This design comes from an exercise in tuning for small area, a short achievable clock period and few clock cycles per item on the open sky130 flow, not from production work. At most, simulation tests tie the RTL to the original design; equivalence was not proved. Some runs may be left out. An edit can pass the tests and still lose a function that they never use. For runs 2 to 11 and 13, only the layout was checked, not whether the RTL still works. The clock port is modelled as an ideal driver; clocking choices that lean on that would not hold on a real chip.

## flow/design.v

```verilog
module Convolution(
        clk,
        rst_n,
        in_valid,
        weight_valid,
        In_IFM_1,
        In_IFM_2,
        In_IFM_3,
        In_IFM_4,
        In_IFM_5,
        In_IFM_6,
        In_IFM_7,
        In_IFM_8,
        In_IFM_9,
        In_Weight_1,
        In_Weight_2,
        In_Weight_3,
        In_Weight_4,
        In_Weight_5,
        In_Weight_6,
        In_Weight_7,
        In_Weight_8,
        In_Weight_9,
        out_valid, 
        Out_OFM
);
input clk, rst_n, in_valid, weight_valid;
input [7:0]In_IFM_1;
input [7:0]In_IFM_2;
input [7:0]In_IFM_3;
input [7:0]In_IFM_4;
input [7:0]In_IFM_5;
input [7:0]In_IFM_6;
input [7:0]In_IFM_7;
input [7:0]In_IFM_8;
input [7:0]In_IFM_9;
input [7:0]In_Weight_1;
input [7:0]In_Weight_2;
input [7:0]In_Weight_3;
input [7:0]In_Weight_4;
input [7:0]In_Weight_5;
input [7:0]In_Weight_6;
input [7:0]In_Weight_7;
input [7:0]In_Weight_8;
input [7:0]In_Weight_9;
output reg out_valid;
output reg [20:0] Out_OFM;
reg EXE;
reg [7:0]IFM_1;
reg [7:0]IFM_2;
reg [7:0]IFM_3;
reg [7:0]IFM_4;
reg [7:0]IFM_5;
reg [7:0]IFM_6;
reg [7:0]IFM_7;
reg [7:0]IFM_8;
reg [7:0]IFM_9;
reg [7:0]Weight_1;
reg [7:0]Weight_2;
reg [7:0]Weight_3;
reg [7:0]Weight_4;
reg [7:0]Weight_5;
reg [7:0]Weight_6;
reg [7:0]Weight_7;
reg [7:0]Weight_8;
reg [7:0]Weight_9;
always @(posedge clk or negedge rst_n) begin
    if (!rst_n) begin
        Weight_1 <= 0;
        Weight_2 <= 0;
        Weight_3 <= 0;
        Weight_4 <= 0;
        Weight_5 <= 0;
        Weight_6 <= 0;
        Weight_7 <= 0;
        Weight_8 <= 0;
        Weight_9 <= 0;
        IFM_1 <= 0;
        IFM_2 <= 0;
        IFM_3 <= 0;
        IFM_4 <= 0;
        IFM_5 <= 0;
        IFM_6 <= 0;
        IFM_7 <= 0;
        IFM_8 <= 0;
        IFM_9 <= 0;
    end 
	else begin
        if (weight_valid) begin
            Weight_1 <= In_Weight_1;
            Weight_2 <= In_Weight_2;
            Weight_3 <= In_Weight_3;
            Weight_4 <= In_Weight_4;
            Weight_5 <= In_Weight_5;
            Weight_6 <= In_Weight_6;
            Weight_7 <= In_Weight_7;
            Weight_8 <= In_Weight_8;
            Weight_9 <= In_Weight_9;
        end
        if (in_valid) begin
            IFM_1 <= In_IFM_1;
            IFM_2 <= In_IFM_2;
            IFM_3 <= In_IFM_3;
            IFM_4 <= In_IFM_4;
            IFM_5 <= In_IFM_5;
            IFM_6 <= In_IFM_6;
            IFM_7 <= In_IFM_7;
            IFM_8 <= In_IFM_8;
            IFM_9 <= In_IFM_9;
        end
    end
end
always@(posedge clk or negedge rst_n) begin
        if(!rst_n)
                EXE <= 0;
        else if(in_valid)
                EXE <= 1;
        else
                EXE <= 0;
end
always@(posedge clk or negedge rst_n) begin
        if(!rst_n)
                out_valid <= 0;
        else if(EXE)
                out_valid <= 1;
        else
                out_valid <= 0;
end
always@(posedge clk or negedge rst_n) begin
        if(!rst_n)
                Out_OFM <= 0;
        else if(EXE) begin
                Out_OFM <= IFM_1*Weight_1
                          +IFM_2*Weight_2
                          +IFM_3*Weight_3
                          +IFM_4*Weight_4
                          +IFM_5*Weight_5
                          +IFM_6*Weight_6
                          +IFM_7*Weight_7
                          +IFM_8*Weight_8
                          +IFM_9*Weight_9;
        end
        else 
                Out_OFM <= 0;
end
endmodule
```

## flow/run.sh

```bash
#!/bin/bash
# synth_recipe.tcl (not shown) runs the flow's synth.tcl, then flattens the netlist and writes it again
# the make line also repeats each setting of config.mk as NAME=value (left out here)
make -C /OpenROAD-flow-scripts/flow DESIGN_CONFIG=/design/flow/config.mk WORK_HOME=/design/flow/orfs CLKGATE_MAP_FILE= SYNTH_SCRIPT=/design/flow/synth_recipe.tcl finish
```

## flow/config.mk

```make
export PLATFORM = sky130hd
export DESIGN_NAME = Convolution
export DESIGN_NICKNAME = Convolution
export VERILOG_FILES = /design/flow/design.v
export SDC_FILE = /design/flow/constraint.sdc
export NUM_CORES = 8
export LEC_CHECK = 0
export CAP_MARGIN = 20
export CORE_MARGIN = 2
export CORE_UTILIZATION = 40
export SLEW_MARGIN = 20
```

## flow/constraint.sdc

```tcl
create_clock -name core_clock -period 8.0 [get_ports {clk}]
set_input_delay 1.6000 -clock core_clock [delete_from_list [all_inputs] [get_ports {clk}]]
set_output_delay 1.6000 -clock core_clock [all_outputs]
set_load 0.01 [all_outputs]
```

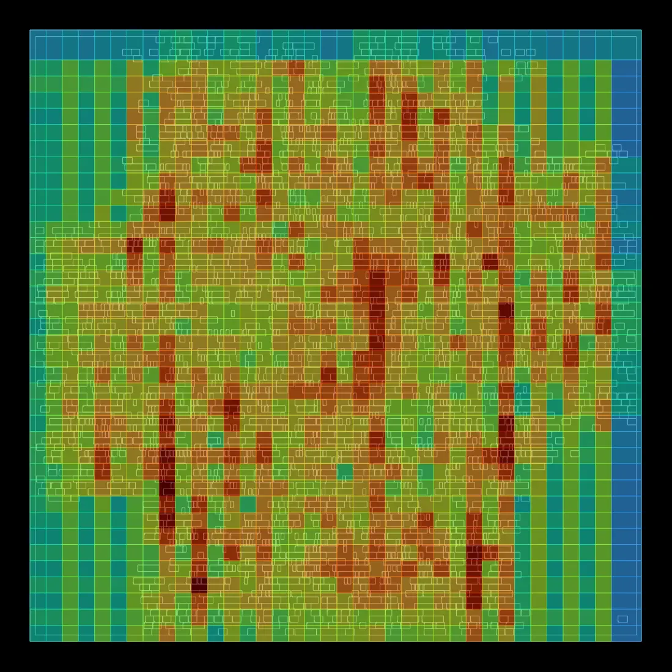
Figure 1: run 1, congestion heat map.
Final Util: 45.6%
WL/cell: 19.1 um
gr usage total: 21.3%
most used routing layer: met2
met1 Resource Use GR: 28.5%

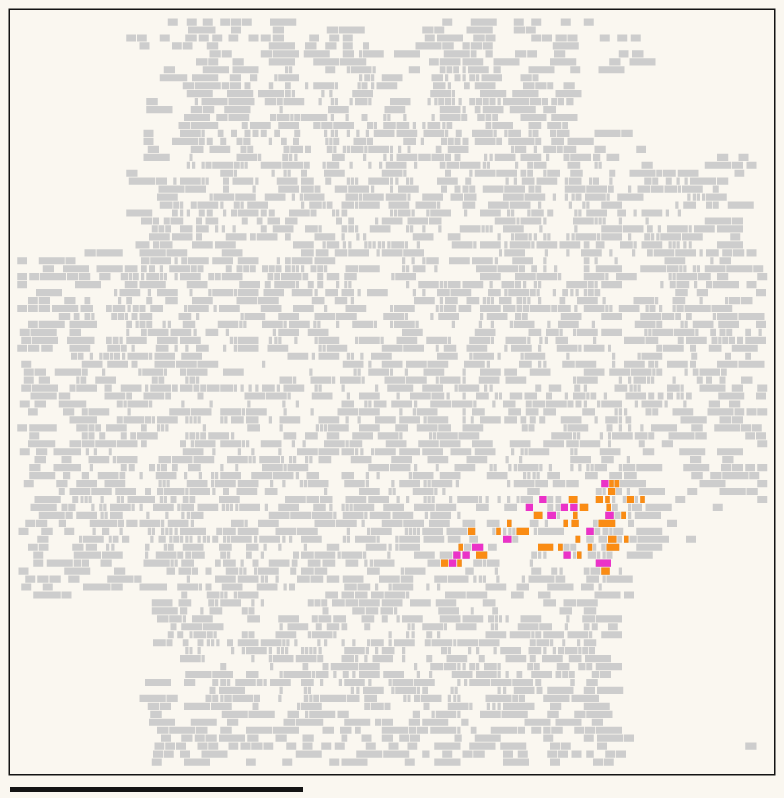
Figure 2: run 1, gate families picked out.
Bar = 100 um.
inverting AOI/OAI gates: in orange, cells 33. AND-OR and OR-AND gates: in magenta, cells 15.

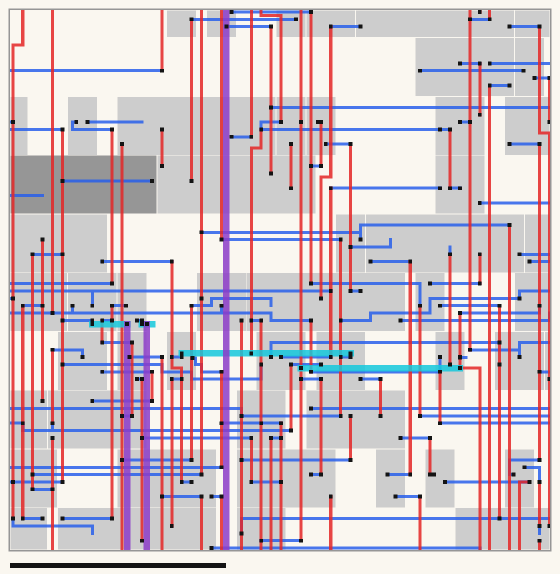
Figure 3: run 1, layout detail.
Bar = 10 um. Window x 53 to 78, y 183 to 208 um. Cells in gray, sequential cells in the stronger gray; small squares are vias.
met3: in cyan. met2: in red. met1: in blue. met4: in purple.
Sequential cells in the window: 1. Most frequent: and2_1 (13), inv_1 (8), fa_1 (7). Netlist names of flops here include `Weight_6` (1). 40 logic cells have their middle in the window.

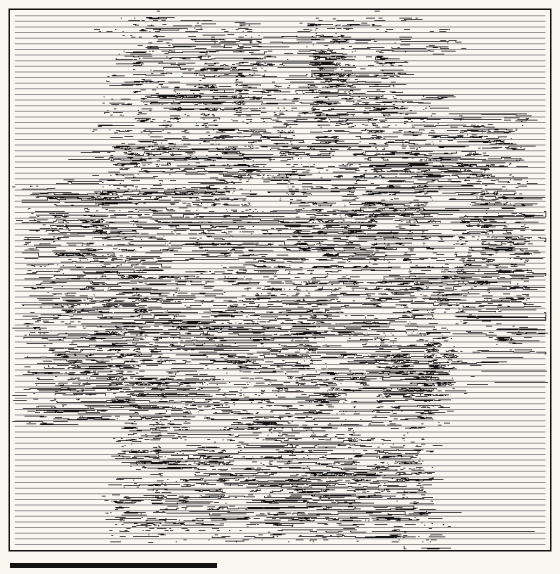
Figure 4: run 1, M1 wires.
Bar = 100 um. Supply wires on this layer in gray.
3367 nets have wire on it. The layer carries 30.5 mm of wire. The layer holds 45% of the routed length.

==> metrics.md, run 1 <==
| Metric | Value |
|---|---|
| Status | `no timing/DRC/antenna violations` |
| Num CTS Buffers | `17` |
| CTS tree | `done` |
| Post-Route WL | `68200 um` |
| Crit path arrival time | `8.18 ns` |
| Ant diodes | `1` |
| Die width | `261 um` |
| Worst R2R Setup Slack | `0.25 ns` |
| Most frequent cells in the layout | `inv_1 (668), fa_1 (543), and2_1 (388)` |
| 1st-iter DRT viols | `861` |
| Fillcell total | `6151` |
| Max FFs per register | `21` |
| Clock Tree Buf Depth | `2` |
| Largest net degree at the start of global routing | `93` |
| Area of the multi-input gates | `19600 um^2` |
| Root buffer selected by CTS | `clkbuf_16` |
| CP most frequent cell | `fa_1` |
| Fin crit share | `96.9%` |
| Seq/Total Area, Yosys | `15.8%` |
| IO Pins | `170` |
| Critical-path top delay cell | `fa_1` |
| Synth cell types | `44` |
| Max incr delay on CP | `0.63 ns` |
| CP Launch Type | `flop` |
| Crit Path Category | `reg -> reg` |
| CTS Sinks | `167` |
| Mapped Area | `26500 um^2` |
| WHS Path Cells | `1` |
| GRT overflow | `0` |
| Hpwl dp | `59000 um` |
| Rows | `94` |
| DRT Pass-1 Iters | `5` |
| Hold path start | `Weight_8[2]$_DFFE_PN0P_` |
| Final non-clock buffer share | `6.58%` |
| Placed Cells | `3537` |
| Max_cap viols | `0` |
| Worst-margin pin slew | `0.797 ns` |
| Multi-input gates | `1637` |
| Core area | `65600 um^2` |
| DRC | `0` |
| Routability congestion estimate | `0.901` |
| Max Transition Viols Final | `0` |
| Nets | `3645` |
| #FFs+latches synth | `167` |
| Clk cell area share | `1.95%` |
| CP max FO | `9` |
| Clock buffer count | `21` |
| Number of H-tree levels | `4` |
| Initial antenna violation count | `0` |
| DIE AREA | `68200 um^2` |
| Reg with most FFs | `Out_OFM` |
| Critical path required time | `8.43 ns` |
Testbench counts for the RTL of run 1, summed over its fixed seeds: cycles 808, items 800.
[run 1: worst max-delay path, delay by kind of cell, from the launching register on]
kind                       cells  cell delay (ns)
AOI/OAI and AO/OA              4             1.08
adders and majority gates     11             5.45
buffers and inverters          4             0.26
DFF                            1             0.48
muxes                          1             0.21
and+or+nand+nor                1             0.22
[run 1: repair_timing]
item                                    4_1_cts  5_1_grt
endpoints found under the setup margin        0        8
buffers inserted                              0        4
gates resized for setup                       0       24
[run 1: cells by family after synthesis]
| logic type | share of synthesized area (%) |
|---|---|
| XOR/XNOR | 0.232 |
| AND/OR/NAND/NOR | 12.8 |
| multiplexers | 6.32 |
| flip-flops | 15.8 |
| buffers and inverters | 10.2 |
| adder cells (fa/ha/maj) | 53.3 |
| AO/OA/AOI/OAI | 1.33 |
[run 1: through the flow]
step	instance area [um^2]	setup slack (ns)	utilization [%]
after global placement	29300	0.250	44.6
after global routing	29900	0.000910	45.6
after detailed placement	29300	0.205	44.6
after CTS	29900	0.154	45.5
after floorplan	26500	0.597	-
final	29900	0.246	45.6
[run 1: routing by layer]
| metal | share of wire (%) | global-route usage, % | vias to the layer above |
|---|---|---|---|
| met1 | 45 | 28.5 | 8751 |
| met5 | 0 | 0 | - |
| li1 | - | - | 7752 |
| met2 | 50 | 36.1 | 302 |
| met4 | 2.0 | 5.82 | 0 |
| met3 | 3.6 | 3.18 | 71 |
[run 1: cell usage after synthesis]
cell / number
a211o_1: 1
a211oi_1: 3
a21o_1: 6
a21oi_1: 11
a21oi_2: 1
a221o_2: 1
a221oi_1: 1
a221oi_2: 1
a22oi_1: 1
a311oi_1: 1
a31o_2: 1
a41oi_1: 1
and2_1: 388
and3_1: 3
and3_2: 1
buf_2: 9
clkbuf_1: 37
dfrtp_1: 167
fa_1: 543
ha_1: 258
inv_1: 668
mux2_2: 144
mux2i_1: 5
nand2_1: 205
nand2b_1: 7
nand3_1: 1
nand4_1: 3
nor2_1: 16
nor2b_1: 1
nor3_1: 3
nor3b_1: 1
nor4_1: 2
o2111ai_1: 1
o211ai_1: 2
o211ai_2: 1
o21a_1: 4
o21a_4: 1
o21ai_0: 7
o21bai_2: 1
o31a_1: 1
o31ai_1: 1
or2_2: 1
xnor2_1: 4
xor2_1: 3
Figure 5. Final layout (run 1).
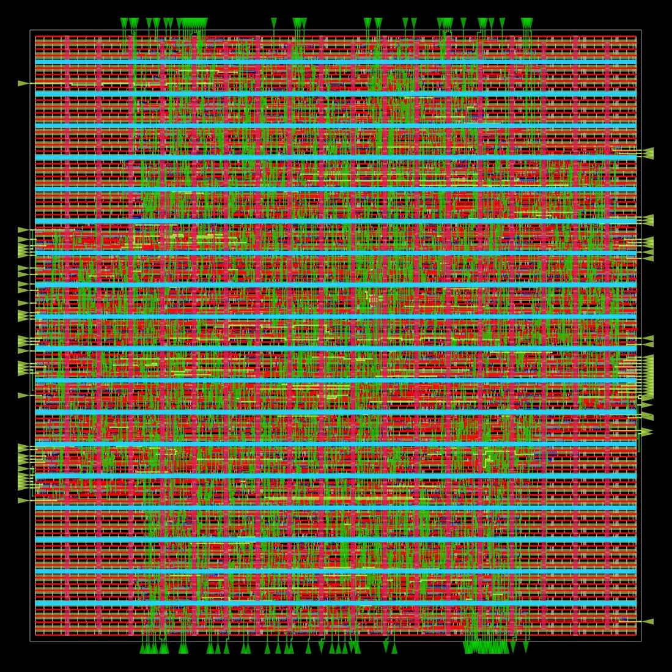

--- run 2: outline of the changes from run 1 ---
flow/design.v: 146 -> 2124 lines; modules unchanged: 0
  Convolution: edited, 146 -> 2118 lines
  fa: new, 6 lines
==> module fa as of run 2 <==
module fa(a, b, c, s, co);
input a, b, c;
output s, co;
assign s = a ^ b ^ c;
assign co = (a & b) | (a & c) | (b & c);
endmodule
--- a/flow/config.mk
+++ b/flow/config.mk
@@ -10,2 +10,3 @@
 export CORE_UTILIZATION = 40
 export SLEW_MARGIN = 20
+export SYNTH_HIERARCHICAL = 1
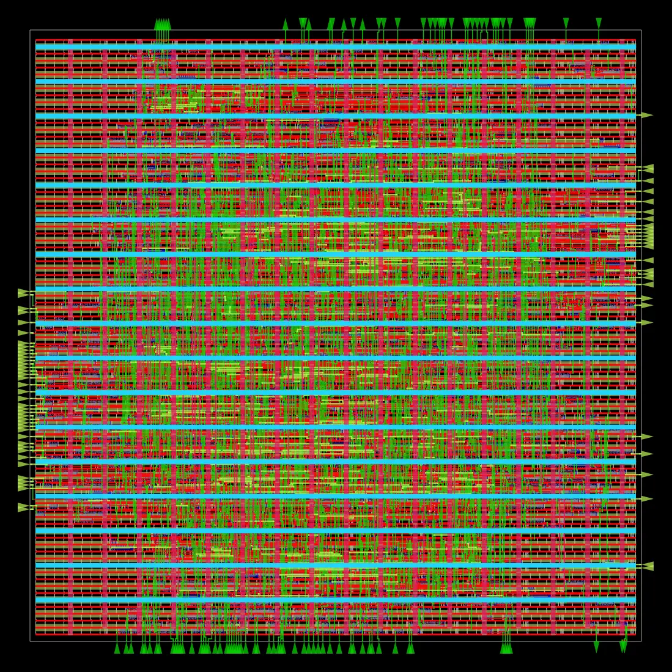
Figure 6: run 2, final layout.
DIE AREA: 57900 um^2
Post-Route WL: 65800 um
Rows: 86

==> run 2 against run 1 <==
Effect of this change: still clean; wire length shrank 3.6%; synthesized cell count decreased by 31%; hold slack got worse by 0.26 ns; sequential cell count grew 188; register-to-register slack better by 4.6 ns; first-iteration DRC count grew 28%; cell count shrank 28%; die area decreased by 15%; largest cell class unchanged.
==> metrics.md, run 2 <==
| Metric | Value |
|---|---|
| Commonest cells in the synthesized netlist | `nand2_1 (586), fa_1 (549), dfxtp_1 (279)` |
| DRC | `0` |
| Fin crit share | `39.5%` |
| Crit path arrival time | `3.62 ns` |
| Status | `no timing/DRC/antenna violations` |
| Placed inst area | `24500 um^2` |
| 1st-iter DRT viols | `1106` |
| EDFF count, synth | `72` |
| Fillcell total | `4816` |
| Ys flop type | `dfxtp_1` |
| CP Launch Type | `flop` |
| Max Transition Viols Final | `0` |
| Area of the multi-input gates | `14000 um^2` |
| Largest net degree at the start of global routing | `73` |
| Post-CTS sizing | `0` |
| Critical path required time | `8.46 ns` |
| Crit Path Category | `reg -> reg` |
| Critical-path top delay cell | `fa_1` |
| Worst-margin pin slew | `0.818 ns` |
| PnR worst setup slack | `4.84 ns` |
| IO Pins | `170` |
| Initial antenna violation count | `0` |
| Post-synthesis compound-gate area fraction | `1.36%` |
| Num CTS Buffers | `42` |
| Pre-CTS worst setup slack | `4.83 ns` |
| Seq/Total Area, Yosys | `35.1%` |
| Core area | `55200 um^2` |
| CTS tree | `done` |
| Most frequent cells in the layout | `nand2_1 (586), fa_1 (549), dfxtp_1 (279)` |
| Post-Synth Simple-Gate Area | `10.4%` |
| CP most frequent cell | `fa_1` |
| Critical path's top delay family | `adder cells` |
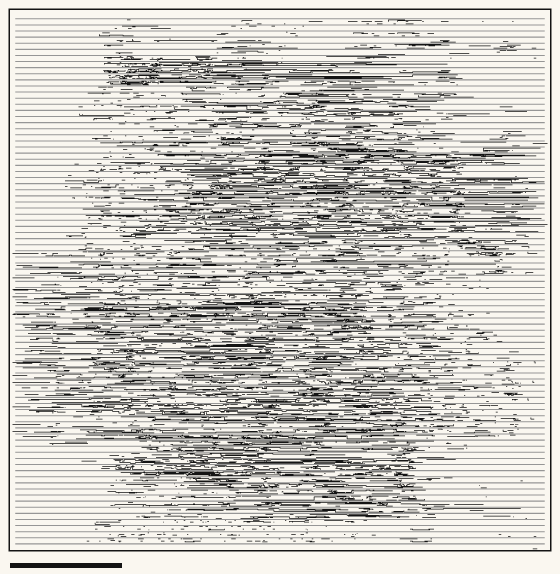
Figure 7: run 2, M1 wires.
Bar = 50 um. Supply wires on this layer in gray.
The layer carries 25.3 mm of wire. The longest straight run is 98.9 um. The wires run mostly horizontal. The layer holds 38% of the routed length. 2148 nets have wire on it.

run 2: cell families after synthesis:
logic type / after synthesis
fa+ha+maj: 564
buf+inv: 154
simple gates: 610
xor+xnor: 14
other cells: 2
mux: 1
compound gates: 40
flops: 355
run 2: layer usage:
layer	track usage (%)	vias up	part of all wire [%]	wire length, um
met2	40.9	623	50	32800
li1	-	5402	-	-
met3	3.77	122	6.8	4450
met4	10.5	0	4.9	3250
met1	31.5	7039	38	25300
met5	0	-	0	0
run 2: cell type report:
class | count | share of cell area (%)
tap | 748 | 3.62
timing repair buffer | 168 | 6.50
clock inverter | 19 | 0.870
sequential | 355 | 30.3
multi-input combinational | 1236 | 54.0
inverter | 7 | 0.102
clock buffer | 56 | 4.57
run 2: Yosys stat by module (local to each module, per instance):
module / flip-flops and latches / copies in the design
fa: 0 / 549
Convolution: 355 / 1
run 2: worst paths after layout:
| path | start | end | slack (ns) | cells past startpoint |
|---|---|---|---|---|
| worst min register to register | r869$_DFF_P_ | r1205$_DFF_P_ | 0.33 | 0 |
| worst max-delay path | r1222$_DFF_P_ | ofm[14]$_DFF_P_ | 4.84 | 7 |
| max in group asynchronous | rst_n | vld[1]$_DFF_PN0_ | 6.62 | 1 |
| worst min-delay path | r869$_DFF_P_ | r1205$_DFF_P_ | 0.33 | 0 |
| worst max register to register | r1222$_DFF_P_ | ofm[14]$_DFF_P_ | 4.84 | 7 |
| min in group asynchronous | rst_n | vld[2]$_DFF_PN0_ | 1.22 | 1 |
Figure 8. Gate families picked out (run 2).
Bar = 50 um.
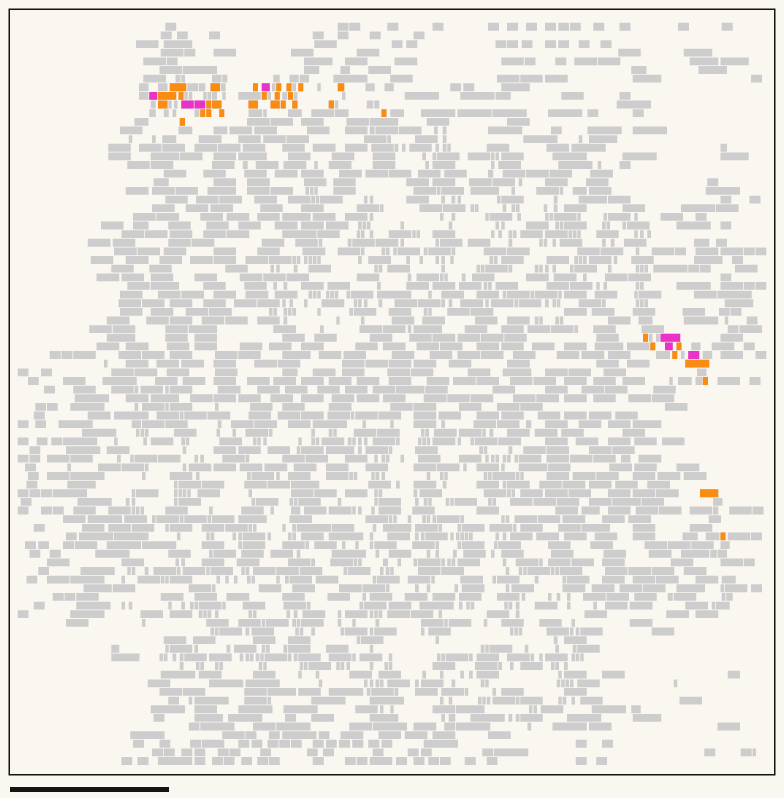

--- run 3 (diff from run 2) ---
--- a/flow/config.mk
+++ b/flow/config.mk
@@ -5,8 +5,11 @@
 export SDC_FILE = /design/flow/constraint.sdc
 export NUM_CORES = 8
 export LEC_CHECK = 0
+export ABC_CLOCK_PERIOD_IN_PS = 2000
 export CAP_MARGIN = 20
 export CORE_MARGIN = 2
 export CORE_UTILIZATION = 40
+export CTS_BUF_LIST = sky130_fd_sc_hd__clkbuf_4 sky130_fd_sc_hd__clkbuf_8
+export SETUP_SLACK_MARGIN = 5
 export SLEW_MARGIN = 20
 export SYNTH_HIERARCHICAL = 1
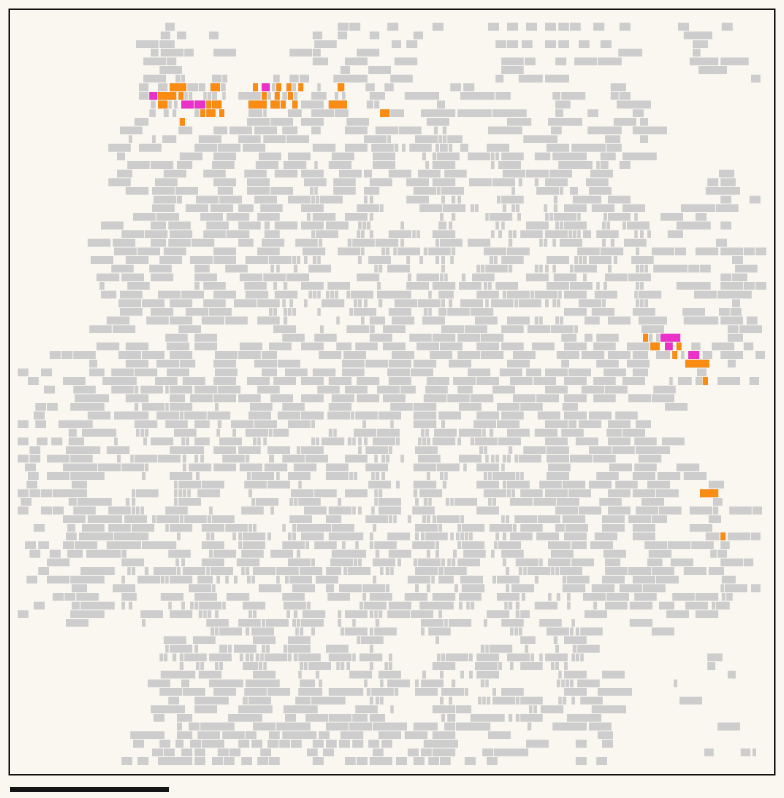
Figure 9: run 3, gate families picked out.
Bar = 50 um.
inverting AOI/OAI gates: in orange, cells 33. AND-OR and OR-AND gates: in magenta, cells 7.

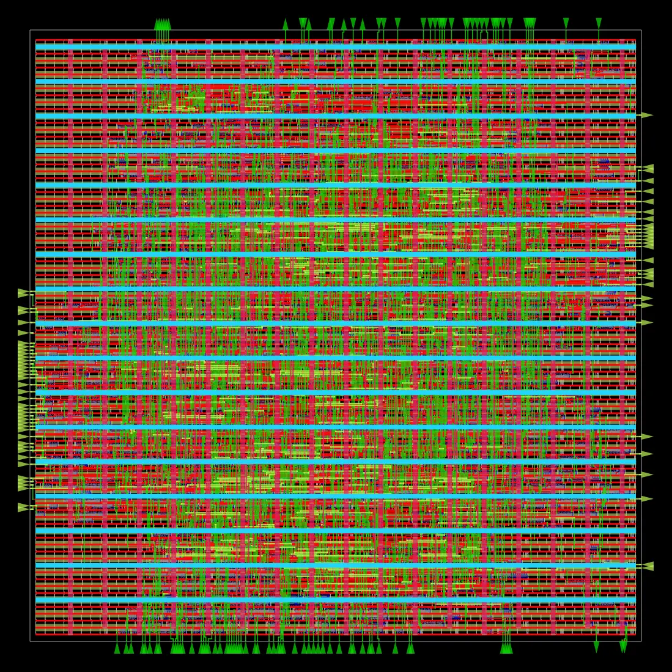
Figure 10: run 3, final layout.
IO Pins: 170
Post-Route WL: 66100 um
design area: 26200 um^2

==> run 3 against run 2 <==
Effect of this change: cell area up 1.2%; synthesized cell count did not move; synthesized area unchanged; sequential share of layout area is 0.32 points lower; register-to-register slack improved by 0.19 ns; global-route usage grew 0.15 points; critical path type unchanged; hold slack lost 0.0024 ns; count of clock-buffer cells in the layout rose by 42; fmax rose by 6.3%; non-clock buffer count is 19 higher; still clean.
==> metrics.md, run 3 <==
| Metric | Value |
|---|---|
| Placed Cells | `2514` |
| CP Buf/Inv Count | `0` |
| Status | `no timing/DRC/antenna violations` |
| Final Util | `47.4%` |
| Rows | `86` |
| Post-synthesis compound-gate area fraction | `1.36%` |
| Worst-margin pin slew | `0.649 ns` |
| Pre-CTS worst setup slack | `4.83 ns` |
| Seq/Total Area, Yosys | `35.1%` |
| Post-Synth Simple-Gate Area | `10.4%` |
| #FFs+latches synth | `355` |
| Synth Area in Adders | `49.9%` |
| FF-to-FF End | `r979$_DFF_P_` |
| Gr usage total | `24.5%` |
| Critical path's top delay family | `adder cells` |
| Initial antenna violation count | `0` |
| Die width | `241 um` |
| Max incr delay on CP | `0.60 ns` |
| Ant diodes | `0` |
| EDFF count, synth | `72` |
| WL/cell | `24.9 um` |
| Worst R2R Setup Slack | `5.03 ns` |
| WL met2 | `32800 um` |
| CTS Sinks | `355` |
| Core area | `55200 um^2` |
| Synth cell types | `40` |
| Reg-to-Reg Start | `w1[4]$_DFFE_PP_` |
| R2R depth | `5` |
| Num CTS Buffers | `67` |
| Fillcell total | `4812` |
| DRC | `0` |
| Root buffer selected by CTS | `clkbuf_8` |
| Most frequent cells in the layout | `nand2_1 (586), fa_1 (549), dfxtp_1 (271)` |
| Crit Path Category | `reg -> reg` |
| 1st-iter DRT viols | `1052` |
==> run 3: changes by cell type in the layout (fill, tap and decap cells not counted), sizes merged <==
cell,change
clkinvlp,+4
dlygate4sd2,+21
bufinv,-1
buf,+19
clkinv,+1
inv,-1
clkbuf,+42
clkdlybuf4s50,-21
==> run 3: worst min path at each step <==
| stage | start | end | slack [ns] | cells past startpoint |
|---|---|---|---|---|
| final | r870$_DFF_P_ | r1206$_DFF_P_ | 0.32 | 0 |
| after global routing | r869$_DFF_P_ | r1205$_DFF_P_ | 0.33 | 0 |
| after floorplan | r869$_DFF_P_ | r1205$_DFF_P_ | 0.31 | 0 |
| after global placement | r870$_DFF_P_ | r1206$_DFF_P_ | 0.31 | 0 |
| after CTS | r870$_DFF_P_ | r1206$_DFF_P_ | 0.33 | 0 |
| after detailed placement | r870$_DFF_P_ | r1206$_DFF_P_ | 0.31 | 0 |
==> run 3: repair_timing <==
action	in CTS	in global routing
pin swaps	0	1
setup endpoints to repair	29	21
setup buffers	5	13
cloned	0	0
resized for setup	27	11
hold buffers	0	0
==> run 3: logic make-up (layout without fill, tap and decap cells) <==
logic type / after synthesis / in the layout
XOR/XNOR: 14 / 14
buffers and inverters: 154 / 314
flip-flops: 355 / 355
AO/OA/AOI/OAI: 40 / 40
multiplexers: 1 / 1
other: 2 / 7
adder cells (fa/ha/maj): 564 / 564
AND/OR/NAND/NOR: 610 / 610
==> run 3: per-module statistics from Yosys (local to each module, per instance) <==
| module | copies in the design | cells inside | flip-flops and latches | cell area, um^2 |
|---|---|---|---|---|
| fa | 549 | 1 | 0 | 20.0 |
| Convolution | 1 | 1191 | 355 | 11400 |
==> run 3: cell type report <==
type / count / area (um^2) / share of cell area, %
clock buffer: 98 / 1220 / 4.67
sequential: 355 / 7860 / 30.0
multi-input combinational: 1236 / 14000 / 53.6
tap: 748 / 936 / 3.57
inverter: 7 / 26.3 / 0.100
clock inverter: 22 / 208 / 0.793
timing repair buffer: 187 / 1910 / 7.29
Figure 11. Layout detail (run 3).
Bar = 10 um. Window x 48 to 73, y 168 to 193 um. Cells in gray, sequential cells in the stronger gray; small squares are vias.
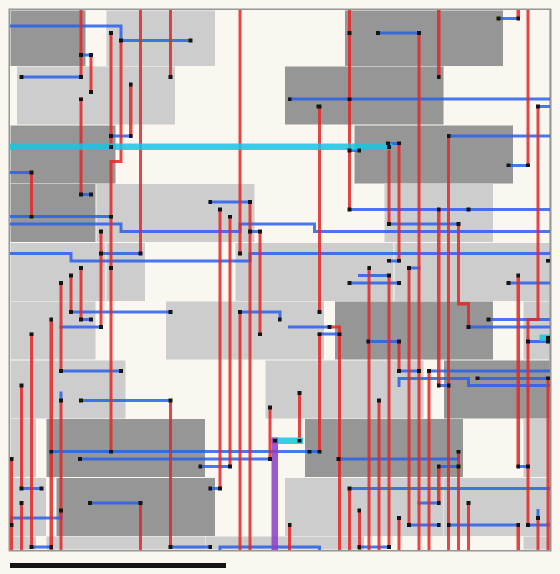

--- run 4 (diff from run 3) ---
--- a/flow/config.mk
+++ b/flow/config.mk
@@ -8,8 +8,9 @@
 export ABC_CLOCK_PERIOD_IN_PS = 2000
 export CAP_MARGIN = 20
 export CORE_MARGIN = 2
-export CORE_UTILIZATION = 40
+export CORE_UTILIZATION = 60
 export CTS_BUF_LIST = sky130_fd_sc_hd__clkbuf_4 sky130_fd_sc_hd__clkbuf_8
+export PLACE_DENSITY = 0.7
 export SETUP_SLACK_MARGIN = 5
 export SLEW_MARGIN = 20
 export SYNTH_HIERARCHICAL = 1
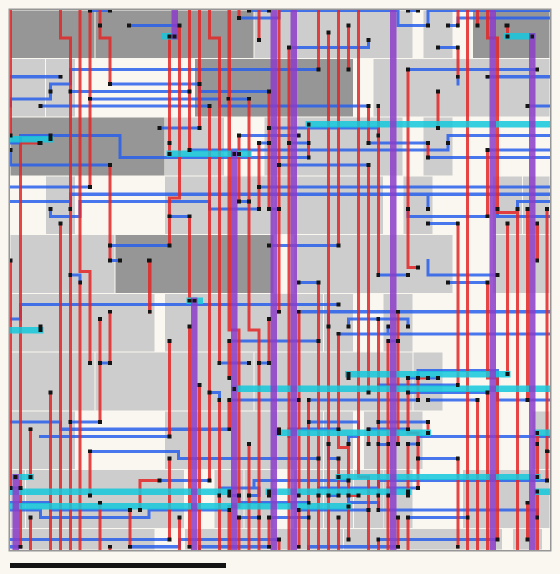
Figure 12: run 4, layout detail.
Bar = 10 um. Window x 37 to 62, y 135 to 160 um. Cells in gray, sequential cells in the stronger gray; small squares are vias.
met3: in cyan. met2: in red. met1: in blue. met4: in purple.
Most frequent: nand2_1 (21), fa_1 (12), dfxtp_1 (5). 42 logic cells have their middle in the window. Sequential cells in the window: 5.

==> run 4 against run 3 <==
Effect of this change: count of clock-buffer cells in the layout down 4; via count up 0.52%; synthesized cell count unchanged; die area down 33%; register-to-register slack better by 0.05 ns; largest cell class unchanged; highest routed layer unchanged.
==> metrics.md, run 4 <==
| Metric | Value |
|---|---|
| Fin crit share | `36.5%` |
| Design area | `25400 um^2` |
| Post-synthesis compound-gate area fraction | `1.36%` |
| Critical path required time | `8.52 ns` |
| Max Transition Viols Final | `0` |
| WL/cell | `25.8 um` |
| Root buffer selected by CTS | `clkbuf_8` |
| Mux share of post-synthesis cell area | `0.0447%` |
| Die width | `197 um` |
| Hpwl dp | `51100 um` |
| GRT overflow | `0` |
| PnR worst setup slack | `5.08 ns` |
| Gr usage total | `34.1%` |
| Status | `no timing/DRC/antenna violations` |
| Post-Synth Simple-Gate Area | `10.4%` |
| Largest net degree at the start of global routing | `73` |
| CP most frequent cell | `fa_1` |
| Num CTS Buffers | `59` |
| DRT Pass-1 Iters | `5` |
| CP Launch Type | `flop` |
| Most common cell in the netlist | `nand2_1` |
| Ant diodes | `0` |
| EDFF count, synth | `72` |
| Ys flop type | `dfxtp_1` |
| Placed inst area | `24100 um^2` |
| Seq/Total Area, Yosys | `35.1%` |
| Worst-margin pin slew | `1.10 ns` |
| Post-Route WL | `60600 um` |
| #FFs+latches synth | `355` |
| Synth cell types | `40` |
| XOR/XNOR share of the synthesized area | `0.548%` |
| Placed Cells | `2234` |
| DIE AREA | `38900 um^2` |
| 1st-iter DRT viols | `1151` |
| Max incr delay on CP | `0.64 ns` |
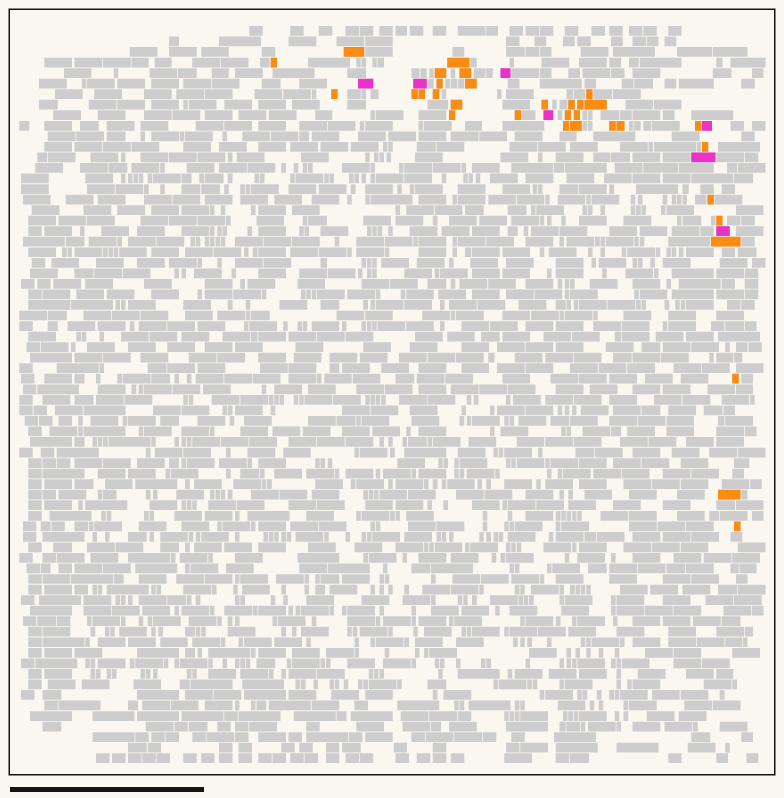
Figure 13: run 4, gate families picked out.
Bar = 50 um.
AND-OR and OR-AND gates: in magenta, cells 7. inverting AOI/OAI gates: in orange, cells 33.

## run 4: cell counts after synthesis
Identical to the previous run, type by type.
## run 4: repair_timing
item / in CTS / in global routing
hold buffers: 0 / 0
endpoints found under the hold margin: 0 / 0
endpoints found under the setup margin: 22 / 4
setup buffers: 0 / 3
gates resized for setup: 22 / 5
## run 4: area by class of cell
type | instances | area, um^2
Multi-Input combinational cell | 1236 | 14000
Fill cell | 2598 | 11300
Sequential cell | 355 | 7850
Timing Repair Buffer | 171 | 1690
Clock buffer | 94 | 1140
Tap cell | 468 | 586
Clock inverter | 17 | 136
Inverter | 7 | 26.3
## run 4: modules after synthesis (local to each module, per instance)
module	cells inside	times used	cell area, um^2	flops+latches
fa	1	549	20.0	0
Convolution	1191	1	11400	355
## run 4: path summary, 6_finish.rpt
| kind | start | end | slack (ns) | cells after the start |
|---|---|---|---|---|
| max in group asynchronous | rst_n | vld[3]$_DFF_PN0_ | 6.70 | 1 |
| setup reg to reg | w3[3]$_DFFE_PP_ | r974$_DFF_P_ | 5.08 | 5 |
| hold / removal | r870$_DFF_P_ | r1206$_DFF_P_ | 0.33 | 0 |
| setup / recovery | w3[3]$_DFFE_PP_ | r974$_DFF_P_ | 5.08 | 5 |
| hold reg to reg | r870$_DFF_P_ | r1206$_DFF_P_ | 0.33 | 0 |
| min in group asynchronous | rst_n | vld[1]$_DFF_PN0_ | 1.14 | 1 |
## run 4: per-layer routing
layer	up-vias	part of all wire (%)	track usage [%]
li1	5455	-	-
met1	7073	36	44.6
met2	854	48	55.1
met3	181	10	6.16
met4	0	6.3	18.5
met5	-	0	0
## run 4: kinds of logic (layout without fill, tap and decap cells)
family                   Yosys count  in the layout
XOR/XNOR                          14             14
multiplexers                       1              1
flip-flops                       355            355
buffers and inverters            154            289
AND/OR/NAND/NOR                  610            610
adder cells (fa/ha/maj)          564            564
AO/OA/AOI/OAI                     40             40
other                              2              7
Figure 14. Final layout (run 4).
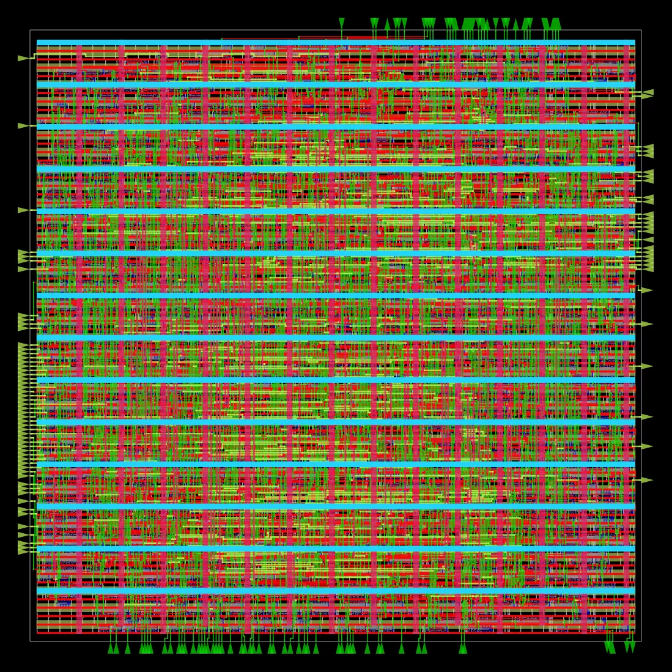

--- run 5 (diff from run 4) ---
==> flow/flow/run.sh (new file) <==
#!/bin/bash
# Own flow: the standard ORFS flow (standard synthesis, same steps), with
#  - port buffers of a plain small buffer cell (every input and output port still gets one),
#  - a tighter setup-slack target for the resizer's timing repair.
# Each tool's full output goes to flow_*.log in this folder; ORFS's own per-step logs stay
# under orfs/logs/.
set -euo pipefail
MARGIN=$(cat flow/margin.txt 2>/dev/null || echo 5.4)
export BUFFER_PORTS_ARGS="-buffer_cell sky130_fd_sc_hd__buf_1"
bash standard.sh SETUP_SLACK_MARGIN=$MARGIN finish > flow_orfs.log 2>&1
==> flow/flow/margin.txt (new file) <==
5.4
==> flow/standard.sh (new file) <==
#!/bin/bash
# synth_recipe.tcl (not shown) runs the flow's synth.tcl, then flattens the netlist and writes it again
# the make line also repeats each setting of config.mk as NAME=value (left out here)
make -C /OpenROAD-flow-scripts/flow DESIGN_CONFIG=/design/flow/config.mk WORK_HOME=/design/flow/orfs CLKGATE_MAP_FILE= SYNTH_SCRIPT=/design/flow/synth_recipe.tcl "${@:-finish}"
--- a/flow/config.mk
+++ b/flow/config.mk
@@ -9,8 +9,6 @@
 export CAP_MARGIN = 20
 export CORE_MARGIN = 2
 export CORE_UTILIZATION = 60
-export CTS_BUF_LIST = sky130_fd_sc_hd__clkbuf_4 sky130_fd_sc_hd__clkbuf_8
 export PLACE_DENSITY = 0.7
-export SETUP_SLACK_MARGIN = 5
 export SLEW_MARGIN = 20
 export SYNTH_HIERARCHICAL = 1
removed: flow/run.sh
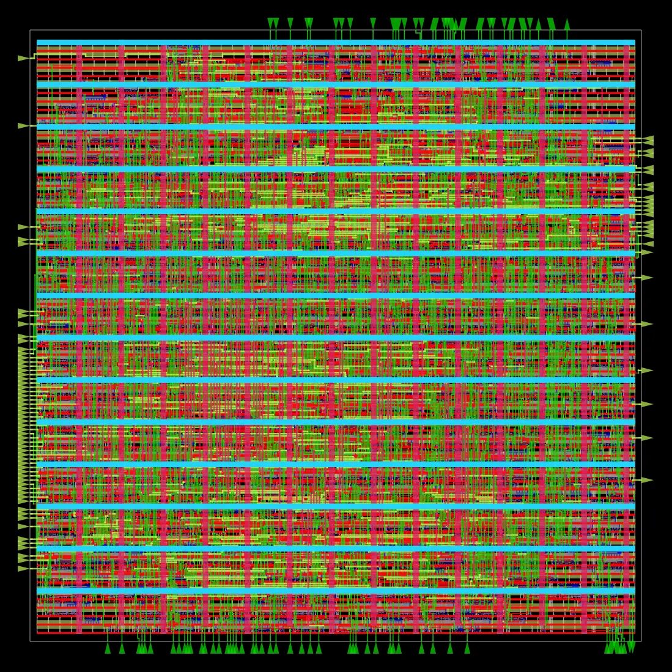
Figure 15: run 5, final layout.
DIE AREA: 38900 um^2
design area: 27400 um^2
Post-Layout Cell Count: 2436

==> run 5 against run 4 <==
Effect of this change: register-to-register slack better by 0.13 ns; sequential share of layout area is 1.7 points lower; cell area is 7.7% higher; cell count is 3.7% higher; via count is 4.8% higher; wire length is 7.6% higher.
==> metrics.md, run 5 <==
| Metric | Value |
|---|---|
| Max_cap viols | `0` |
| Final Util | `74.6%` |
| Post-Route WL | `65200 um` |
| Root buffer selected by CTS | `clkbuf_16` |
| Synth cell types | `40` |
| Async SR Flop Fraction | `1.13%` |
| Hpwl dp | `50100 um` |
| CP most frequent cell | `fa_1` |
| Crit path arrival time | `3.22 ns` |
| #FFs+latches synth | `355` |
| Largest net degree at the start of global routing | `73` |
| Largest family of logic cells by synthesized area | `adder cells` |
| XOR/XNOR share of the synthesized area | `0.548%` |
| Ys flop type | `dfxtp_1` |
| Reg with most FFs | `ofm` |
| DRC | `0` |
| Nets | `2651` |
| Most common cell in the netlist | `nand2_1` |
| Max incr delay on CP | `0.52 ns` |
| Num CTS Buffers | `39` |
| Status | `no timing/DRC/antenna violations` |
| Gr usage total | `35.3%` |
| Max FFs per register | `20` |
| CTS tree | `done` |
| CP max FO | `6` |
| Mapped Area | `22400 um^2` |
| Max Transition Viols Final | `0` |
| Critical-path top delay cell | `fa_1` |
| Rows | `70` |
| GRT overflow | `0` |
| Mux share of post-synthesis cell area | `0.0447%` |
| Commonest cells in the synthesized netlist | `nand2_1 (586), fa_1 (549), dfxtp_1 (279)` |
| Number of H-tree levels | `2` |
| 1st-iter DRT viols | `1405` |
| Critical path's top delay family | `adder cells` |
| Crit Path Category | `reg -> reg` |
| Initial antenna violation count | `0` |
| Worst-margin pin slew | `1.07 ns` |
| Seq/Total Area, Yosys | `35.1%` |
| IO Pins | `170` |
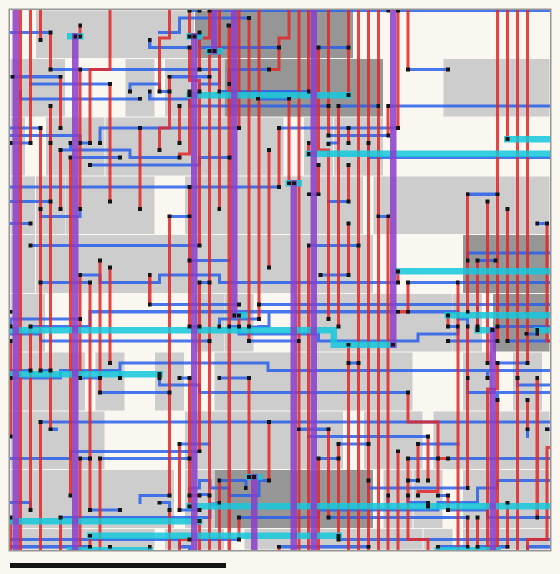
Figure 16: run 5, layout detail.
Bar = 10 um. Window x 37 to 62, y 135 to 160 um. Cells in gray, sequential cells in the stronger gray; small squares are vias.
met2: in red. met4: in purple. met1: in blue. met3: in cyan.
Sequential cells in the window: 4. 39 logic cells have their middle in the window. Most frequent: nand2_1 (17), fa_1 (6), fa_2 (6).

run 5: cell counts after synthesis:
No cell type changed its count.
run 5: cell families after synthesis:
logic type	after synthesis
buf+inv	154
compound gates	40
simple gates	610
mux	1
xor+xnor	14
flops	355
fa+ha+maj	564
other cells	2
run 5: what timing repair did:
| action | 4_1_cts | 5_1_grt |
|---|---|---|
| resized for setup | 307 | 211 |
| buffers inserted | 114 | 17 |
| setup endpoints to repair | 96 | 84 |
| hold buffers | 0 | 0 |
| pin swaps | 98 | 138 |
run 5: routing by layer:
| metal | GRT usage [%] | vias up | wire (um) |
|---|---|---|---|
| met4 | 20.4 | 0 | 4700 |
| met1 | 45.6 | 7337 | 22400 |
| li1 | - | 5668 | - |
| met2 | 56.5 | 995 | 31600 |
| met3 | 7.05 | 209 | 6590 |
| met5 | 0 | - | 0 |
run 5: stage by stage:
stage               setup WS, ns  hold WS (ns)  cells  area, um^2
floorplan                   5.40         0.310   1745       22500
detailed placement          4.90         0.312   2235       23100
global placement            4.92         0.311   2235       23100
global route                5.16         0.333   2436       27400
finish                      5.21         0.325   2436       27400
CTS                         5.28         0.325   2419       26600
run 5: final cells by class:
type                       instances  area [um^2]
timing repair buffer             300         2480
sequential                       355         8000
clock inverter                    13          130
clock buffer                      57         1170
tap                              468          586
multi-input combinational       1236        15000
fill                            2282         9310
inverter                           7         26.3
run 5: modules after synthesis, one instance, submodules excluded:
module | copies in the design | cells | flip-flops and latches
Convolution | 1 | 1191 | 355
fa | 549 | 1 | 0
run 5: final timing paths:
path                                from                to  slack [ns]  depth (start not counted)
min                         r871$_DFF_P_     r1207$_DFF_P_        0.33                          0
max reg2reg                r1237$_DFF_P_   ofm[16]$_DFF_P_        5.21                          9
min in group asynchronous          rst_n  vld[2]$_DFF_PN0_        0.86                          1
max in group asynchronous          rst_n  vld[0]$_DFF_PN0_        6.96                          1
min reg2reg                 r871$_DFF_P_     r1207$_DFF_P_        0.33                          0
max                        r1237$_DFF_P_   ofm[16]$_DFF_P_        5.21                          9
Figure 17. M1 wires (run 5).
Bar = 50 um. Supply wires on this layer in gray.
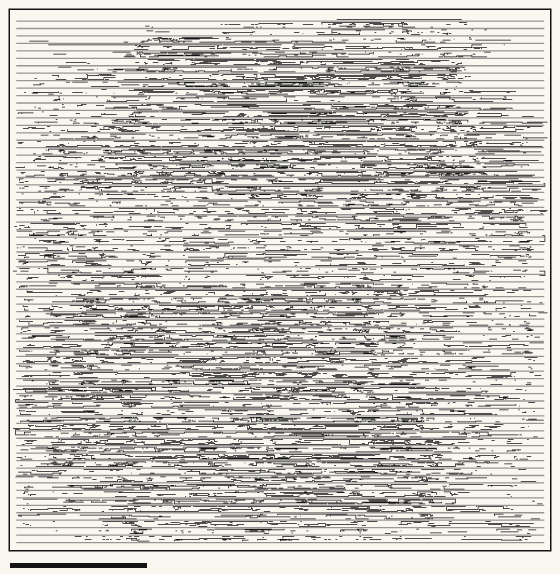

--- run 6: outline of the changes from run 5 ---
flow/design.v: 2124 -> 2099 lines; modules unchanged: 1
  Convolution: edited, 2118 -> 2069 lines
  cpa: new, 24 lines
==> module cpa as of run 6 <==
module cpa(a, b, s);
parameter N = 16;
input [N-1:0] a, b;
output [N-1:0] s;
localparam LV = $clog2(N);
wire [(LV+1)*N-1:0] g, p;
assign g[N-1:0] = ~a & ~b;
assign p[N-1:0] = a ^ b;
genvar l, i;
generate
  for (l = 0; l < LV; l = l + 1) begin : lvl
    for (i = 0; i < N; i = i + 1) begin : bt
      if (i >= (1 << l)) begin : op
        assign g[(l+1)*N+i] = g[l*N+i] | (p[l*N+i] & g[l*N+i-(1<<l)]);
        assign p[(l+1)*N+i] = p[l*N+i] & p[l*N+i-(1<<l)];
      end else begin : pass
        assign g[(l+1)*N+i] = g[l*N+i];
        assign p[(l+1)*N+i] = p[l*N+i];
      end
    end
  end
endgenerate
assign s = p[N-1:0] ^ {g[LV*N+N-2:LV*N], 1'b0};
endmodule
==> flow/run.sh (new file) <==
#!/bin/bash
# synth_recipe.tcl (not shown) runs the flow's synth.tcl, then flattens the netlist and writes it again
# the make line also repeats each setting of config.mk as NAME=value (left out here)
make -C /OpenROAD-flow-scripts/flow DESIGN_CONFIG=/design/flow/config.mk WORK_HOME=/design/flow/orfs CLKGATE_MAP_FILE= SYNTH_SCRIPT=/design/flow/synth_recipe.tcl finish
--- a/flow/config.mk
+++ b/flow/config.mk
@@ -11,4 +11,5 @@
 export CORE_UTILIZATION = 60
 export PLACE_DENSITY = 0.7
+export SETUP_SLACK_MARGIN = 5
 export SLEW_MARGIN = 20
 export SYNTH_HIERARCHICAL = 1
removed: flow/flow/run.sh
removed: flow/flow/margin.txt
removed: flow/standard.sh
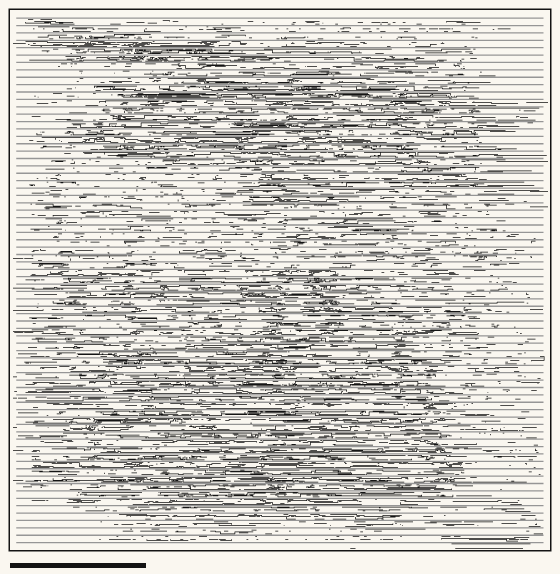
Figure 18: run 6, M1 wires.
Bar = 50 um. Supply wires on this layer in gray.
2140 nets have wire on it. The layer carries 19300 um of wire. The wires run mostly horizontal.

==> run 6 against run 5 <==
Effect of this change: still clean on timing, DRC and antenna; via count fell by 9.4%; count of clock-buffer cells in the layout fell by 10; highest routed layer unchanged.
==> metrics.md, run 6 <==
| Metric | Value |
|---|---|
| Number of H-tree levels | `2` |
| FF-to-FF End | `k1_948$_DFF_P_` |
| CTS Sinks | `323` |
| DRT Pass-1 Iters | `6` |
| Num CTS Buffers | `36` |
| Hold path start | `k1_907$_DFF_P_` |
| Clock Tree Buf Depth | `3` |
| Mapped Area | `22800 um^2` |
| GRT overflow | `0` |
| Gr usage total | `31.1%` |
| 1st-iter DRT viols | `1286` |
| Root buffer selected by CTS | `clkbuf_16` |
| Seq. cell area | `7220 um^2` |
| Most common cell in the netlist | `nand2_1` |
| Reg with most FFs | `ofm` |
| Crit Path Category | `reg -> reg` |
| EDFF count, synth | `72` |
| Reg-to-Reg Start | `w2[6]$_DFFE_PP_` |
| CP most frequent cell | `fa_1` |
| Largest net degree at the start of global routing | `52` |
| Max Transition Viols Final | `0` |
| Seq/Total Area, Yosys | `31.6%` |
| Max_cap viols | `0` |
| Ant diodes | `0` |
| DIE AREA | `39500 um^2` |
| IO Pins | `170` |
| CP max FO | `8` |
| Commonest cells in the synthesized netlist | `nand2_1 (570), fa_1 (557), dfxtp_1 (247)` |
| Critical path required time | `8.42 ns` |
| Core area | `37500 um^2` |
| WL/cell | `24.1 um` |
| Hold_buf cts | `0` |
| Most frequent cells in the layout | `nand2_1 (570), fa_1 (551), dfxtp_1 (233)` |
| Placed inst area | `23500 um^2` |
| CP Launch Type | `flop` |
| Setup crit end | `k1_948$_DFF_P_` |
| #FFs+latches synth | `323` |
| Fin crit share | `37.2%` |
| Routability congestion estimate | `0.933` |
| Critical Path Start | `w2[6]$_DFFE_PP_` |
| Worst R2R Setup Slack | `5.03 ns` |
| CTS tree | `done` |
| Critical-path top delay cell | `fa_1` |
| DRC | `0` |
| R2R depth | `5` |
| Nets | `2508` |
| Hpwl dp | `47900 um` |
| Ys flop type | `dfxtp_1` |
| Status | `no timing/DRC/antenna violations` |
| Worst-margin pin slew | `0.734 ns` |
| Crit path arrival time | `3.39 ns` |
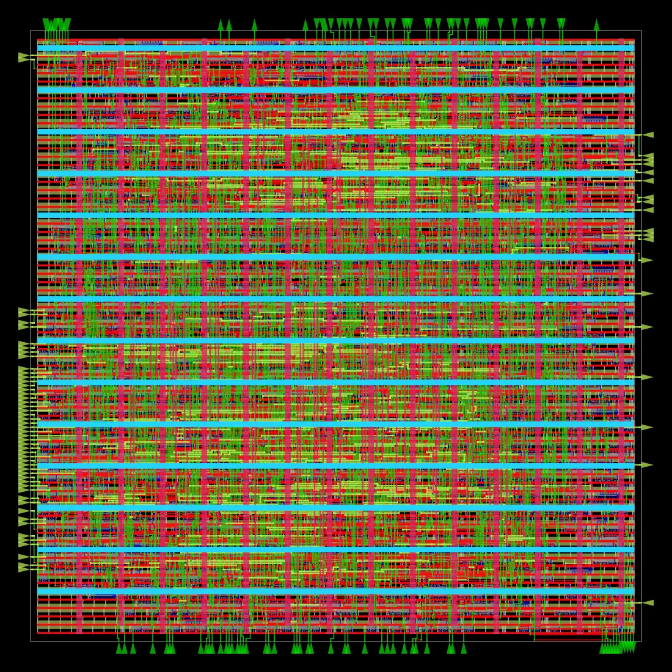
Figure 19: run 6, final layout.
Post-Layout Cell Count: 2328
design area: 25100 um^2
die height: 199 um
Rows: 71
Post-Route WL: 56200 um

## run 6: critical path, delay by kind of cell (launching register included)
kind / cells / cell delay [ns]
flops: 1 / 0.56
fa+ha+maj: 4 / 2.14
simple gates: 1 / 0.13
## run 6: routing by layer
metal,share of wire [%],GRT usage (%),wire (um)
met3,9.8,5.32,5500
met4,6.3,17.1,3540
met2,49,50.9,27800
met5,0,0,0
met1,34,40.1,19300
## run 6: worst min path at each step
stage	depth (start not counted)	endpoint	slack (ns)
floorplan	0	k2_1223$_DFF_P_	0.31
global placement	0	k2_1223$_DFF_P_	0.31
detailed placement	0	k2_1223$_DFF_P_	0.32
CTS	0	k2_1223$_DFF_P_	0.33
global route	0	k2_1224$_DFF_P_	0.34
finish	0	k2_1223$_DFF_P_	0.33
## run 6: area by class of cell
| cell class | instances | share of cell area [%] |
|---|---|---|
| Multi-Input combinational cell | 1205 | 55.3 |
| Sequential cell | 323 | 28.8 |
| Timing Repair Buffer | 194 | 8.03 |
| Clock buffer | 47 | 4.08 |
| Tap cell | 511 | 2.55 |
| Clock inverter | 16 | 0.748 |
| Inverter | 32 | 0.479 |
## run 6: cell families after synthesis
| family | share of synthesized area, % |
|---|---|
| other | 0.0330 |
| XOR/XNOR | 0.384 |
| AND/OR/NAND/NOR | 9.98 |
| flip-flops | 31.6 |
| buffers and inverters | 7.68 |
| adder cells (fa/ha/maj) | 49.6 |
| AO/OA/AOI/OAI | 0.731 |
## run 6: through the flow
| step | instances | setup WS [ns] | util [%] | hold slack (ns) |
|---|---|---|---|---|
| 2_1_floorplan | 1705 | 5.27 | - | 0.310 |
| 3_3_place_gp | 2240 | 4.98 | 62.7 | 0.314 |
| 3_5_place_dp | 2240 | 4.97 | 62.7 | 0.315 |
| 4_1_cts | 2309 | 5.00 | 66.0 | 0.328 |
| 5_1_grt | 2328 | 4.97 | 66.9 | 0.341 |
| 6_report | 2328 | 5.03 | 66.9 | 0.326 |
## run 6: timing repair
action,4_1_cts,5_1_grt
endpoints found under the setup margin,15,28
buffers inserted,6,19
resized for setup,14,27
pin swaps,0,1
Figure 20. Gate families picked out (run 6).
Bar = 50 um.
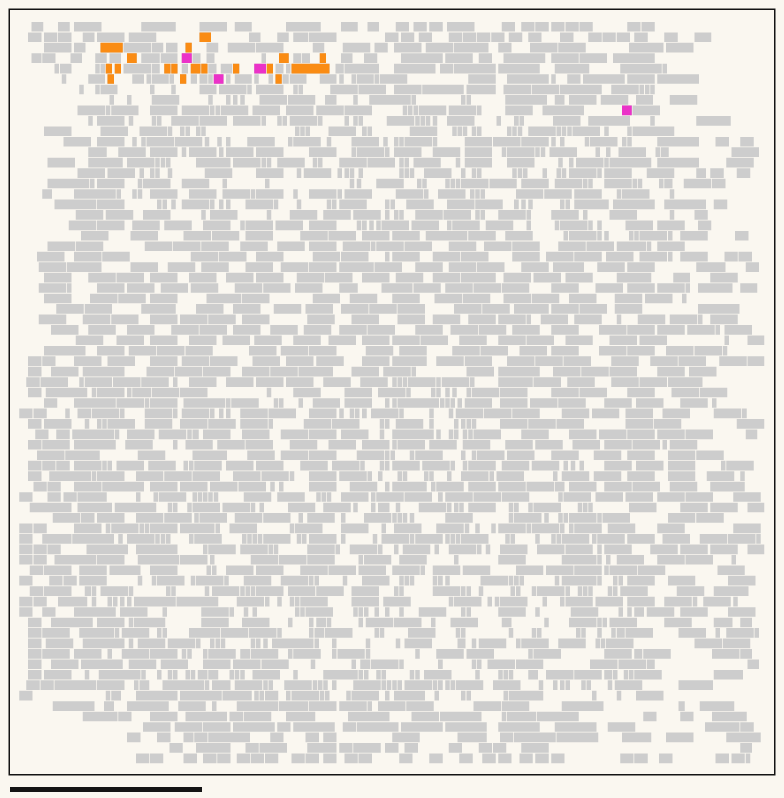

==> run 7: too many edits to list; what changed since run 6 <==
flow/design.v: 2099 -> 2135 lines; modules unchanged: 2
  Convolution: edited, 2069 -> 2105 lines
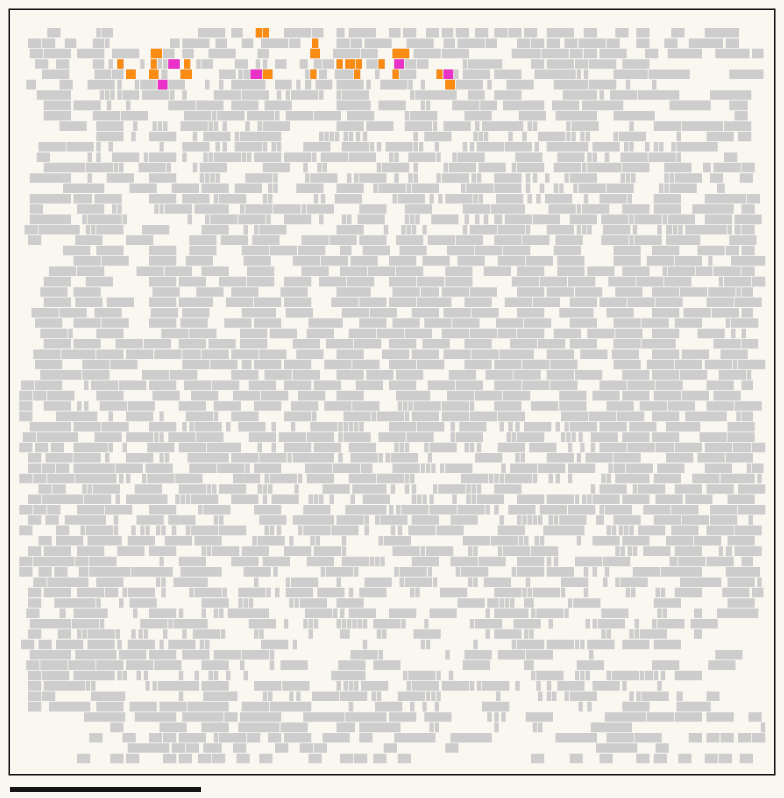
Figure 21: run 7, gate families picked out.
Bar = 50 um.
AND-OR and OR-AND gates: in magenta, cells 5. inverting AOI/OAI gates: in orange, cells 22.

==> run 7 against run 6 <==
Effect of this change: critical path depth did not move; die area rose by 1.6%; fmax rose by 1.9%; sequential cell count rose by 19; first-iteration DRC count fell by 9.4%; clock skew fell by 0.015 ns; wire length rose by 2.6%; cell area rose by 0.31%; sequential share of layout area rose by 1.4 points; synthesized area rose by 1.7%; non-clock buffer count fell by 22; largest cell class unchanged.
==> metrics.md, run 7 <==
| Metric | Value |
|---|---|
| Root buffer selected by CTS | `clkbuf_16` |
| Seq. cell area | `7590 um^2` |
| Crit Path Category | `reg -> reg` |
| Number of H-tree levels | `2` |
| Area of the multi-input gates | `13900 um^2` |
| Met3 wire length | `5240 um` |
| Seq/Total Area, Yosys | `32.8%` |
| Worst-margin pin slew | `0.730 ns` |
| FF-to-FF End | `k1_915$_DFF_P_` |
| Nets | `2512` |
| Largest net degree at the start of global routing | `51` |
| DRT Pass-1 Iters | `7` |
| DIE AREA | `40200 um^2` |
| CP Launch Type | `flop` |
| WL met2 | `28300 um` |
| Ant diodes | `0` |
| Async SR Flop Fraction | `1.17%` |
| Mapped Area | `23200 um^2` |
| Met1 wire length | `20900 um` |
| Max FFs per register | `20` |
| Post-CTS setup buffers | `0` |
| Synth Area in Adders | `48.7%` |
| IO Pins | `170` |
| Reg with most FFs | `ofm` |
| XOR/XNOR share of the synthesized area | `0.454%` |
| CTS tree | `done` |
| Status | `no timing/DRC/antenna violations` |
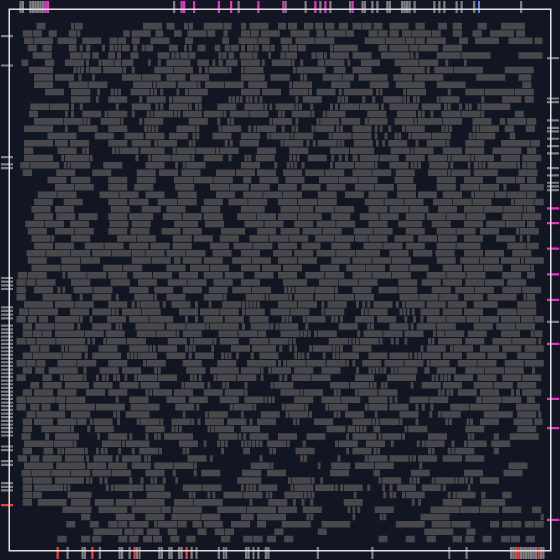
Figure 22: run 7, pin placement.
Pins as bars across the die edge, other pins in gray.
`In_Weight_1`: in red, pins 8, direction input, edge 7 bottom, 1 left. `in_valid`: in blue, pins 1, direction input, edge top. `Out_OFM`: in magenta, pins 21, direction output, edge 12 top, 9 right.
All pins by edge: 52 left, 48 bottom, 46 top, 24 right.

==> run 7: cell count changes after synthesis, moves of 2 or more <==
cell	change
nand2b_1	-3
a31o_1	+2
dfxtp_1	+19
and2_1	-3
a211oi_1	+2
xor2_1	-2
xnor2_1	+4
nor4_1	+4
o21ai_1	+3
o21bai_1	+2
==> run 7: final cells by class <==
class                           instances  area share, %
Sequential cell                       342           30.2
Multi-Input combinational cell       1209           55.1
Inverter                               33          0.492
Clock buffer                           56           4.61
Clock inverter                         13          0.428
Tap cell                              511           2.54
Timing Repair Buffer                  172           6.70
==> run 7: how the worst max path moves through the flow <==
| stage | cells past startpoint | end | slack (ns) | from |
|---|---|---|---|---|
| floorplan | 5 | k2_1249$_DFF_P_ | 5.32 | k1_961$_DFF_P_ |
| global placement | 2 | w1[0]$_DFFE_PP_ | 4.97 | weight_valid |
| detailed placement | 2 | w1[0]$_DFFE_PP_ | 4.92 | weight_valid |
| CTS | 1 | Out_OFM[5] | 5.00 | ofm[5]$_DFF_P_ |
| global route | 5 | k1_915$_DFF_P_ | 5.00 | w2[0]$_DFFE_PP_ |
| finish | 5 | k1_915$_DFF_P_ | 5.08 | w1[5]$_DFFE_PP_ |
==> run 7: kinds of logic (layout without fill, tap and decap cells) <==
family                     count (synthesis)  count (layout)
AOI/OAI and AO/OA                         27              27
xor gates and xnor gates                  12              12
adders and majority gates                568             568
buffers and inverters                    178             274
DFF                                      342             342
other                                      2              13
and+or+nand+nor                          589             589
==> run 7: metrics by stage <==
stage	area [um^2]	hold WS, ns	cells
after floorplan	23200	0.310	1729
after global placement	23900	0.317	2264
after detailed placement	23900	0.315	2264
after CTS	25100	0.333	2333
after global routing	25200	0.343	2336
final	25200	0.329	2336
==> run 7: critical path, cell delays in order (launching register included) <==
cell,delay [ns]
edfxtp_1,0.57
nand2_1,0.15
fa_1,0.52
fa_1,0.55
fa_1,0.53
fa_1,0.48
==> run 7: Yosys stat by module (local to each module, per instance), excerpt <==
module       cell area, um^2  flip-flops and latches  times used
fa                      20.0                       0         555
Convolution            11400                     342           1
==> run 7: routing by layer <==
layer | global-route usage (%) | up-vias
met5 | 0 | -
met4 | 15.2 | 0
met3 | 5.19 | 129
met2 | 51.3 | 727
met1 | 41.0 | 6725
li1 | - | 5287
Figure 23. Layout detail (run 7).
Bar = 10 um. Window x 38 to 63, y 138 to 163 um. Cells in gray, sequential cells in the stronger gray; small squares are vias.
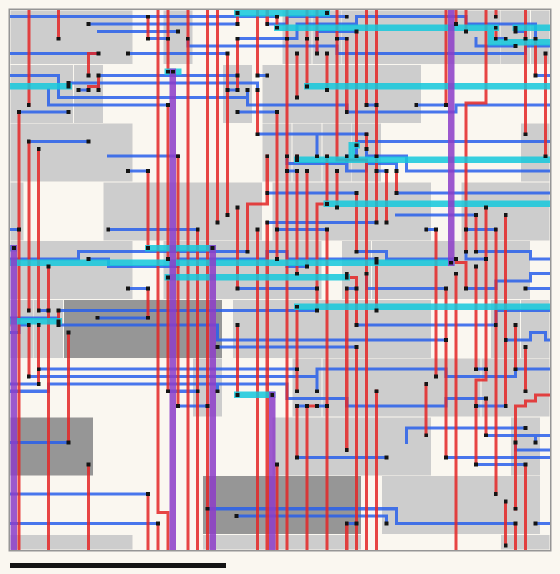

--- run 8 (diff from run 7) ---
==> flow/flow/run.sh (new file) <==
#!/bin/bash
# Own flow: the standard ORFS flow (standard synthesis, same steps), with
#  - port buffers of a plain small buffer cell (every input and output port still gets one),
#  - a tighter setup-slack target for the resizer's timing repair.
# Each tool's full output goes to flow_*.log in this folder; ORFS's own per-step logs stay
# under orfs/logs/.
set -euo pipefail
MARGIN=$(cat flow/margin.txt 2>/dev/null || echo 5.4)
export BUFFER_PORTS_ARGS="-buffer_cell sky130_fd_sc_hd__buf_1"
bash standard.sh SETUP_SLACK_MARGIN=$MARGIN finish > flow_orfs.log 2>&1
==> flow/flow/margin.txt (new file) <==
5.2
==> flow/standard.sh (new file) <==
#!/bin/bash
# synth_recipe.tcl (not shown) runs the flow's synth.tcl, then flattens the netlist and writes it again
# the make line also repeats each setting of config.mk as NAME=value (left out here)
make -C /OpenROAD-flow-scripts/flow DESIGN_CONFIG=/design/flow/config.mk WORK_HOME=/design/flow/orfs CLKGATE_MAP_FILE= SYNTH_SCRIPT=/design/flow/synth_recipe.tcl "${@:-finish}"
--- a/flow/config.mk
+++ b/flow/config.mk
@@ -10,6 +10,5 @@
 export CORE_MARGIN = 2
 export CORE_UTILIZATION = 60
 export PLACE_DENSITY = 0.7
-export SETUP_SLACK_MARGIN = 5
 export SLEW_MARGIN = 20
 export SYNTH_HIERARCHICAL = 1
removed: flow/run.sh
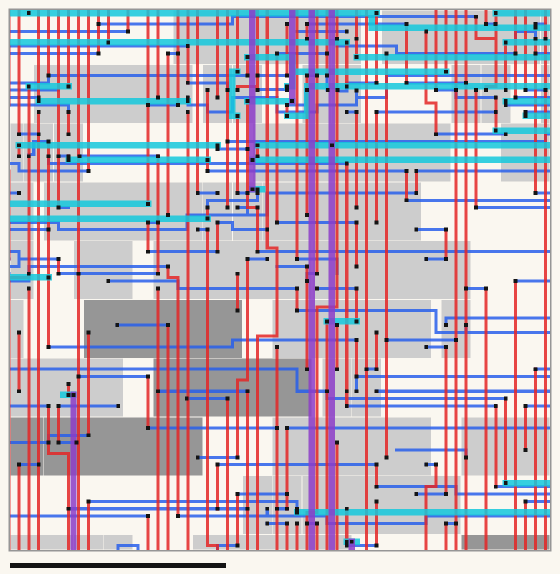
Figure 24: run 8, layout detail.
Bar = 10 um. Window x 38 to 63, y 138 to 163 um. Cells in gray, sequential cells in the stronger gray; small squares are vias.
met2: in red. met1: in blue. met4: in purple. met3: in cyan.
34 logic cells have their middle in the window. Sequential cells in the window: 3. Most frequent: nand2_1 (17), fa_1 (12), dfxtp_1 (3).

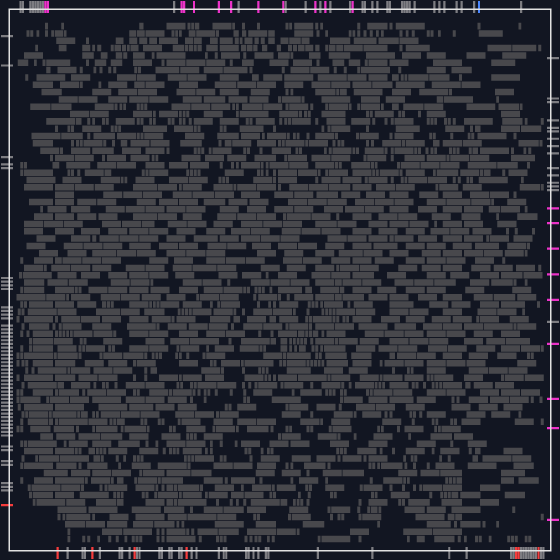
Figure 25: run 8, pin placement.
Pins as bars across the die edge, other pins in gray.
`In_Weight_1`: in red, pins 8, direction input, edge 7 bottom, 1 left. `Out_OFM`: in magenta, pins 21, direction output, edge 12 top, 9 right. `in_valid`: in blue, pins 1, direction input, edge top.
All pins by edge: 52 left, 48 bottom, 46 top, 24 right.

==> run 8 against run 7 <==
Effect of this change: still clean; critical path depth did not move; wire length rose by 3.7%; via count rose by 4.1%; critical path type unchanged.
==> metrics.md, run 8 <==
| Metric | Value |
|---|---|
| Max FFs per register | `20` |
| Ys flop type | `dfxtp_1` |
| CP max FO | `1` |
| Placed Cells | `2263` |
| Async SR Flop Fraction | `1.17%` |
| Hpwl dp | `49100 um` |
| Number of H-tree levels | `2` |
| Met2 Usage GRT | `51.6%` |
| Die width | `200 um` |
| Reg with most FFs | `ofm` |
| Status | `no timing/DRC/antenna violations` |
| Seq/Total Area, Yosys | `32.8%` |
| GRT overflow | `0` |
| Ant diodes | `0` |
| Most frequent cells in the layout | `nand2_1 (569), fa_1 (512), dfxtp_1 (195)` |
| Crit path arrival time | `3.27 ns` |
| Synth cell types | `28` |
| Fillcell total | `2762` |
| DRC | `0` |
| Final Util | `67.6%` |
| Pre-CTS worst setup slack | `5.02 ns` |
| Seq. cell area | `7680 um^2` |
| Area of the multi-input gates | `14000 um^2` |
| Core area | `37800 um^2` |
| Clock Tree Buf Depth | `3` |
| Fin crit share | `35.5%` |
| Met3 usage | `6.31%` |
| Max_cap viols | `0` |
| Most used routing layer | `met2` |
| PnR worst setup slack | `5.16 ns` |
| Nets | `2593` |
| WL/cell | `24.7 um` |
| Post-Route WL | `59800 um` |
| Initial antenna violation count | `0` |
| Hold_buf cts | `0` |
| Post-Layout Cell Count | `2417` |
| Mapped Area | `23200 um^2` |
| 1st-iter DRT viols | `1222` |
| Placed inst area | `22800 um^2` |
| CP Launch Type | `flop` |
| Rows | `71` |
| Worst-margin pin slew | `0.807 ns` |
| Routability congestion estimate | `0.992` |
| Gr usage total | `31.5%` |
## run 8: cell counts after synthesis
No cell type changed its count.
## run 8: metal layers
layer	wire [um]	part of all wire (%)
met1	21100	35
met2	29100	49
met3	6140	10
met4	3400	5.7
met5	0	0
## run 8: kinds of logic (layout without fill, tap and decap cells)
kind of cell	count (synthesis)	after routing	share of synthesized area (%)
AO/OA/AOI/OAI	27	27	0.778
XOR/XNOR	12	12	0.454
adder cells (fa/ha/maj)	568	568	48.7
buffers and inverters	178	355	7.57
flip-flops	342	342	32.8
other	2	13	0.0324
AND/OR/NAND/NOR	589	589	9.70
## run 8: timing repair
item / 4_1_cts / 5_1_grt
resized for setup: 52 / 67
buffers inserted: 59 / 26
endpoints found under the setup margin: 61 / 59
pin swaps: 0 / 19
## run 8: cell type report
cell class	instances	share of cell area (%)
Clock buffer	52	4.28
Timing Repair Buffer	253	7.40
Clock inverter	17	0.699
Sequential cell	342	30.0
Multi-Input combinational cell	1209	54.6
Tap cell	511	2.50
Inverter	33	0.484
## run 8: worst max-delay path, stage by stage (launching register included)
cell     delay (ns)
dfxtp_2        0.35
fa_2           0.41
fa_1           0.52
fa_1           0.44
fa_1           0.52
fa_1           0.46
## run 8: worst paths after layout
| check | depth (start not counted) | slack [ns] | end | from |
|---|---|---|---|---|
| setup / recovery | 5 | 5.16 | k2_1238$_DFF_P_ | k1_916$_DFF_P_ |
| hold / removal | 0 | 0.33 | k2_1228$_DFF_P_ | k1_880$_DFF_P_ |
| setup reg to reg | 5 | 5.16 | k2_1238$_DFF_P_ | k1_916$_DFF_P_ |
| hold reg to reg | 0 | 0.33 | k2_1228$_DFF_P_ | k1_880$_DFF_P_ |
| max in group asynchronous | 1 | 6.98 | vld[0]$_DFF_PN0_ | rst_n |
| min in group asynchronous | 1 | 0.85 | vld[3]$_DFF_PN0_ | rst_n |
## run 8: per-module statistics from Yosys (local to each module, per instance), a selection
module / flip-flops and latches / cells / area, um^2
fa: 0 / 1 / 20.0
Convolution: 342 / 1072 / 11400
Figure 26. Final layout (run 8).
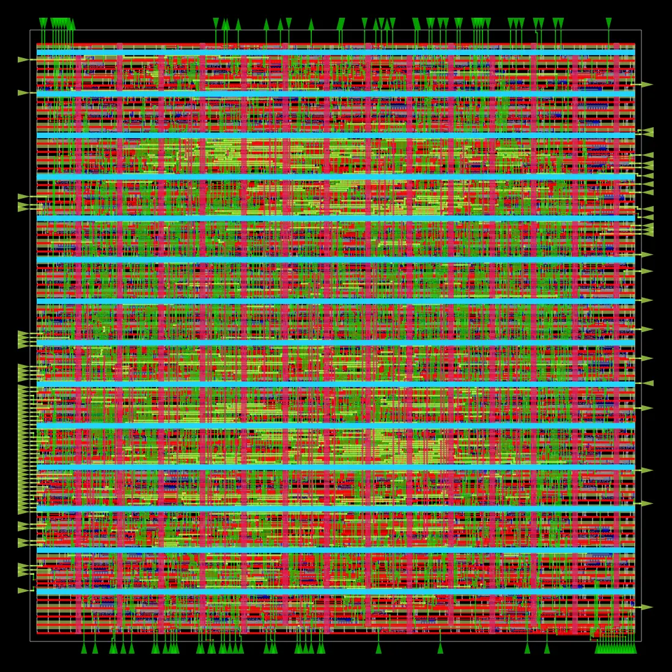

--- run 9 (diff from run 8) ---
==> flow/flow/margin.txt (replaced) <==
5.0
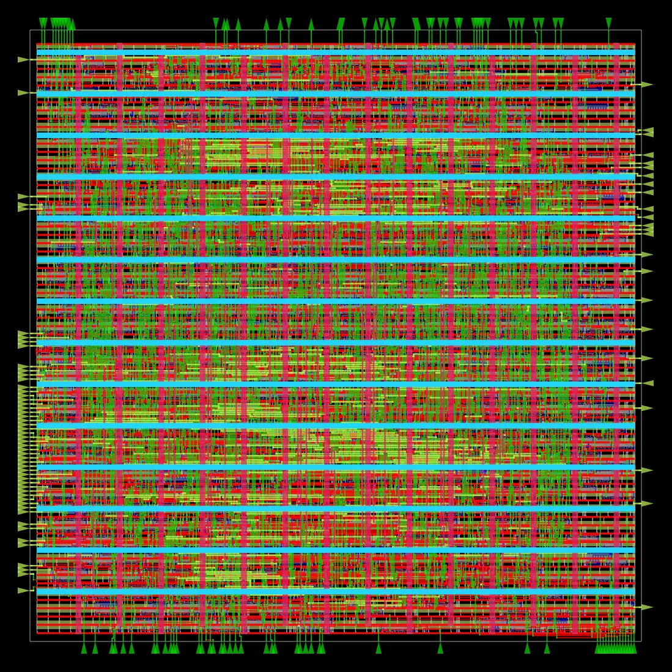
Figure 27: run 9, final layout.
die width: 200 um
Post-Layout Cell Count: 2336
DIE AREA: 40200 um^2
die height: 200 um

==> run 9 against run 8 <==
Effect of this change: die area unchanged; critical path depth unchanged; hold slack about the same; cell count decreased by 3.4%; count of clock-buffer cells in the layout unchanged; sequential share of layout area increased by 1.3 points; largest cell class unchanged.
==> metrics.md, run 9 <==
| Metric | Value |
|---|---|
| Number of H-tree levels | `2` |
| CP most frequent cell | `fa_1` |
| Root buffer selected by CTS | `clkbuf_16` |
| CTS Sinks | `342` |
| Ant diodes | `0` |
| Hold_buf cts | `0` |
| WL/cell | `24.8 um` |
| Reg with most FFs | `ofm` |
| Nets | `2512` |
| #FFs+latches synth | `342` |
| DRC | `0` |
| Critical path's top delay family | `adder cells` |
| Fin crit share | `37.1%` |
| Rows | `71` |
| Critical-path top delay cell | `edfxtp_1` |
| Max FFs per register | `20` |
| CP Launch Type | `flop` |
| Routability congestion estimate | `0.992` |
| CP Buf/Inv Count | `0` |
| Crit path arrival time | `3.40 ns` |
| Fillcell total | `2935` |
| Crit-path cells | `nand2_1 -> fa_1 -> fa_1 -> fa_1 -> fa_1` |
| Async SR Flop Fraction | `1.17%` |
| Commonest cells in the synthesized netlist | `nand2_1 (571), fa_1 (556), dfxtp_1 (266)` |
| CP max FO | `8` |
| EDFF count, synth | `72` |
| Synth cell types | `28` |
| Max incr delay on CP | `0.57 ns` |
| DRT Pass-1 Iters | `6` |
| Core area | `37800 um^2` |
| PnR worst setup slack | `5.03 ns` |
| Gr usage total | `31.0%` |
| Post-Route WL | `57800 um` |
| WHS | `0.325 ns` |
| Pre-CTS worst setup slack | `5.02 ns` |
| Num CTS Buffers | `38` |
| Critical path required time | `8.44 ns` |
| GRT overflow | `0` |
| IO Pins | `170` |
| Status | `no timing/DRC/antenna violations` |
| Max Transition Viols Final | `0` |
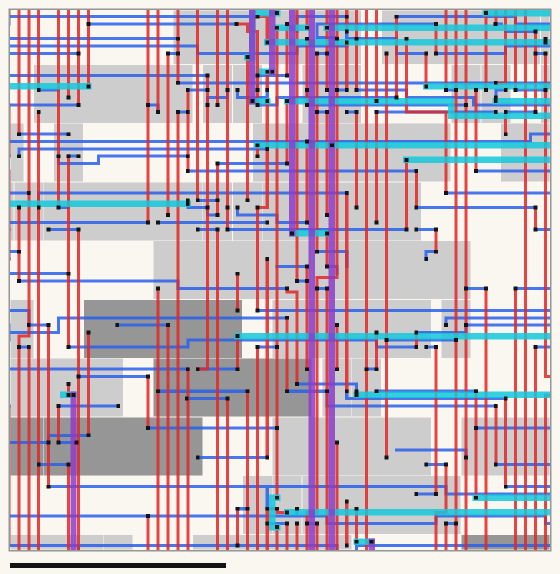
Figure 28: run 9, layout detail.
Bar = 10 um. Window x 38 to 63, y 138 to 163 um. Cells in gray, sequential cells in the stronger gray; small squares are vias.
met2: in red. met3: in cyan. met1: in blue. met4: in purple.
33 logic cells have their middle in the window. Most frequent: nand2_1 (17), fa_1 (12), dfxtp_1 (3). Sequential cells in the window: 3.

## run 9: logic make-up after synthesis
group | synth area share (%)
compound gates | 0.778
fa+ha+maj | 48.7
simple gates | 9.70
buf+inv | 7.57
other cells | 0.0324
flops | 32.8
xor+xnor | 0.454
## run 9: per-module statistics from Yosys (local to each module, per instance), excerpt
module       copies in the design  cells inside
fa                            555             1
Convolution                     1          1072
## run 9: path summary, 6_finish.rpt
check | startpoint | end | slack, ns | cells after the start
max in group asynchronous | rst_n | vld[1]$_DFF_PN0_ | 6.98 | 1
setup reg to reg | w1[5]$_DFFE_PP_ | k1_915$_DFF_P_ | 5.03 | 5
hold / removal | k1_880$_DFF_P_ | k2_1228$_DFF_P_ | 0.33 | 0
min in group asynchronous | rst_n | vld[3]$_DFF_PN0_ | 0.85 | 1
hold reg to reg | k1_880$_DFF_P_ | k2_1228$_DFF_P_ | 0.33 | 0
setup / recovery | w1[5]$_DFFE_PP_ | k1_915$_DFF_P_ | 5.03 | 5
## run 9: final cells by class
class	instances	area [um^2]	share of cell area, %
tap	511	639	2.64
multi-input combinational	1209	13900	57.3
timing repair buffer	172	718	2.97
sequential	342	7590	31.4
clock inverter	17	179	0.739
inverter	33	124	0.512
clock buffer	52	1100	4.53
## run 9: per-layer routing
layer | part of all wire [%] | global-route usage [%] | vias up | wire length, um
met5 | 0 | 0 | - | 0
met2 | 49 | 50.6 | 779 | 28300
met1 | 36 | 40.8 | 6692 | 20700
met4 | 5.0 | 14.2 | 0 | 2910
li1 | - | - | 5300 | -
met3 | 10 | 6.22 | 136 | 5920
## run 9: through the flow
stage / cell area [um^2] / util [%]
after floorplan: 23200 / -
after CTS: 24100 / 63.7
after global placement: 22800 / 60.4
after global routing: 24200 / 64.0
after detailed placement: 22800 / 60.4
final: 24200 / 64.0
## run 9: repair_timing
item,in CTS,in global routing
resized for setup,0,3
endpoints found under the hold margin,0,0
setup buffers,0,4
endpoints found under the setup margin,0,9
Figure 29. M1 wires (run 9).
Bar = 50 um. Supply wires on this layer in gray.
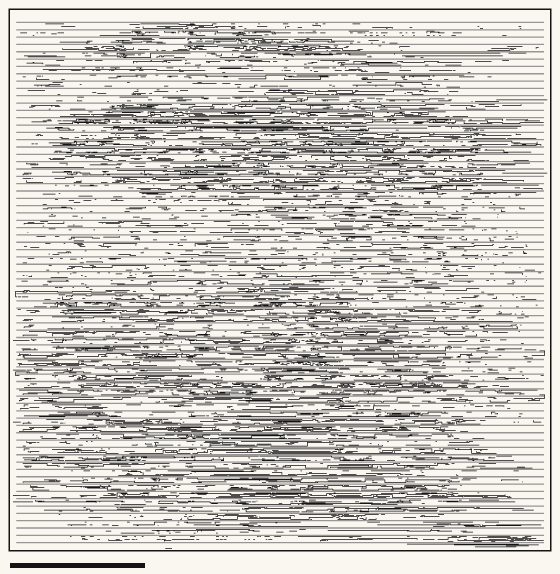

--- run 10 (diff from run 9) ---
--- a/flow/design.v
+++ b/flow/design.v
@@ -32,6 +32,24 @@
 reg [7:0] x7, w7;
 reg [7:0] x8, w8;
 reg [7:0] x9, w9;
+wire [7:0] wn1;
+wsel #(.N(8)) u_wsel1(.s(weight_valid), .a(In_Weight_1), .b(w1), .y(wn1));
+wire [7:0] wn2;
+wsel #(.N(8)) u_wsel2(.s(weight_valid), .a(In_Weight_2), .b(w2), .y(wn2));
+wire [7:0] wn3;
+wsel #(.N(8)) u_wsel3(.s(weight_valid), .a(In_Weight_3), .b(w3), .y(wn3));
+wire [7:0] wn4;
+wsel #(.N(8)) u_wsel4(.s(weight_valid), .a(In_Weight_4), .b(w4), .y(wn4));
+wire [7:0] wn5;
+wsel #(.N(8)) u_wsel5(.s(weight_valid), .a(In_Weight_5), .b(w5), .y(wn5));
+wire [7:0] wn6;
+wsel #(.N(8)) u_wsel6(.s(weight_valid), .a(In_Weight_6), .b(w6), .y(wn6));
+wire [7:0] wn7;
+wsel #(.N(8)) u_wsel7(.s(weight_valid), .a(In_Weight_7), .b(w7), .y(wn7));
+wire [7:0] wn8;
+wsel #(.N(8)) u_wsel8(.s(weight_valid), .a(In_Weight_8), .b(w8), .y(wn8));
+wire [7:0] wn9;
+wsel #(.N(8)) u_wsel9(.s(weight_valid), .a(In_Weight_9), .b(w9), .y(wn9));
 always @(posedge clk) begin
   x1 <= In_IFM_1;
   x2 <= In_IFM_2;
@@ -42,17 +60,15 @@
   x7 <= In_IFM_7;
   x8 <= In_IFM_8;
   x9 <= In_IFM_9;
-  if (weight_valid) begin
-    w1 <= In_Weight_1;
-    w2 <= In_Weight_2;
-    w3 <= In_Weight_3;
-    w4 <= In_Weight_4;
-    w5 <= In_Weight_5;
-    w6 <= In_Weight_6;
-    w7 <= In_Weight_7;
-    w8 <= In_Weight_8;
-    w9 <= In_Weight_9;
-  end
+  w1 <= wn1;
+  w2 <= wn2;
+  w3 <= wn3;
+  w4 <= wn4;
+  w5 <= wn5;
+  w6 <= wn6;
+  w7 <= wn7;
+  w8 <= wn8;
+  w9 <= wn9;
 end
 reg [3:0] vld;
 always @(posedge clk or negedge rst_n)
@@ -2109,6 +2125,13 @@
 assign s = a ^ b ^ c;
 assign co = (a & b) | (a & c) | (b & c);
 endmodule
+module wsel(s, a, b, y);
+parameter N = 8;
+input s;
+input [N-1:0] a, b;
+output [N-1:0] y;
+assign y = s ? a : b;
+endmodule
 module cpa(a, b, s);
 parameter N = 16;
 input [N-1:0] a, b;
==> flow/flow/margin.txt (replaced) <==
5.2
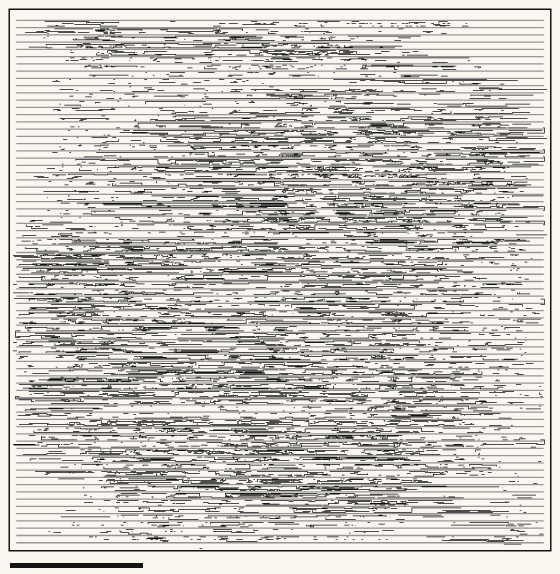
Figure 30: run 10, M1 wires.
Bar = 50 um. Supply wires on this layer in gray.
The layer carries 22.2 mm of wire. 2192 nets have wire on it.

==> run 10 against run 9 <==
Effect of this change: cell count up 3.1%; hold slack better by 0.0013 ns; sequential share of layout area down 2.6 points; cell area up 2.1%; first-iteration DRC count up 4.5%; fmax up 6.2%; register-to-register slack better by 0.17 ns; still clean on timing, DRC and antenna; die area up 2.0%; non-clock buffer count down 3.
==> metrics.md, run 10 <==
| Metric | Value |
|---|---|
| 1st-iter DRT viols | `1317` |
| Most frequent cells in the layout | `nand2_1 (571), fa_1 (537), dfxtp_1 (196)` |
| Commonest cells in the synthesized netlist | `nand2_1 (571), fa_1 (556), dfxtp_1 (338)` |
| CTS Sinks | `342` |
| Pre-CTS worst setup slack | `4.60 ns` |
| Routability congestion estimate | `0.952` |
| Die height | `202 um` |
| FF-to-FF End | `k2_1238$_DFF_P_` |
| Status | `no timing/DRC/antenna violations` |
| Fin crit share | `34.9%` |
| Final Util | `63.8%` |
| Critical Path Start | `k1_916$_DFF_P_` |
| WHS | `0.326 ns` |
| Max_cap viols | `0` |
| Num CTS Buffers | `38` |
| Clock Tree Buf Depth | `3` |
| Crit-path cells | `fa_2 -> fa_1 -> fa_1 -> fa_1 -> fa_1` |
| Crit path arrival time | `3.22 ns` |
| Most common cell in the netlist | `nand2_1` |
| Number of H-tree levels | `2` |
| Gr usage total | `31.5%` |
| Hpwl dp | `50000 um` |
| #FFs+latches synth | `342` |
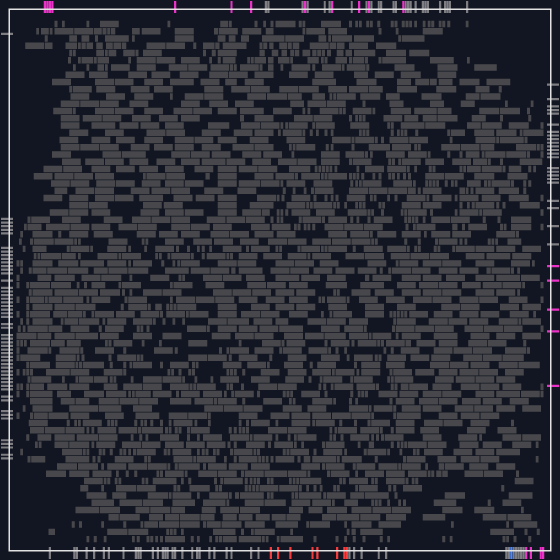
Figure 31: run 10, pin placement.
Pins as bars across the die edge, other pins in gray.
`Out_OFM`: in magenta, pins 21, direction output, edge 12 top, 5 right, 4 bottom. `in_valid`: in blue, pins 1, direction input, edge bottom. `In_Weight_1`: in red, pins 8, direction input, edge bottom.

-- run 10: cell types whose count changed after synthesis, sizes merged --
cell / change
buf: +9
dfxtp: +72
edfxtp: -72
mux2: +72
-- run 10: cell type report --
cell class	count	area (um^2)	share of cell area [%]
Sequential cell	342	7100	28.8
Tap cell	518	648	2.62
Inverter	33	124	0.501
Multi-Input combinational cell	1281	15000	60.7
Clock buffer	49	1040	4.22
Timing Repair Buffer	169	646	2.61
Clock inverter	16	139	0.562
-- run 10: worst register-to-register path, stage by stage (launching register included) --
cell and delay (ns):
dfxtp_2 0.34, fa_2 0.39, fa_1 0.51, fa_1 0.44, fa_1 0.51, fa_1 0.47
-- run 10: kinds of logic after synthesis --
family          count (synthesis)  synth area share [%]
simple gates                  589                  9.51
compound gates                 27                 0.763
fa+ha+maj                     568                  47.8
xor+xnor                       12                 0.445
other cells                     2                0.0318
mux                            72                  4.58
flops                         342                  29.1
buf+inv                       187                  7.85
-- run 10: per-module statistics from Yosys (local to each module, per instance), excerpt --
module,times used,cells
fa,555,1
Convolution,1,1072
-- run 10: what timing repair did --
action                                  4_1_cts  5_1_grt
buffers inserted                              0        0
endpoints found under the setup margin       58       94
resized for setup                           124       65
pin swaps                                     1        3
-- run 10: metrics by stage --
stage	cells	instance area [um^2]
final	2408	24700
after global routing	2408	24700
after global placement	2343	23200
after floorplan	1810	23700
after detailed placement	2343	23200
after CTS	2408	24600
-- run 10: worst min-delay path by stage --
stage	start	end	slack, ns	cells after the start
3_3_place_gp	k1_880$_DFF_P_	k2_1228$_DFF_P_	0.31	0
2_1_floorplan	k1_879$_DFF_P_	k2_1227$_DFF_P_	0.31	0
4_1_cts	k1_879$_DFF_P_	k2_1227$_DFF_P_	0.33	0
5_1_grt	k1_880$_DFF_P_	k2_1228$_DFF_P_	0.33	0
6_report	k1_880$_DFF_P_	k2_1228$_DFF_P_	0.33	0
3_5_place_dp	k1_879$_DFF_P_	k2_1227$_DFF_P_	0.31	0
-- run 10: per-layer routing --
metal / vias to the layer above / wire length [um] / global-route usage (%)
met3: 151 / 5690 / 5.76
met5: - / 0 / 0
met1: 7035 / 22200 / 42.3
met4: 0 / 3790 / 18.0
li1: 5504 / - / -
met2: 808 / 28000 / 49.0
Figure 32. Layout detail (run 10).
Bar = 10 um. Window x 38 to 63, y 139 to 164 um. Cells in gray, sequential cells in the stronger gray; small squares are vias.
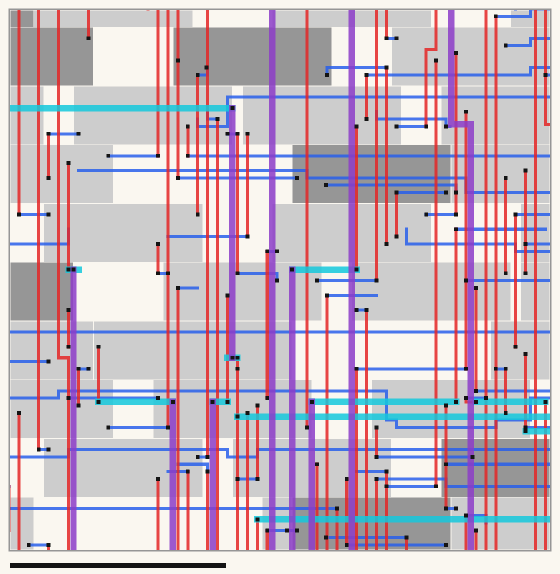

--- run 11 (diff from run 10) ---
==> flow/flow/margin.txt (replaced) <==
5.5
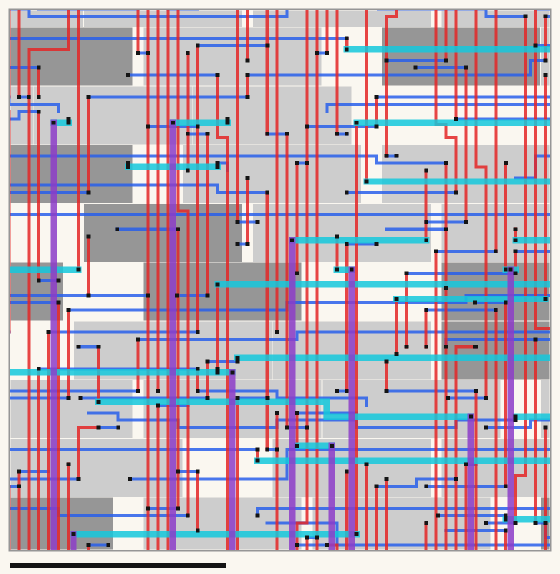
Figure 33: run 11, layout detail.
Bar = 10 um. Window x 38 to 63, y 139 to 164 um. Cells in gray, sequential cells in the stronger gray; small squares are vias.
met2: in red. met3: in cyan. met4: in purple. met1: in blue.
Most frequent: fa_2 (11), dfxtp_1 (8), fa_1 (5). Sequential cells in the window: 8. 25 logic cells have their middle in the window.

==> run 11 against run 10 <==
Effect of this change: register-to-register slack about the same; synthesized area unchanged; global-route usage increased by 1.8 points; sequential cell count unchanged; critical path depth increased by 1; still clean; cell area increased by 15%.
==> metrics.md, run 11 <==
| Metric | Value |
|---|---|
| CTS tree | `done` |
| Setup crit end | `k1_995$_DFF_P_` |
| Routability congestion estimate | `0.985` |
| Post-Layout Cell Count | `2578` |
| CP most frequent cell | `fa_2` |
| Async SR Flop Fraction | `1.17%` |
| Critical path's top delay family | `adder cells` |
| Reg with most FFs | `ofm` |
| Fillcell total | `2442` |
| WL/cell | `28.0 um` |
| PnR worst setup slack | `5.21 ns` |
| EDFF count, synth | `0` |
| CP Buf/Inv Count | `1` |
| Crit path arrival time | `3.23 ns` |
| Met3 wire length | `8450 um` |
| Post-Route WL | `72200 um` |
| Top Metal Used | `met4` |
| Status | `no timing/DRC/antenna violations` |
| Worst-margin pin slew | `0.578 ns` |
| Crit-path cells | `clkbuf_4 -> nand2_1 -> fa_2 -> fa_2 -> fa_2 -> fa_2` |
| Seq/Total Area, Yosys | `29.1%` |
| Crit Path Category | `reg -> reg` |
| Clock Tree Buf Depth | `3` |
| CP max FO | `6` |
| Placed Cells | `2343` |
| Mapped Area | `23600 um^2` |
| DIE AREA | `41000 um^2` |
| Rows | `72` |
| CTS Sinks | `342` |
| Critical Path Start | `w2[4]$_DFF_P_` |
| Mux share of post-synthesis cell area | `4.58%` |
| CP Launch Type | `flop` |
| Number of H-tree levels | `2` |
| Final Util | `73.2%` |
| Largest net degree at the start of global routing | `47` |
| DRC | `0` |
| #FFs+latches synth | `342` |
| Max incr delay on CP | `0.56 ns` |
| Met1 wire length | `24600 um` |
| Most common cell in the netlist | `nand2_1` |
| Synth cell types | `28` |
| Post-Synth Simple-Gate Area | `9.51%` |
| GRT overflow | `0` |
| FF-to-FF End | `k1_995$_DFF_P_` |
| Ys flop type | `dfxtp_1` |
| Reg-to-Reg Start | `w2[4]$_DFF_P_` |
| Max_cap viols | `0` |
| IO Pins | `170` |
| Max Transition Viols Final | `0` |
| Worst R2R Setup Slack | `5.21 ns` |
| Num CTS Buffers | `38` |
| Die height | `202 um` |
| Hold_buf cts | `0` |
| Initial antenna violation count | `0` |
| XOR/XNOR share of the synthesized area | `0.445%` |
| Critical path required time | `8.44 ns` |
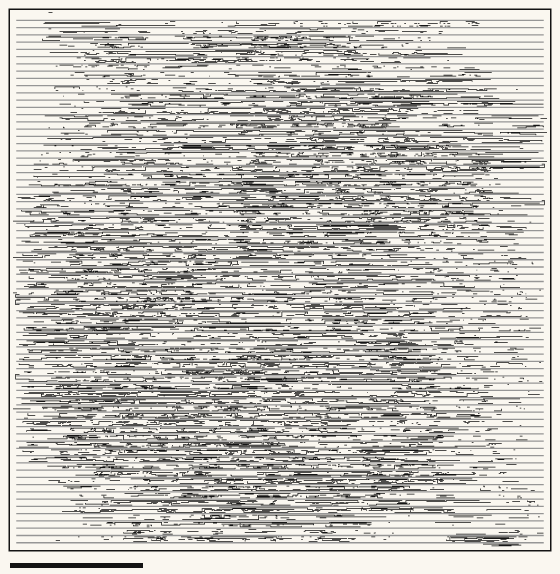
Figure 34: run 11, M1 wires.
Bar = 50 um. Supply wires on this layer in gray.
The wires run mostly horizontal. 2412 nets have wire on it. The longest straight run is 60.7 um. The layer carries 24.6 mm of wire. The layer holds 34% of the routed length.

==> run 11: layout make-up <==
cell class | count | area (um^2) | area share (%)
sequential | 342 | 7420 | 26.2
clock inverter | 9 | 151 | 0.534
timing repair buffer | 337 | 2590 | 9.12
tap | 518 | 648 | 2.29
clock buffer | 58 | 1170 | 4.13
multi-input combinational | 1281 | 16300 | 57.3
inverter | 33 | 124 | 0.437
==> run 11: per-module statistics from Yosys, one instance, submodules excluded, excerpt <==
| module | copies in the design | cell area (um^2) | cells inside |
|---|---|---|---|
| fa | 555 | 20.0 | 1 |
| Convolution | 1 | 10700 | 1072 |
==> run 11: timing repair <==
item                                    in CTS  in global routing
cloned                                       0                  0
endpoints found under the setup margin     179                113
pin swaps                                   80                199
buffers inserted                            49                119
resized for setup                          495                373
==> run 11: worst min path at each step <==
stage / endpoint / startpoint / cells past startpoint
final: k2_1228$_DFF_P_ / k1_880$_DFF_P_ / 0
after CTS: k2_1227$_DFF_P_ / k1_879$_DFF_P_ / 0
after global placement: k2_1227$_DFF_P_ / k1_879$_DFF_P_ / 0
after global routing: k2_1227$_DFF_P_ / k1_879$_DFF_P_ / 0
after floorplan: k2_1227$_DFF_P_ / k1_879$_DFF_P_ / 0
after detailed placement: k2_1228$_DFF_P_ / k1_880$_DFF_P_ / 0
==> run 11: logic make-up (layout without fill, tap and decap cells) <==
kind of cell,Yosys count,after routing
flops,342,342
fa+ha+maj,568,568
xor+xnor,12,12
mux,72,72
simple gates,589,589
compound gates,27,27
other cells,2,13
buf+inv,187,437
==> run 11: per-stage QoR <==
step,cell area (um^2)
finish,28400
global route,28400
CTS,26200
detailed placement,23300
global placement,23300
floorplan,23800
==> run 11: metal layers <==
metal  track usage [%]  vias to the layer above
li1                  -                     5856
met1              43.9                     7728
met2              52.2                     1152
met3              7.11                      291
met4              18.8                        0
met5                 0                        -
Figure 35. Congestion heat map (run 11).
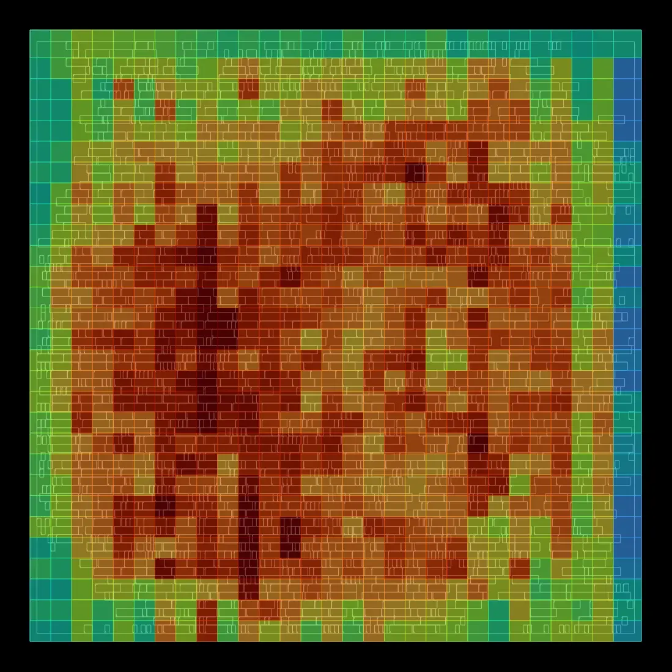

--- run 12 (diff from run 11) ---
--- a/flow/design.v
+++ b/flow/design.v
@@ -2114,7 +2114,7 @@
 wire [12:0] fa_a = {1'b1,c1284,s1283,k2_1259,k2_1256,s1279,s1277,s1275,s1273,s1271,s1269,s1267,c1264};
 wire [12:0] fa_b = {1'b1,1'b1,c1282,s1281,c1280,c1278,c1276,c1274,c1272,c1270,c1268,c1266,s1265};
 wire [12:0] hi;
-cpa #(.N(13)) u_cpa(.a(fa_a), .b(fa_b), .s(hi));
+cpa #(.N(13), .LV(4)) u_cpa(.a(fa_a), .b(fa_b), .s(hi));
 reg [19:0] ofm;
 always @(posedge clk) ofm <= {hi, ~{s1263,k2_1232,k2_1231,k2_1230,k2_1229,k2_1228,k2_1227}};
 assign Out_OFM = {1'd0, ofm};
@@ -2136,7 +2136,7 @@
 parameter N = 16;
 input [N-1:0] a, b;
 output [N-1:0] s;
-localparam LV = $clog2(N);
+parameter LV = 4;   
 wire [(LV+1)*N-1:0] g, p;
 assign g[N-1:0] = ~a & ~b;
 assign p[N-1:0] = a ^ b;
==> flow/flow/margin.txt (replaced) <==
5.2
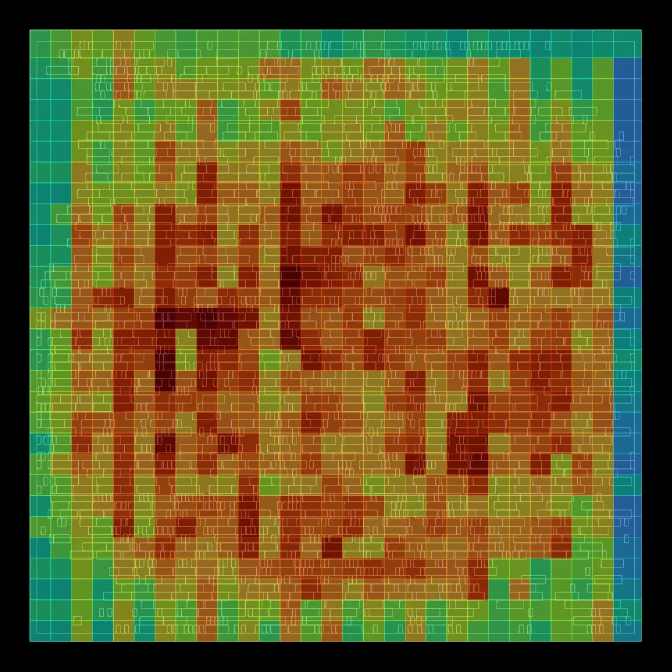
Figure 36: run 12, congestion heat map.
met3 usage: 5.76%
met2 Usage GRT: 49.0%

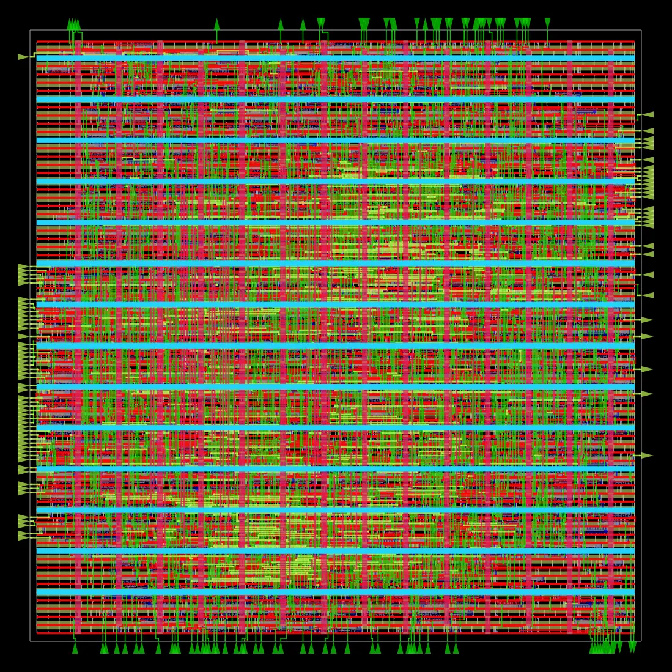
Figure 37: run 12, final layout.
DIE AREA: 41000 um^2
Rows: 72
die height: 202 um
Post-Layout Cell Count: 2408

==> run 12 against run 11 <==
Effect of this change: still clean; global-route usage is 1.8 points lower; fmax barely moved; sequential share of layout area increased by 2.6 points; critical path depth is 1 lower; first-iteration DRC count fell by 19%.
==> metrics.md, run 12 <==
| Metric | Value |
|---|---|
| Status | `no timing/DRC/antenna violations` |
| Crit path arrival time | `3.22 ns` |
| GRT overflow | `0` |
| Max_cap viols | `0` |
| EDFF count, synth | `0` |
| Top Metal Used | `met4` |
| CTS tree | `done` |
| Met1 wire length | `22200 um` |
| Max FFs per register | `20` |
| IO Pins | `170` |
| Worst R2R Setup Slack | `5.21 ns` |
| WHS Path Cells | `0` |
| Core area | `38700 um^2` |
| FF-to-FF End | `k2_1238$_DFF_P_` |
| 1st-iter DRT viols | `1317` |
| Ant diodes | `0` |
| Die width | `202 um` |
| Most frequent cells in the layout | `nand2_1 (571), fa_1 (537), dfxtp_1 (196)` |
| Worst-margin pin slew | `0.622 ns` |
| Most common cell in the netlist | `nand2_1` |
| Synth cell types | `28` |
| DRT Pass-1 Iters | `5` |
| Fin crit share | `34.9%` |
| Reg with most FFs | `ofm` |
| Design area | `24700 um^2` |
| CP Launch Type | `flop` |
| Critical Path Start | `k1_916$_DFF_P_` |
| Seq/Total Area, Yosys | `29.1%` |
| Num CTS Buffers | `38` |
| Initial antenna violation count | `0` |
| Hold path start | `k1_880$_DFF_P_` |
| Number of H-tree levels | `2` |
| Post-synthesis compound-gate area fraction | `0.763%` |
| Async SR Flop Fraction | `1.17%` |
| CP max FO | `1` |
Testbench counts for the RTL of run 12, summed over its fixed seeds: cycles 824, items 800.
run 12: cell counts after synthesis:
Identical to the previous run, type by type.
run 12: worst max-delay path, cell delays in order (launching register included):
cell     delay, ns
dfxtp_2       0.34
fa_2          0.39
fa_1          0.50
fa_1          0.44
fa_1          0.51
fa_1          0.47
run 12: layout make-up:
| cell class | instances | area (um^2) |
|---|---|---|
| flip-flops and latches | 342 | 7100 |
| well taps | 518 | 648 |
| multi-input cells | 1281 | 15000 |
| fillers | 3019 | 14000 |
| inverters | 33 | 124 |
| clock inverters | 16 | 139 |
| clock buffers | 49 | 1040 |
| repair buffers | 169 | 646 |
run 12: stage by stage:
| stage | utilization, % | setup slack [ns] | hold slack, ns | instances |
|---|---|---|---|---|
| after floorplan | - | 5.32 | 0.310 | 1810 |
| after global placement | 59.9 | 4.64 | 0.314 | 2343 |
| after detailed placement | 59.9 | 4.60 | 0.313 | 2343 |
| after CTS | 63.4 | 5.18 | 0.327 | 2408 |
| after global routing | 63.8 | 5.16 | 0.331 | 2408 |
| final | 63.8 | 5.21 | 0.326 | 2408 |
run 12: worst max-delay path by stage:
stage / to / cells after the start / slack (ns)
2_1_floorplan: k2_1249$_DFF_P_ / 5 / 5.32
3_3_place_gp: w8[0]$_DFF_P_ / 3 / 4.64
3_5_place_dp: w7[1]$_DFF_P_ / 3 / 4.60
4_1_cts: k2_1238$_DFF_P_ / 5 / 5.18
5_1_grt: k2_1238$_DFF_P_ / 5 / 5.16
6_report: k2_1238$_DFF_P_ / 5 / 5.21
run 12: per-module statistics from Yosys, one instance, submodules excluded, excerpt:
module,copies in the design,cells inside,flip-flops and latches
fa,555,1,0
Convolution,1,1072,342
run 12: per-layer routing:
| metal | track usage (%) | up-vias |
|---|---|---|
| met4 | 18.0 | 0 |
| li1 | - | 5504 |
| met1 | 42.3 | 7035 |
| met2 | 49.0 | 808 |
| met3 | 5.76 | 151 |
| met5 | 0 | - |
run 12: what timing repair did:
action,CTS,global route
buffers inserted,0,0
hold buffers,0,0
pin swaps,1,3
endpoints found under the setup margin,58,94
cloned,0,0
resized for setup,124,65
Figure 38. Gate families picked out (run 12).
Bar = 50 um.
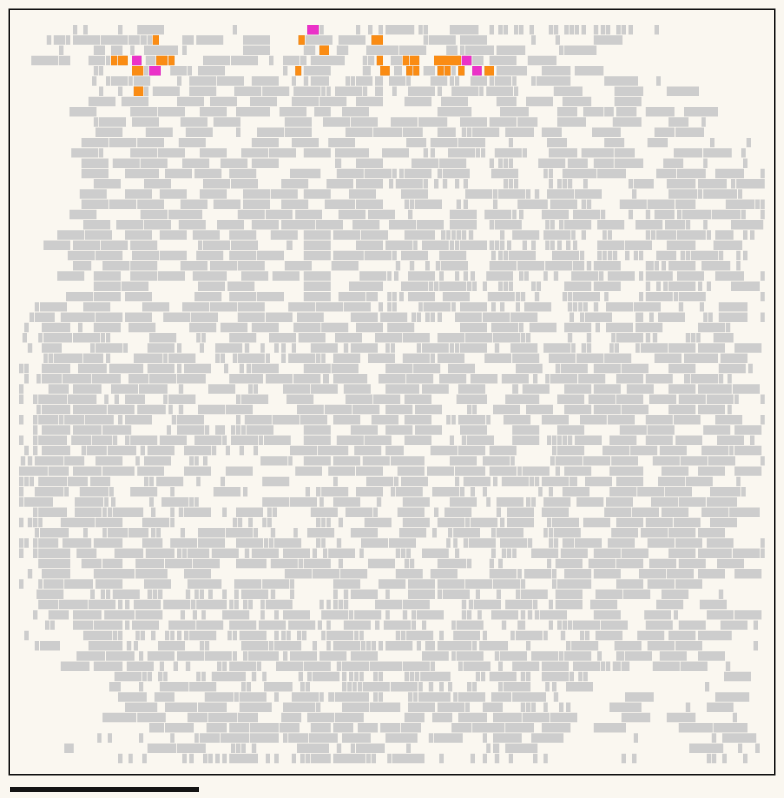

--- run 13 (diff from run 12) ---
--- a/flow/design.v
+++ b/flow/design.v
@@ -2114,7 +2114,7 @@
 wire [12:0] fa_a = {1'b1,c1284,s1283,k2_1259,k2_1256,s1279,s1277,s1275,s1273,s1271,s1269,s1267,c1264};
 wire [12:0] fa_b = {1'b1,1'b1,c1282,s1281,c1280,c1278,c1276,c1274,c1272,c1270,c1268,c1266,s1265};
 wire [12:0] hi;
-cpa #(.N(13), .LV(4)) u_cpa(.a(fa_a), .b(fa_b), .s(hi));
+cpa #(.N(13)) u_cpa(.a(fa_a), .b(fa_b), .s(hi));
 reg [19:0] ofm;
 always @(posedge clk) ofm <= {hi, ~{s1263,k2_1232,k2_1231,k2_1230,k2_1229,k2_1228,k2_1227}};
 assign Out_OFM = {1'd0, ofm};
@@ -2136,7 +2136,7 @@
 parameter N = 16;
 input [N-1:0] a, b;
 output [N-1:0] s;
-parameter LV = 4;   
+localparam LV = $clog2(N);
 wire [(LV+1)*N-1:0] g, p;
 assign g[N-1:0] = ~a & ~b;
 assign p[N-1:0] = a ^ b;
==> flow/flow/run.sh (replaced) <==
#!/bin/bash
# Own flow: the standard ORFS flow (standard synthesis, same steps and scripts), with
#  - port buffers of a plain small buffer cell (every input and output port still gets one),
#  - a tighter setup-slack target for the resizer's timing repair (flow/margin.txt),
#  - optionally (flow/post_cts.tcl) a step after clock-tree synthesis that sizes down cells
#    that are faster than needed, keeping the same setup-slack target.
# Each tool's full output goes to flow_orfs.log in this folder; ORFS's per-step logs stay
# under orfs/logs/.
set -euo pipefail
MARGIN=$(cat flow/margin.txt 2>/dev/null || echo 5.0)
export BUFFER_PORTS_ARGS="-buffer_cell sky130_fd_sc_hd__buf_1"
if [[ -f flow/post_cts.tcl ]]; then
  export POST_CTS_TCL=$PWD/flow/post_cts.tcl
fi
export OWN_MARGIN=$MARGIN
bash standard.sh SETUP_SLACK_MARGIN=$MARGIN finish > flow_orfs.log 2>&1
--- a/flow/config.mk
+++ b/flow/config.mk
@@ -9,6 +9,8 @@
 export CAP_MARGIN = 20
 export CORE_MARGIN = 2
 export CORE_UTILIZATION = 60
+export CTS_CLUSTER_DIAMETER = 100
+export CTS_CLUSTER_SIZE = 30
 export PLACE_DENSITY = 0.7
 export SLEW_MARGIN = 20
 export SYNTH_HIERARCHICAL = 1
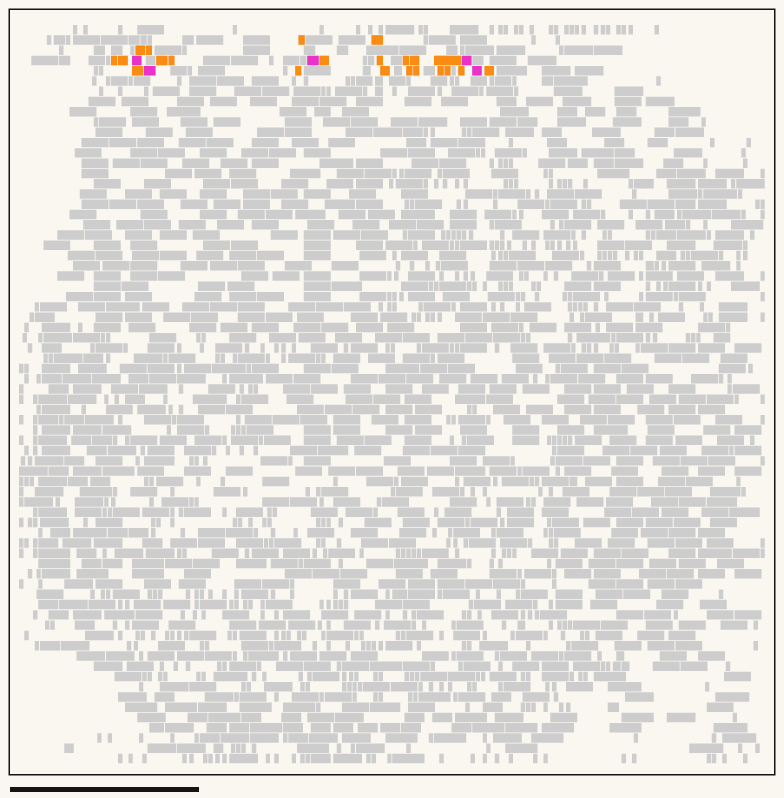
Figure 39: run 13, gate families picked out.
Bar = 50 um.
inverting AOI/OAI gates: in orange, cells 22, where top middle. AND-OR and OR-AND gates: in magenta, cells 5.

==> run 13 against run 12 <==
Effect of this change: sequential share of layout area grew 0.92 points; wire length decreased by 2.1%; register-to-register slack got worse by 0.04 ns; die area did not move; synthesized area unchanged; clock skew is 0.0065 ns higher; still clean; critical path type unchanged; global-route usage is 0.74 points lower; fmax fell by 1.3%.
==> metrics.md, run 13 <==
| Metric | Value |
|---|---|
| Max Transition Viols Final | `0` |
| Met2 Usage GRT | `48.8%` |
| Synth cell types | `28` |
| Worst-margin pin slew | `0.626 ns` |
| DRC | `0` |
| Status | `no timing/DRC/antenna violations` |
| GRT overflow | `0` |
| Routability congestion estimate | `0.952` |
| Gr usage total | `30.8%` |
| Ant diodes | `0` |
| Placed inst area | `23200 um^2` |
| Seq. cell area | `7130 um^2` |
| WL/cell | `24.7 um` |
| IO Pins | `170` |
| DIE AREA | `41000 um^2` |
| Ys flop type | `dfxtp_1` |
| Most used routing layer | `met2` |
| CP max FO | `1` |
| Area of the multi-input gates | `15000 um^2` |
| Fillcell total | `3078` |
| Reg with most FFs | `ofm` |
| Rows | `72` |
| Async SR Flop Fraction | `1.17%` |
| Seq/Total Area, Yosys | `29.1%` |
| Crit-path cells | `fa_2 -> fa_1 -> fa_1 -> fa_1 -> fa_1` |
| Critical-path top delay cell | `fa_1` |
| 1st-iter DRT viols | `1313` |
| Critical path required time | `8.40 ns` |
| Fin crit share | `35.4%` |
| PnR worst setup slack | `5.17 ns` |
| Post-Synth Simple-Gate Area | `9.51%` |
| CTS Sinks | `342` |
| CP Launch Type | `flop` |
| XOR/XNOR share of the synthesized area | `0.445%` |
| Post-synthesis compound-gate area fraction | `0.763%` |
| #FFs+latches synth | `342` |
| Crit Path Category | `reg -> reg` |
| Core area | `38700 um^2` |
| Largest net degree at the start of global routing | `45` |
| Most frequent cells in the layout | `nand2_1 (571), fa_1 (540), dfxtp_1 (196)` |
| Largest family of logic cells by synthesized area | `adder cells` |
| EDFF count, synth | `0` |
| WHS | `0.342 ns` |
| Met1 Resource Use GR | `42.5%` |
| Initial antenna violation count | `0` |
| CTS tree | `done` |
| Mapped Area | `23600 um^2` |
| CP most frequent cell | `fa_1` |
| Max incr delay on CP | `0.51 ns` |
| Commonest cells in the synthesized netlist | `nand2_1 (571), fa_1 (556), dfxtp_1 (338)` |
| Nets | `2559` |
| Most common cell in the netlist | `nand2_1` |
| DRT Pass-1 Iters | `5` |
| Hpwl dp | `50000 um` |
| Met3 usage | `4.79%` |
| Vias | `13300` |
| Synth Area in Adders | `47.8%` |
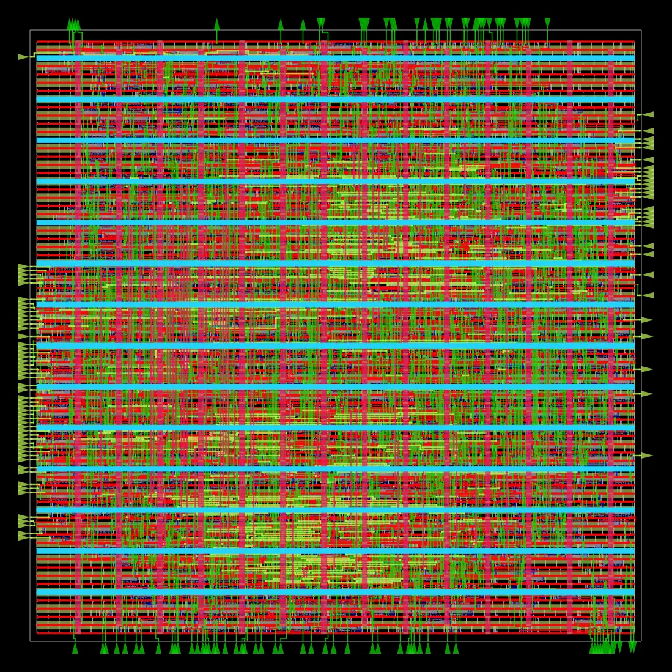
Figure 40: run 13, final layout.
design area: 24000 um^2
Post-Layout Cell Count: 2365
Final Util: 62.0%
die width: 202 um
Post-Route WL: 58500 um

-- run 13: cell counts after synthesis --
Identical to the previous run, type by type.
-- run 13: final timing paths --
path / start / endpoint / slack (ns) / cells past startpoint
max: k1_916$_DFF_P_ / k2_1238$_DFF_P_ / 5.17 / 5
min: k1_880$_DFF_P_ / k2_1228$_DFF_P_ / 0.34 / 0
max reg2reg: k1_916$_DFF_P_ / k2_1238$_DFF_P_ / 5.17 / 5
min reg2reg: k1_880$_DFF_P_ / k2_1228$_DFF_P_ / 0.34 / 0
max in group asynchronous: rst_n / vld[3]$_DFF_PN0_ / 6.95 / 1
min in group asynchronous: rst_n / vld[0]$_DFF_PN0_ / 0.87 / 1
-- run 13: layout make-up --
cell class,instances,area share [%]
well taps,518,2.70
inverters,33,0.516
repair buffers,169,2.69
multi-input cells,1281,62.4
clock buffers,17,1.77
clock inverters,5,0.234
flip-flops and latches,342,29.7
-- run 13: stage by stage --
stage | std cells | util (%)
6_report | 2365 | 62.0
2_1_floorplan | 1810 | -
5_1_grt | 2365 | 62.0
3_3_place_gp | 2343 | 59.9
3_5_place_dp | 2343 | 59.9
-- run 13: modules after synthesis (local to each module, per instance), excerpt --
module | flops+latches | copies in the design
fa | 0 | 555
Convolution | 342 | 1
-- run 13: critical path: cells and delay by family, from the launching register on --
family / cells / cell delay [ns]
flip-flops: 1 / 0.36
adder cells (fa/ha/maj): 5 / 2.32
-- run 13: metal layers --
layer,part of all wire [%],vias to the layer above
met2,47,744
met3,8.9,138
met1,38,6959
met4,5.9,0
li1,-,5426
met5,0,-
-- run 13: kinds of logic (layout without fill, tap and decap cells) --
family / after synthesis / count (layout)
adder cells (fa/ha/maj): 568 / 568
AO/OA/AOI/OAI: 27 / 27
buffers and inverters: 187 / 224
XOR/XNOR: 12 / 12
other: 2 / 13
multiplexers: 72 / 72
AND/OR/NAND/NOR: 589 / 589
flip-flops: 342 / 342

==> gallery <==
Layout detail.
(a)
Bar = 10 um. Window x 48 to 73, y 168 to 193 um. Cells in gray, sequential cells in the stronger gray; small squares are vias.
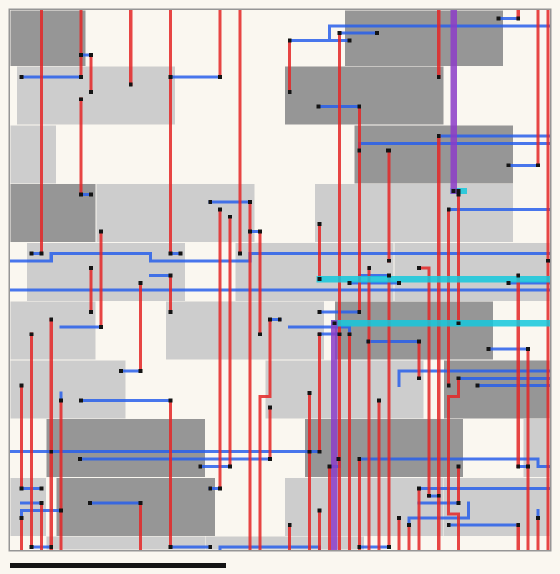
(b)
Bar = 10 um. Window x 38 to 63, y 139 to 164 um. Cells in gray, sequential cells in the stronger gray; small squares are vias.
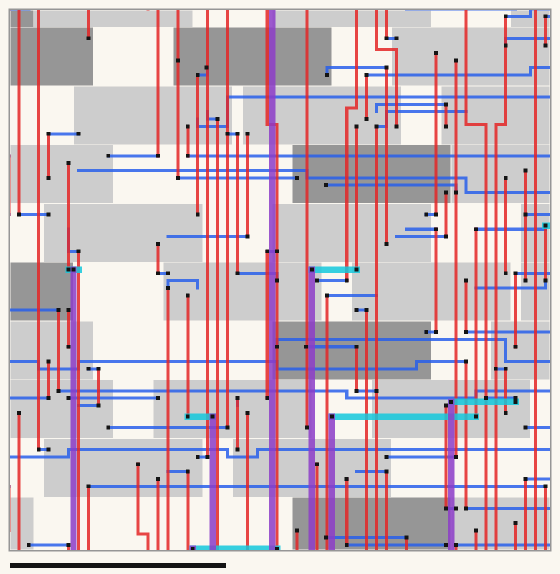
(c)
Bar = 10 um. Window x 37 to 62, y 137 to 162 um. Cells in gray, sequential cells in the stronger gray; small squares are vias.
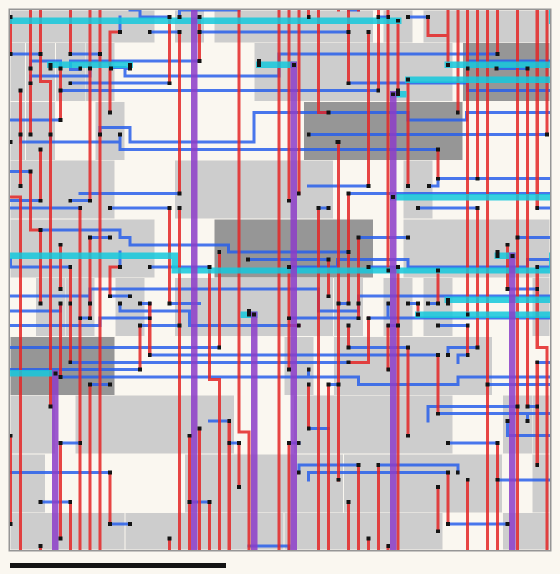
- largest die: (a)
- (c) = run 6
- (a) = run 2
- (b) = run 13

Key to (b):
met1: in blue. met3: in cyan. met2: in red. met4: in purple.
22 logic cells have their middle in the window. Sequential cells in the window: 5. Most frequent: fa_1 (17), dfxtp_1 (5).


## Gallery

Pin placement.
Pins as bars across the die edge, other pins in gray.
picture 1
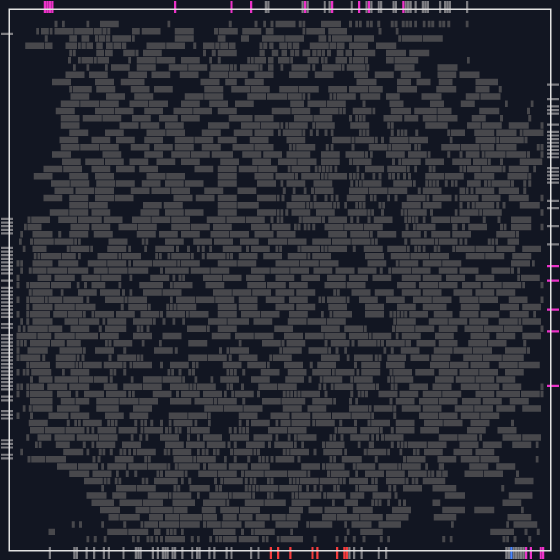
picture 2
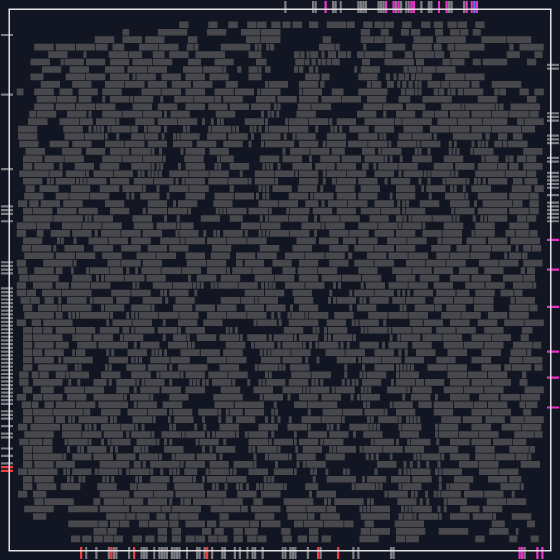
picture 3
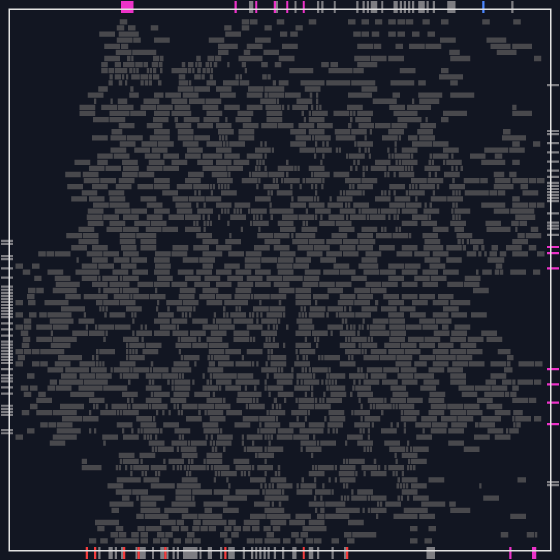
picture 4
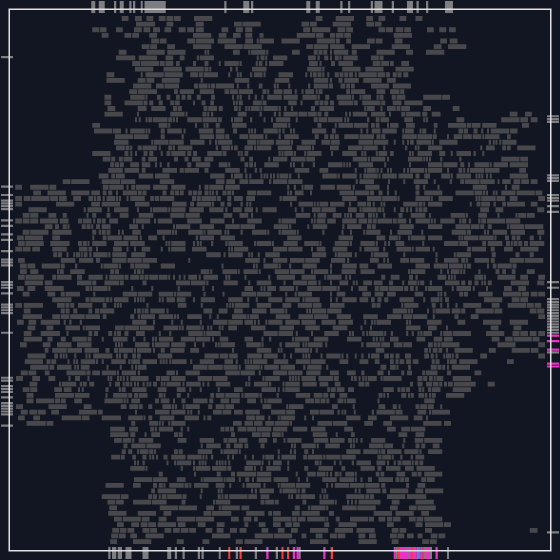
run 4: picture 2
run 1: picture 4
run 2: picture 3
run 13: picture 1

[what the ideal ports hide]
No port has a modelled driver above. Below, the same layouts with a new extraction and two added sets of constraints.
Step 1 assumes that a clkbuf_16 drives the clock port and a buf_2 every other input.
Step 2 times the ports against the registers' clock, not the clock port: input delays grow and output delays shrink by t, the midpoint of the rising clock arrivals with the driver on.
Three values: no drivers, after step 1, after step 2; two values: the first two.
run | shift t [ns] | setup slack, ns | worst setup path after step 2 | clock arrival spread, ns | worst data-port slew with drivers (ns)
run 1 | 0.562 | 0.246 / 0.246 / 0.246 | register to register | 0.015 / 0.014 | 0.06
run 2 | 0.625 | 4.842 / 4.842 / 4.842 | register to register | 0.035 / 0.036 | 0.05
run 3 | 0.701 | 5.029 / 5.029 / 5.029 | register to register | 0.038 / 0.038 | 0.06
run 4 | 0.719 | 5.079 / 5.070 / 5.079 | register to register | 0.031 / 0.030 | 0.07
run 5 | 0.610 | 5.210 / 5.210 / 5.046 | input to register | 0.016 / 0.016 | 0.05
run 6 | 0.598 | 5.027 / 5.027 / 5.008 | input to register | 0.025 / 0.026 | 0.05
run 7 | 0.608 | 5.082 / 5.082 / 4.923 | input to register | 0.011 / 0.010 | 0.07
run 8 | 0.615 | 5.160 / 5.160 / 5.160 | register to register | 0.015 / 0.015 | 0.06
run 9 | 0.615 | 5.033 / 5.033 / 5.033 | register to register | 0.017 / 0.017 | 0.06
run 10 | 0.621 | 5.205 / 5.205 / 4.806 | input to register | 0.017 / 0.017 | 0.05
run 11 | 0.615 | 5.208 / 5.208 / 4.925 | input to register | 0.041 / 0.041 | 0.05
run 12 | 0.621 | 5.205 / 5.205 / 4.806 | input to register | 0.017 / 0.017 | 0.05
run 13 | 0.589 | 5.169 / 5.169 / 4.805 | input to register | 0.023 / 0.024 | 0.05
After both steps setup and hold are still met in every run listed.
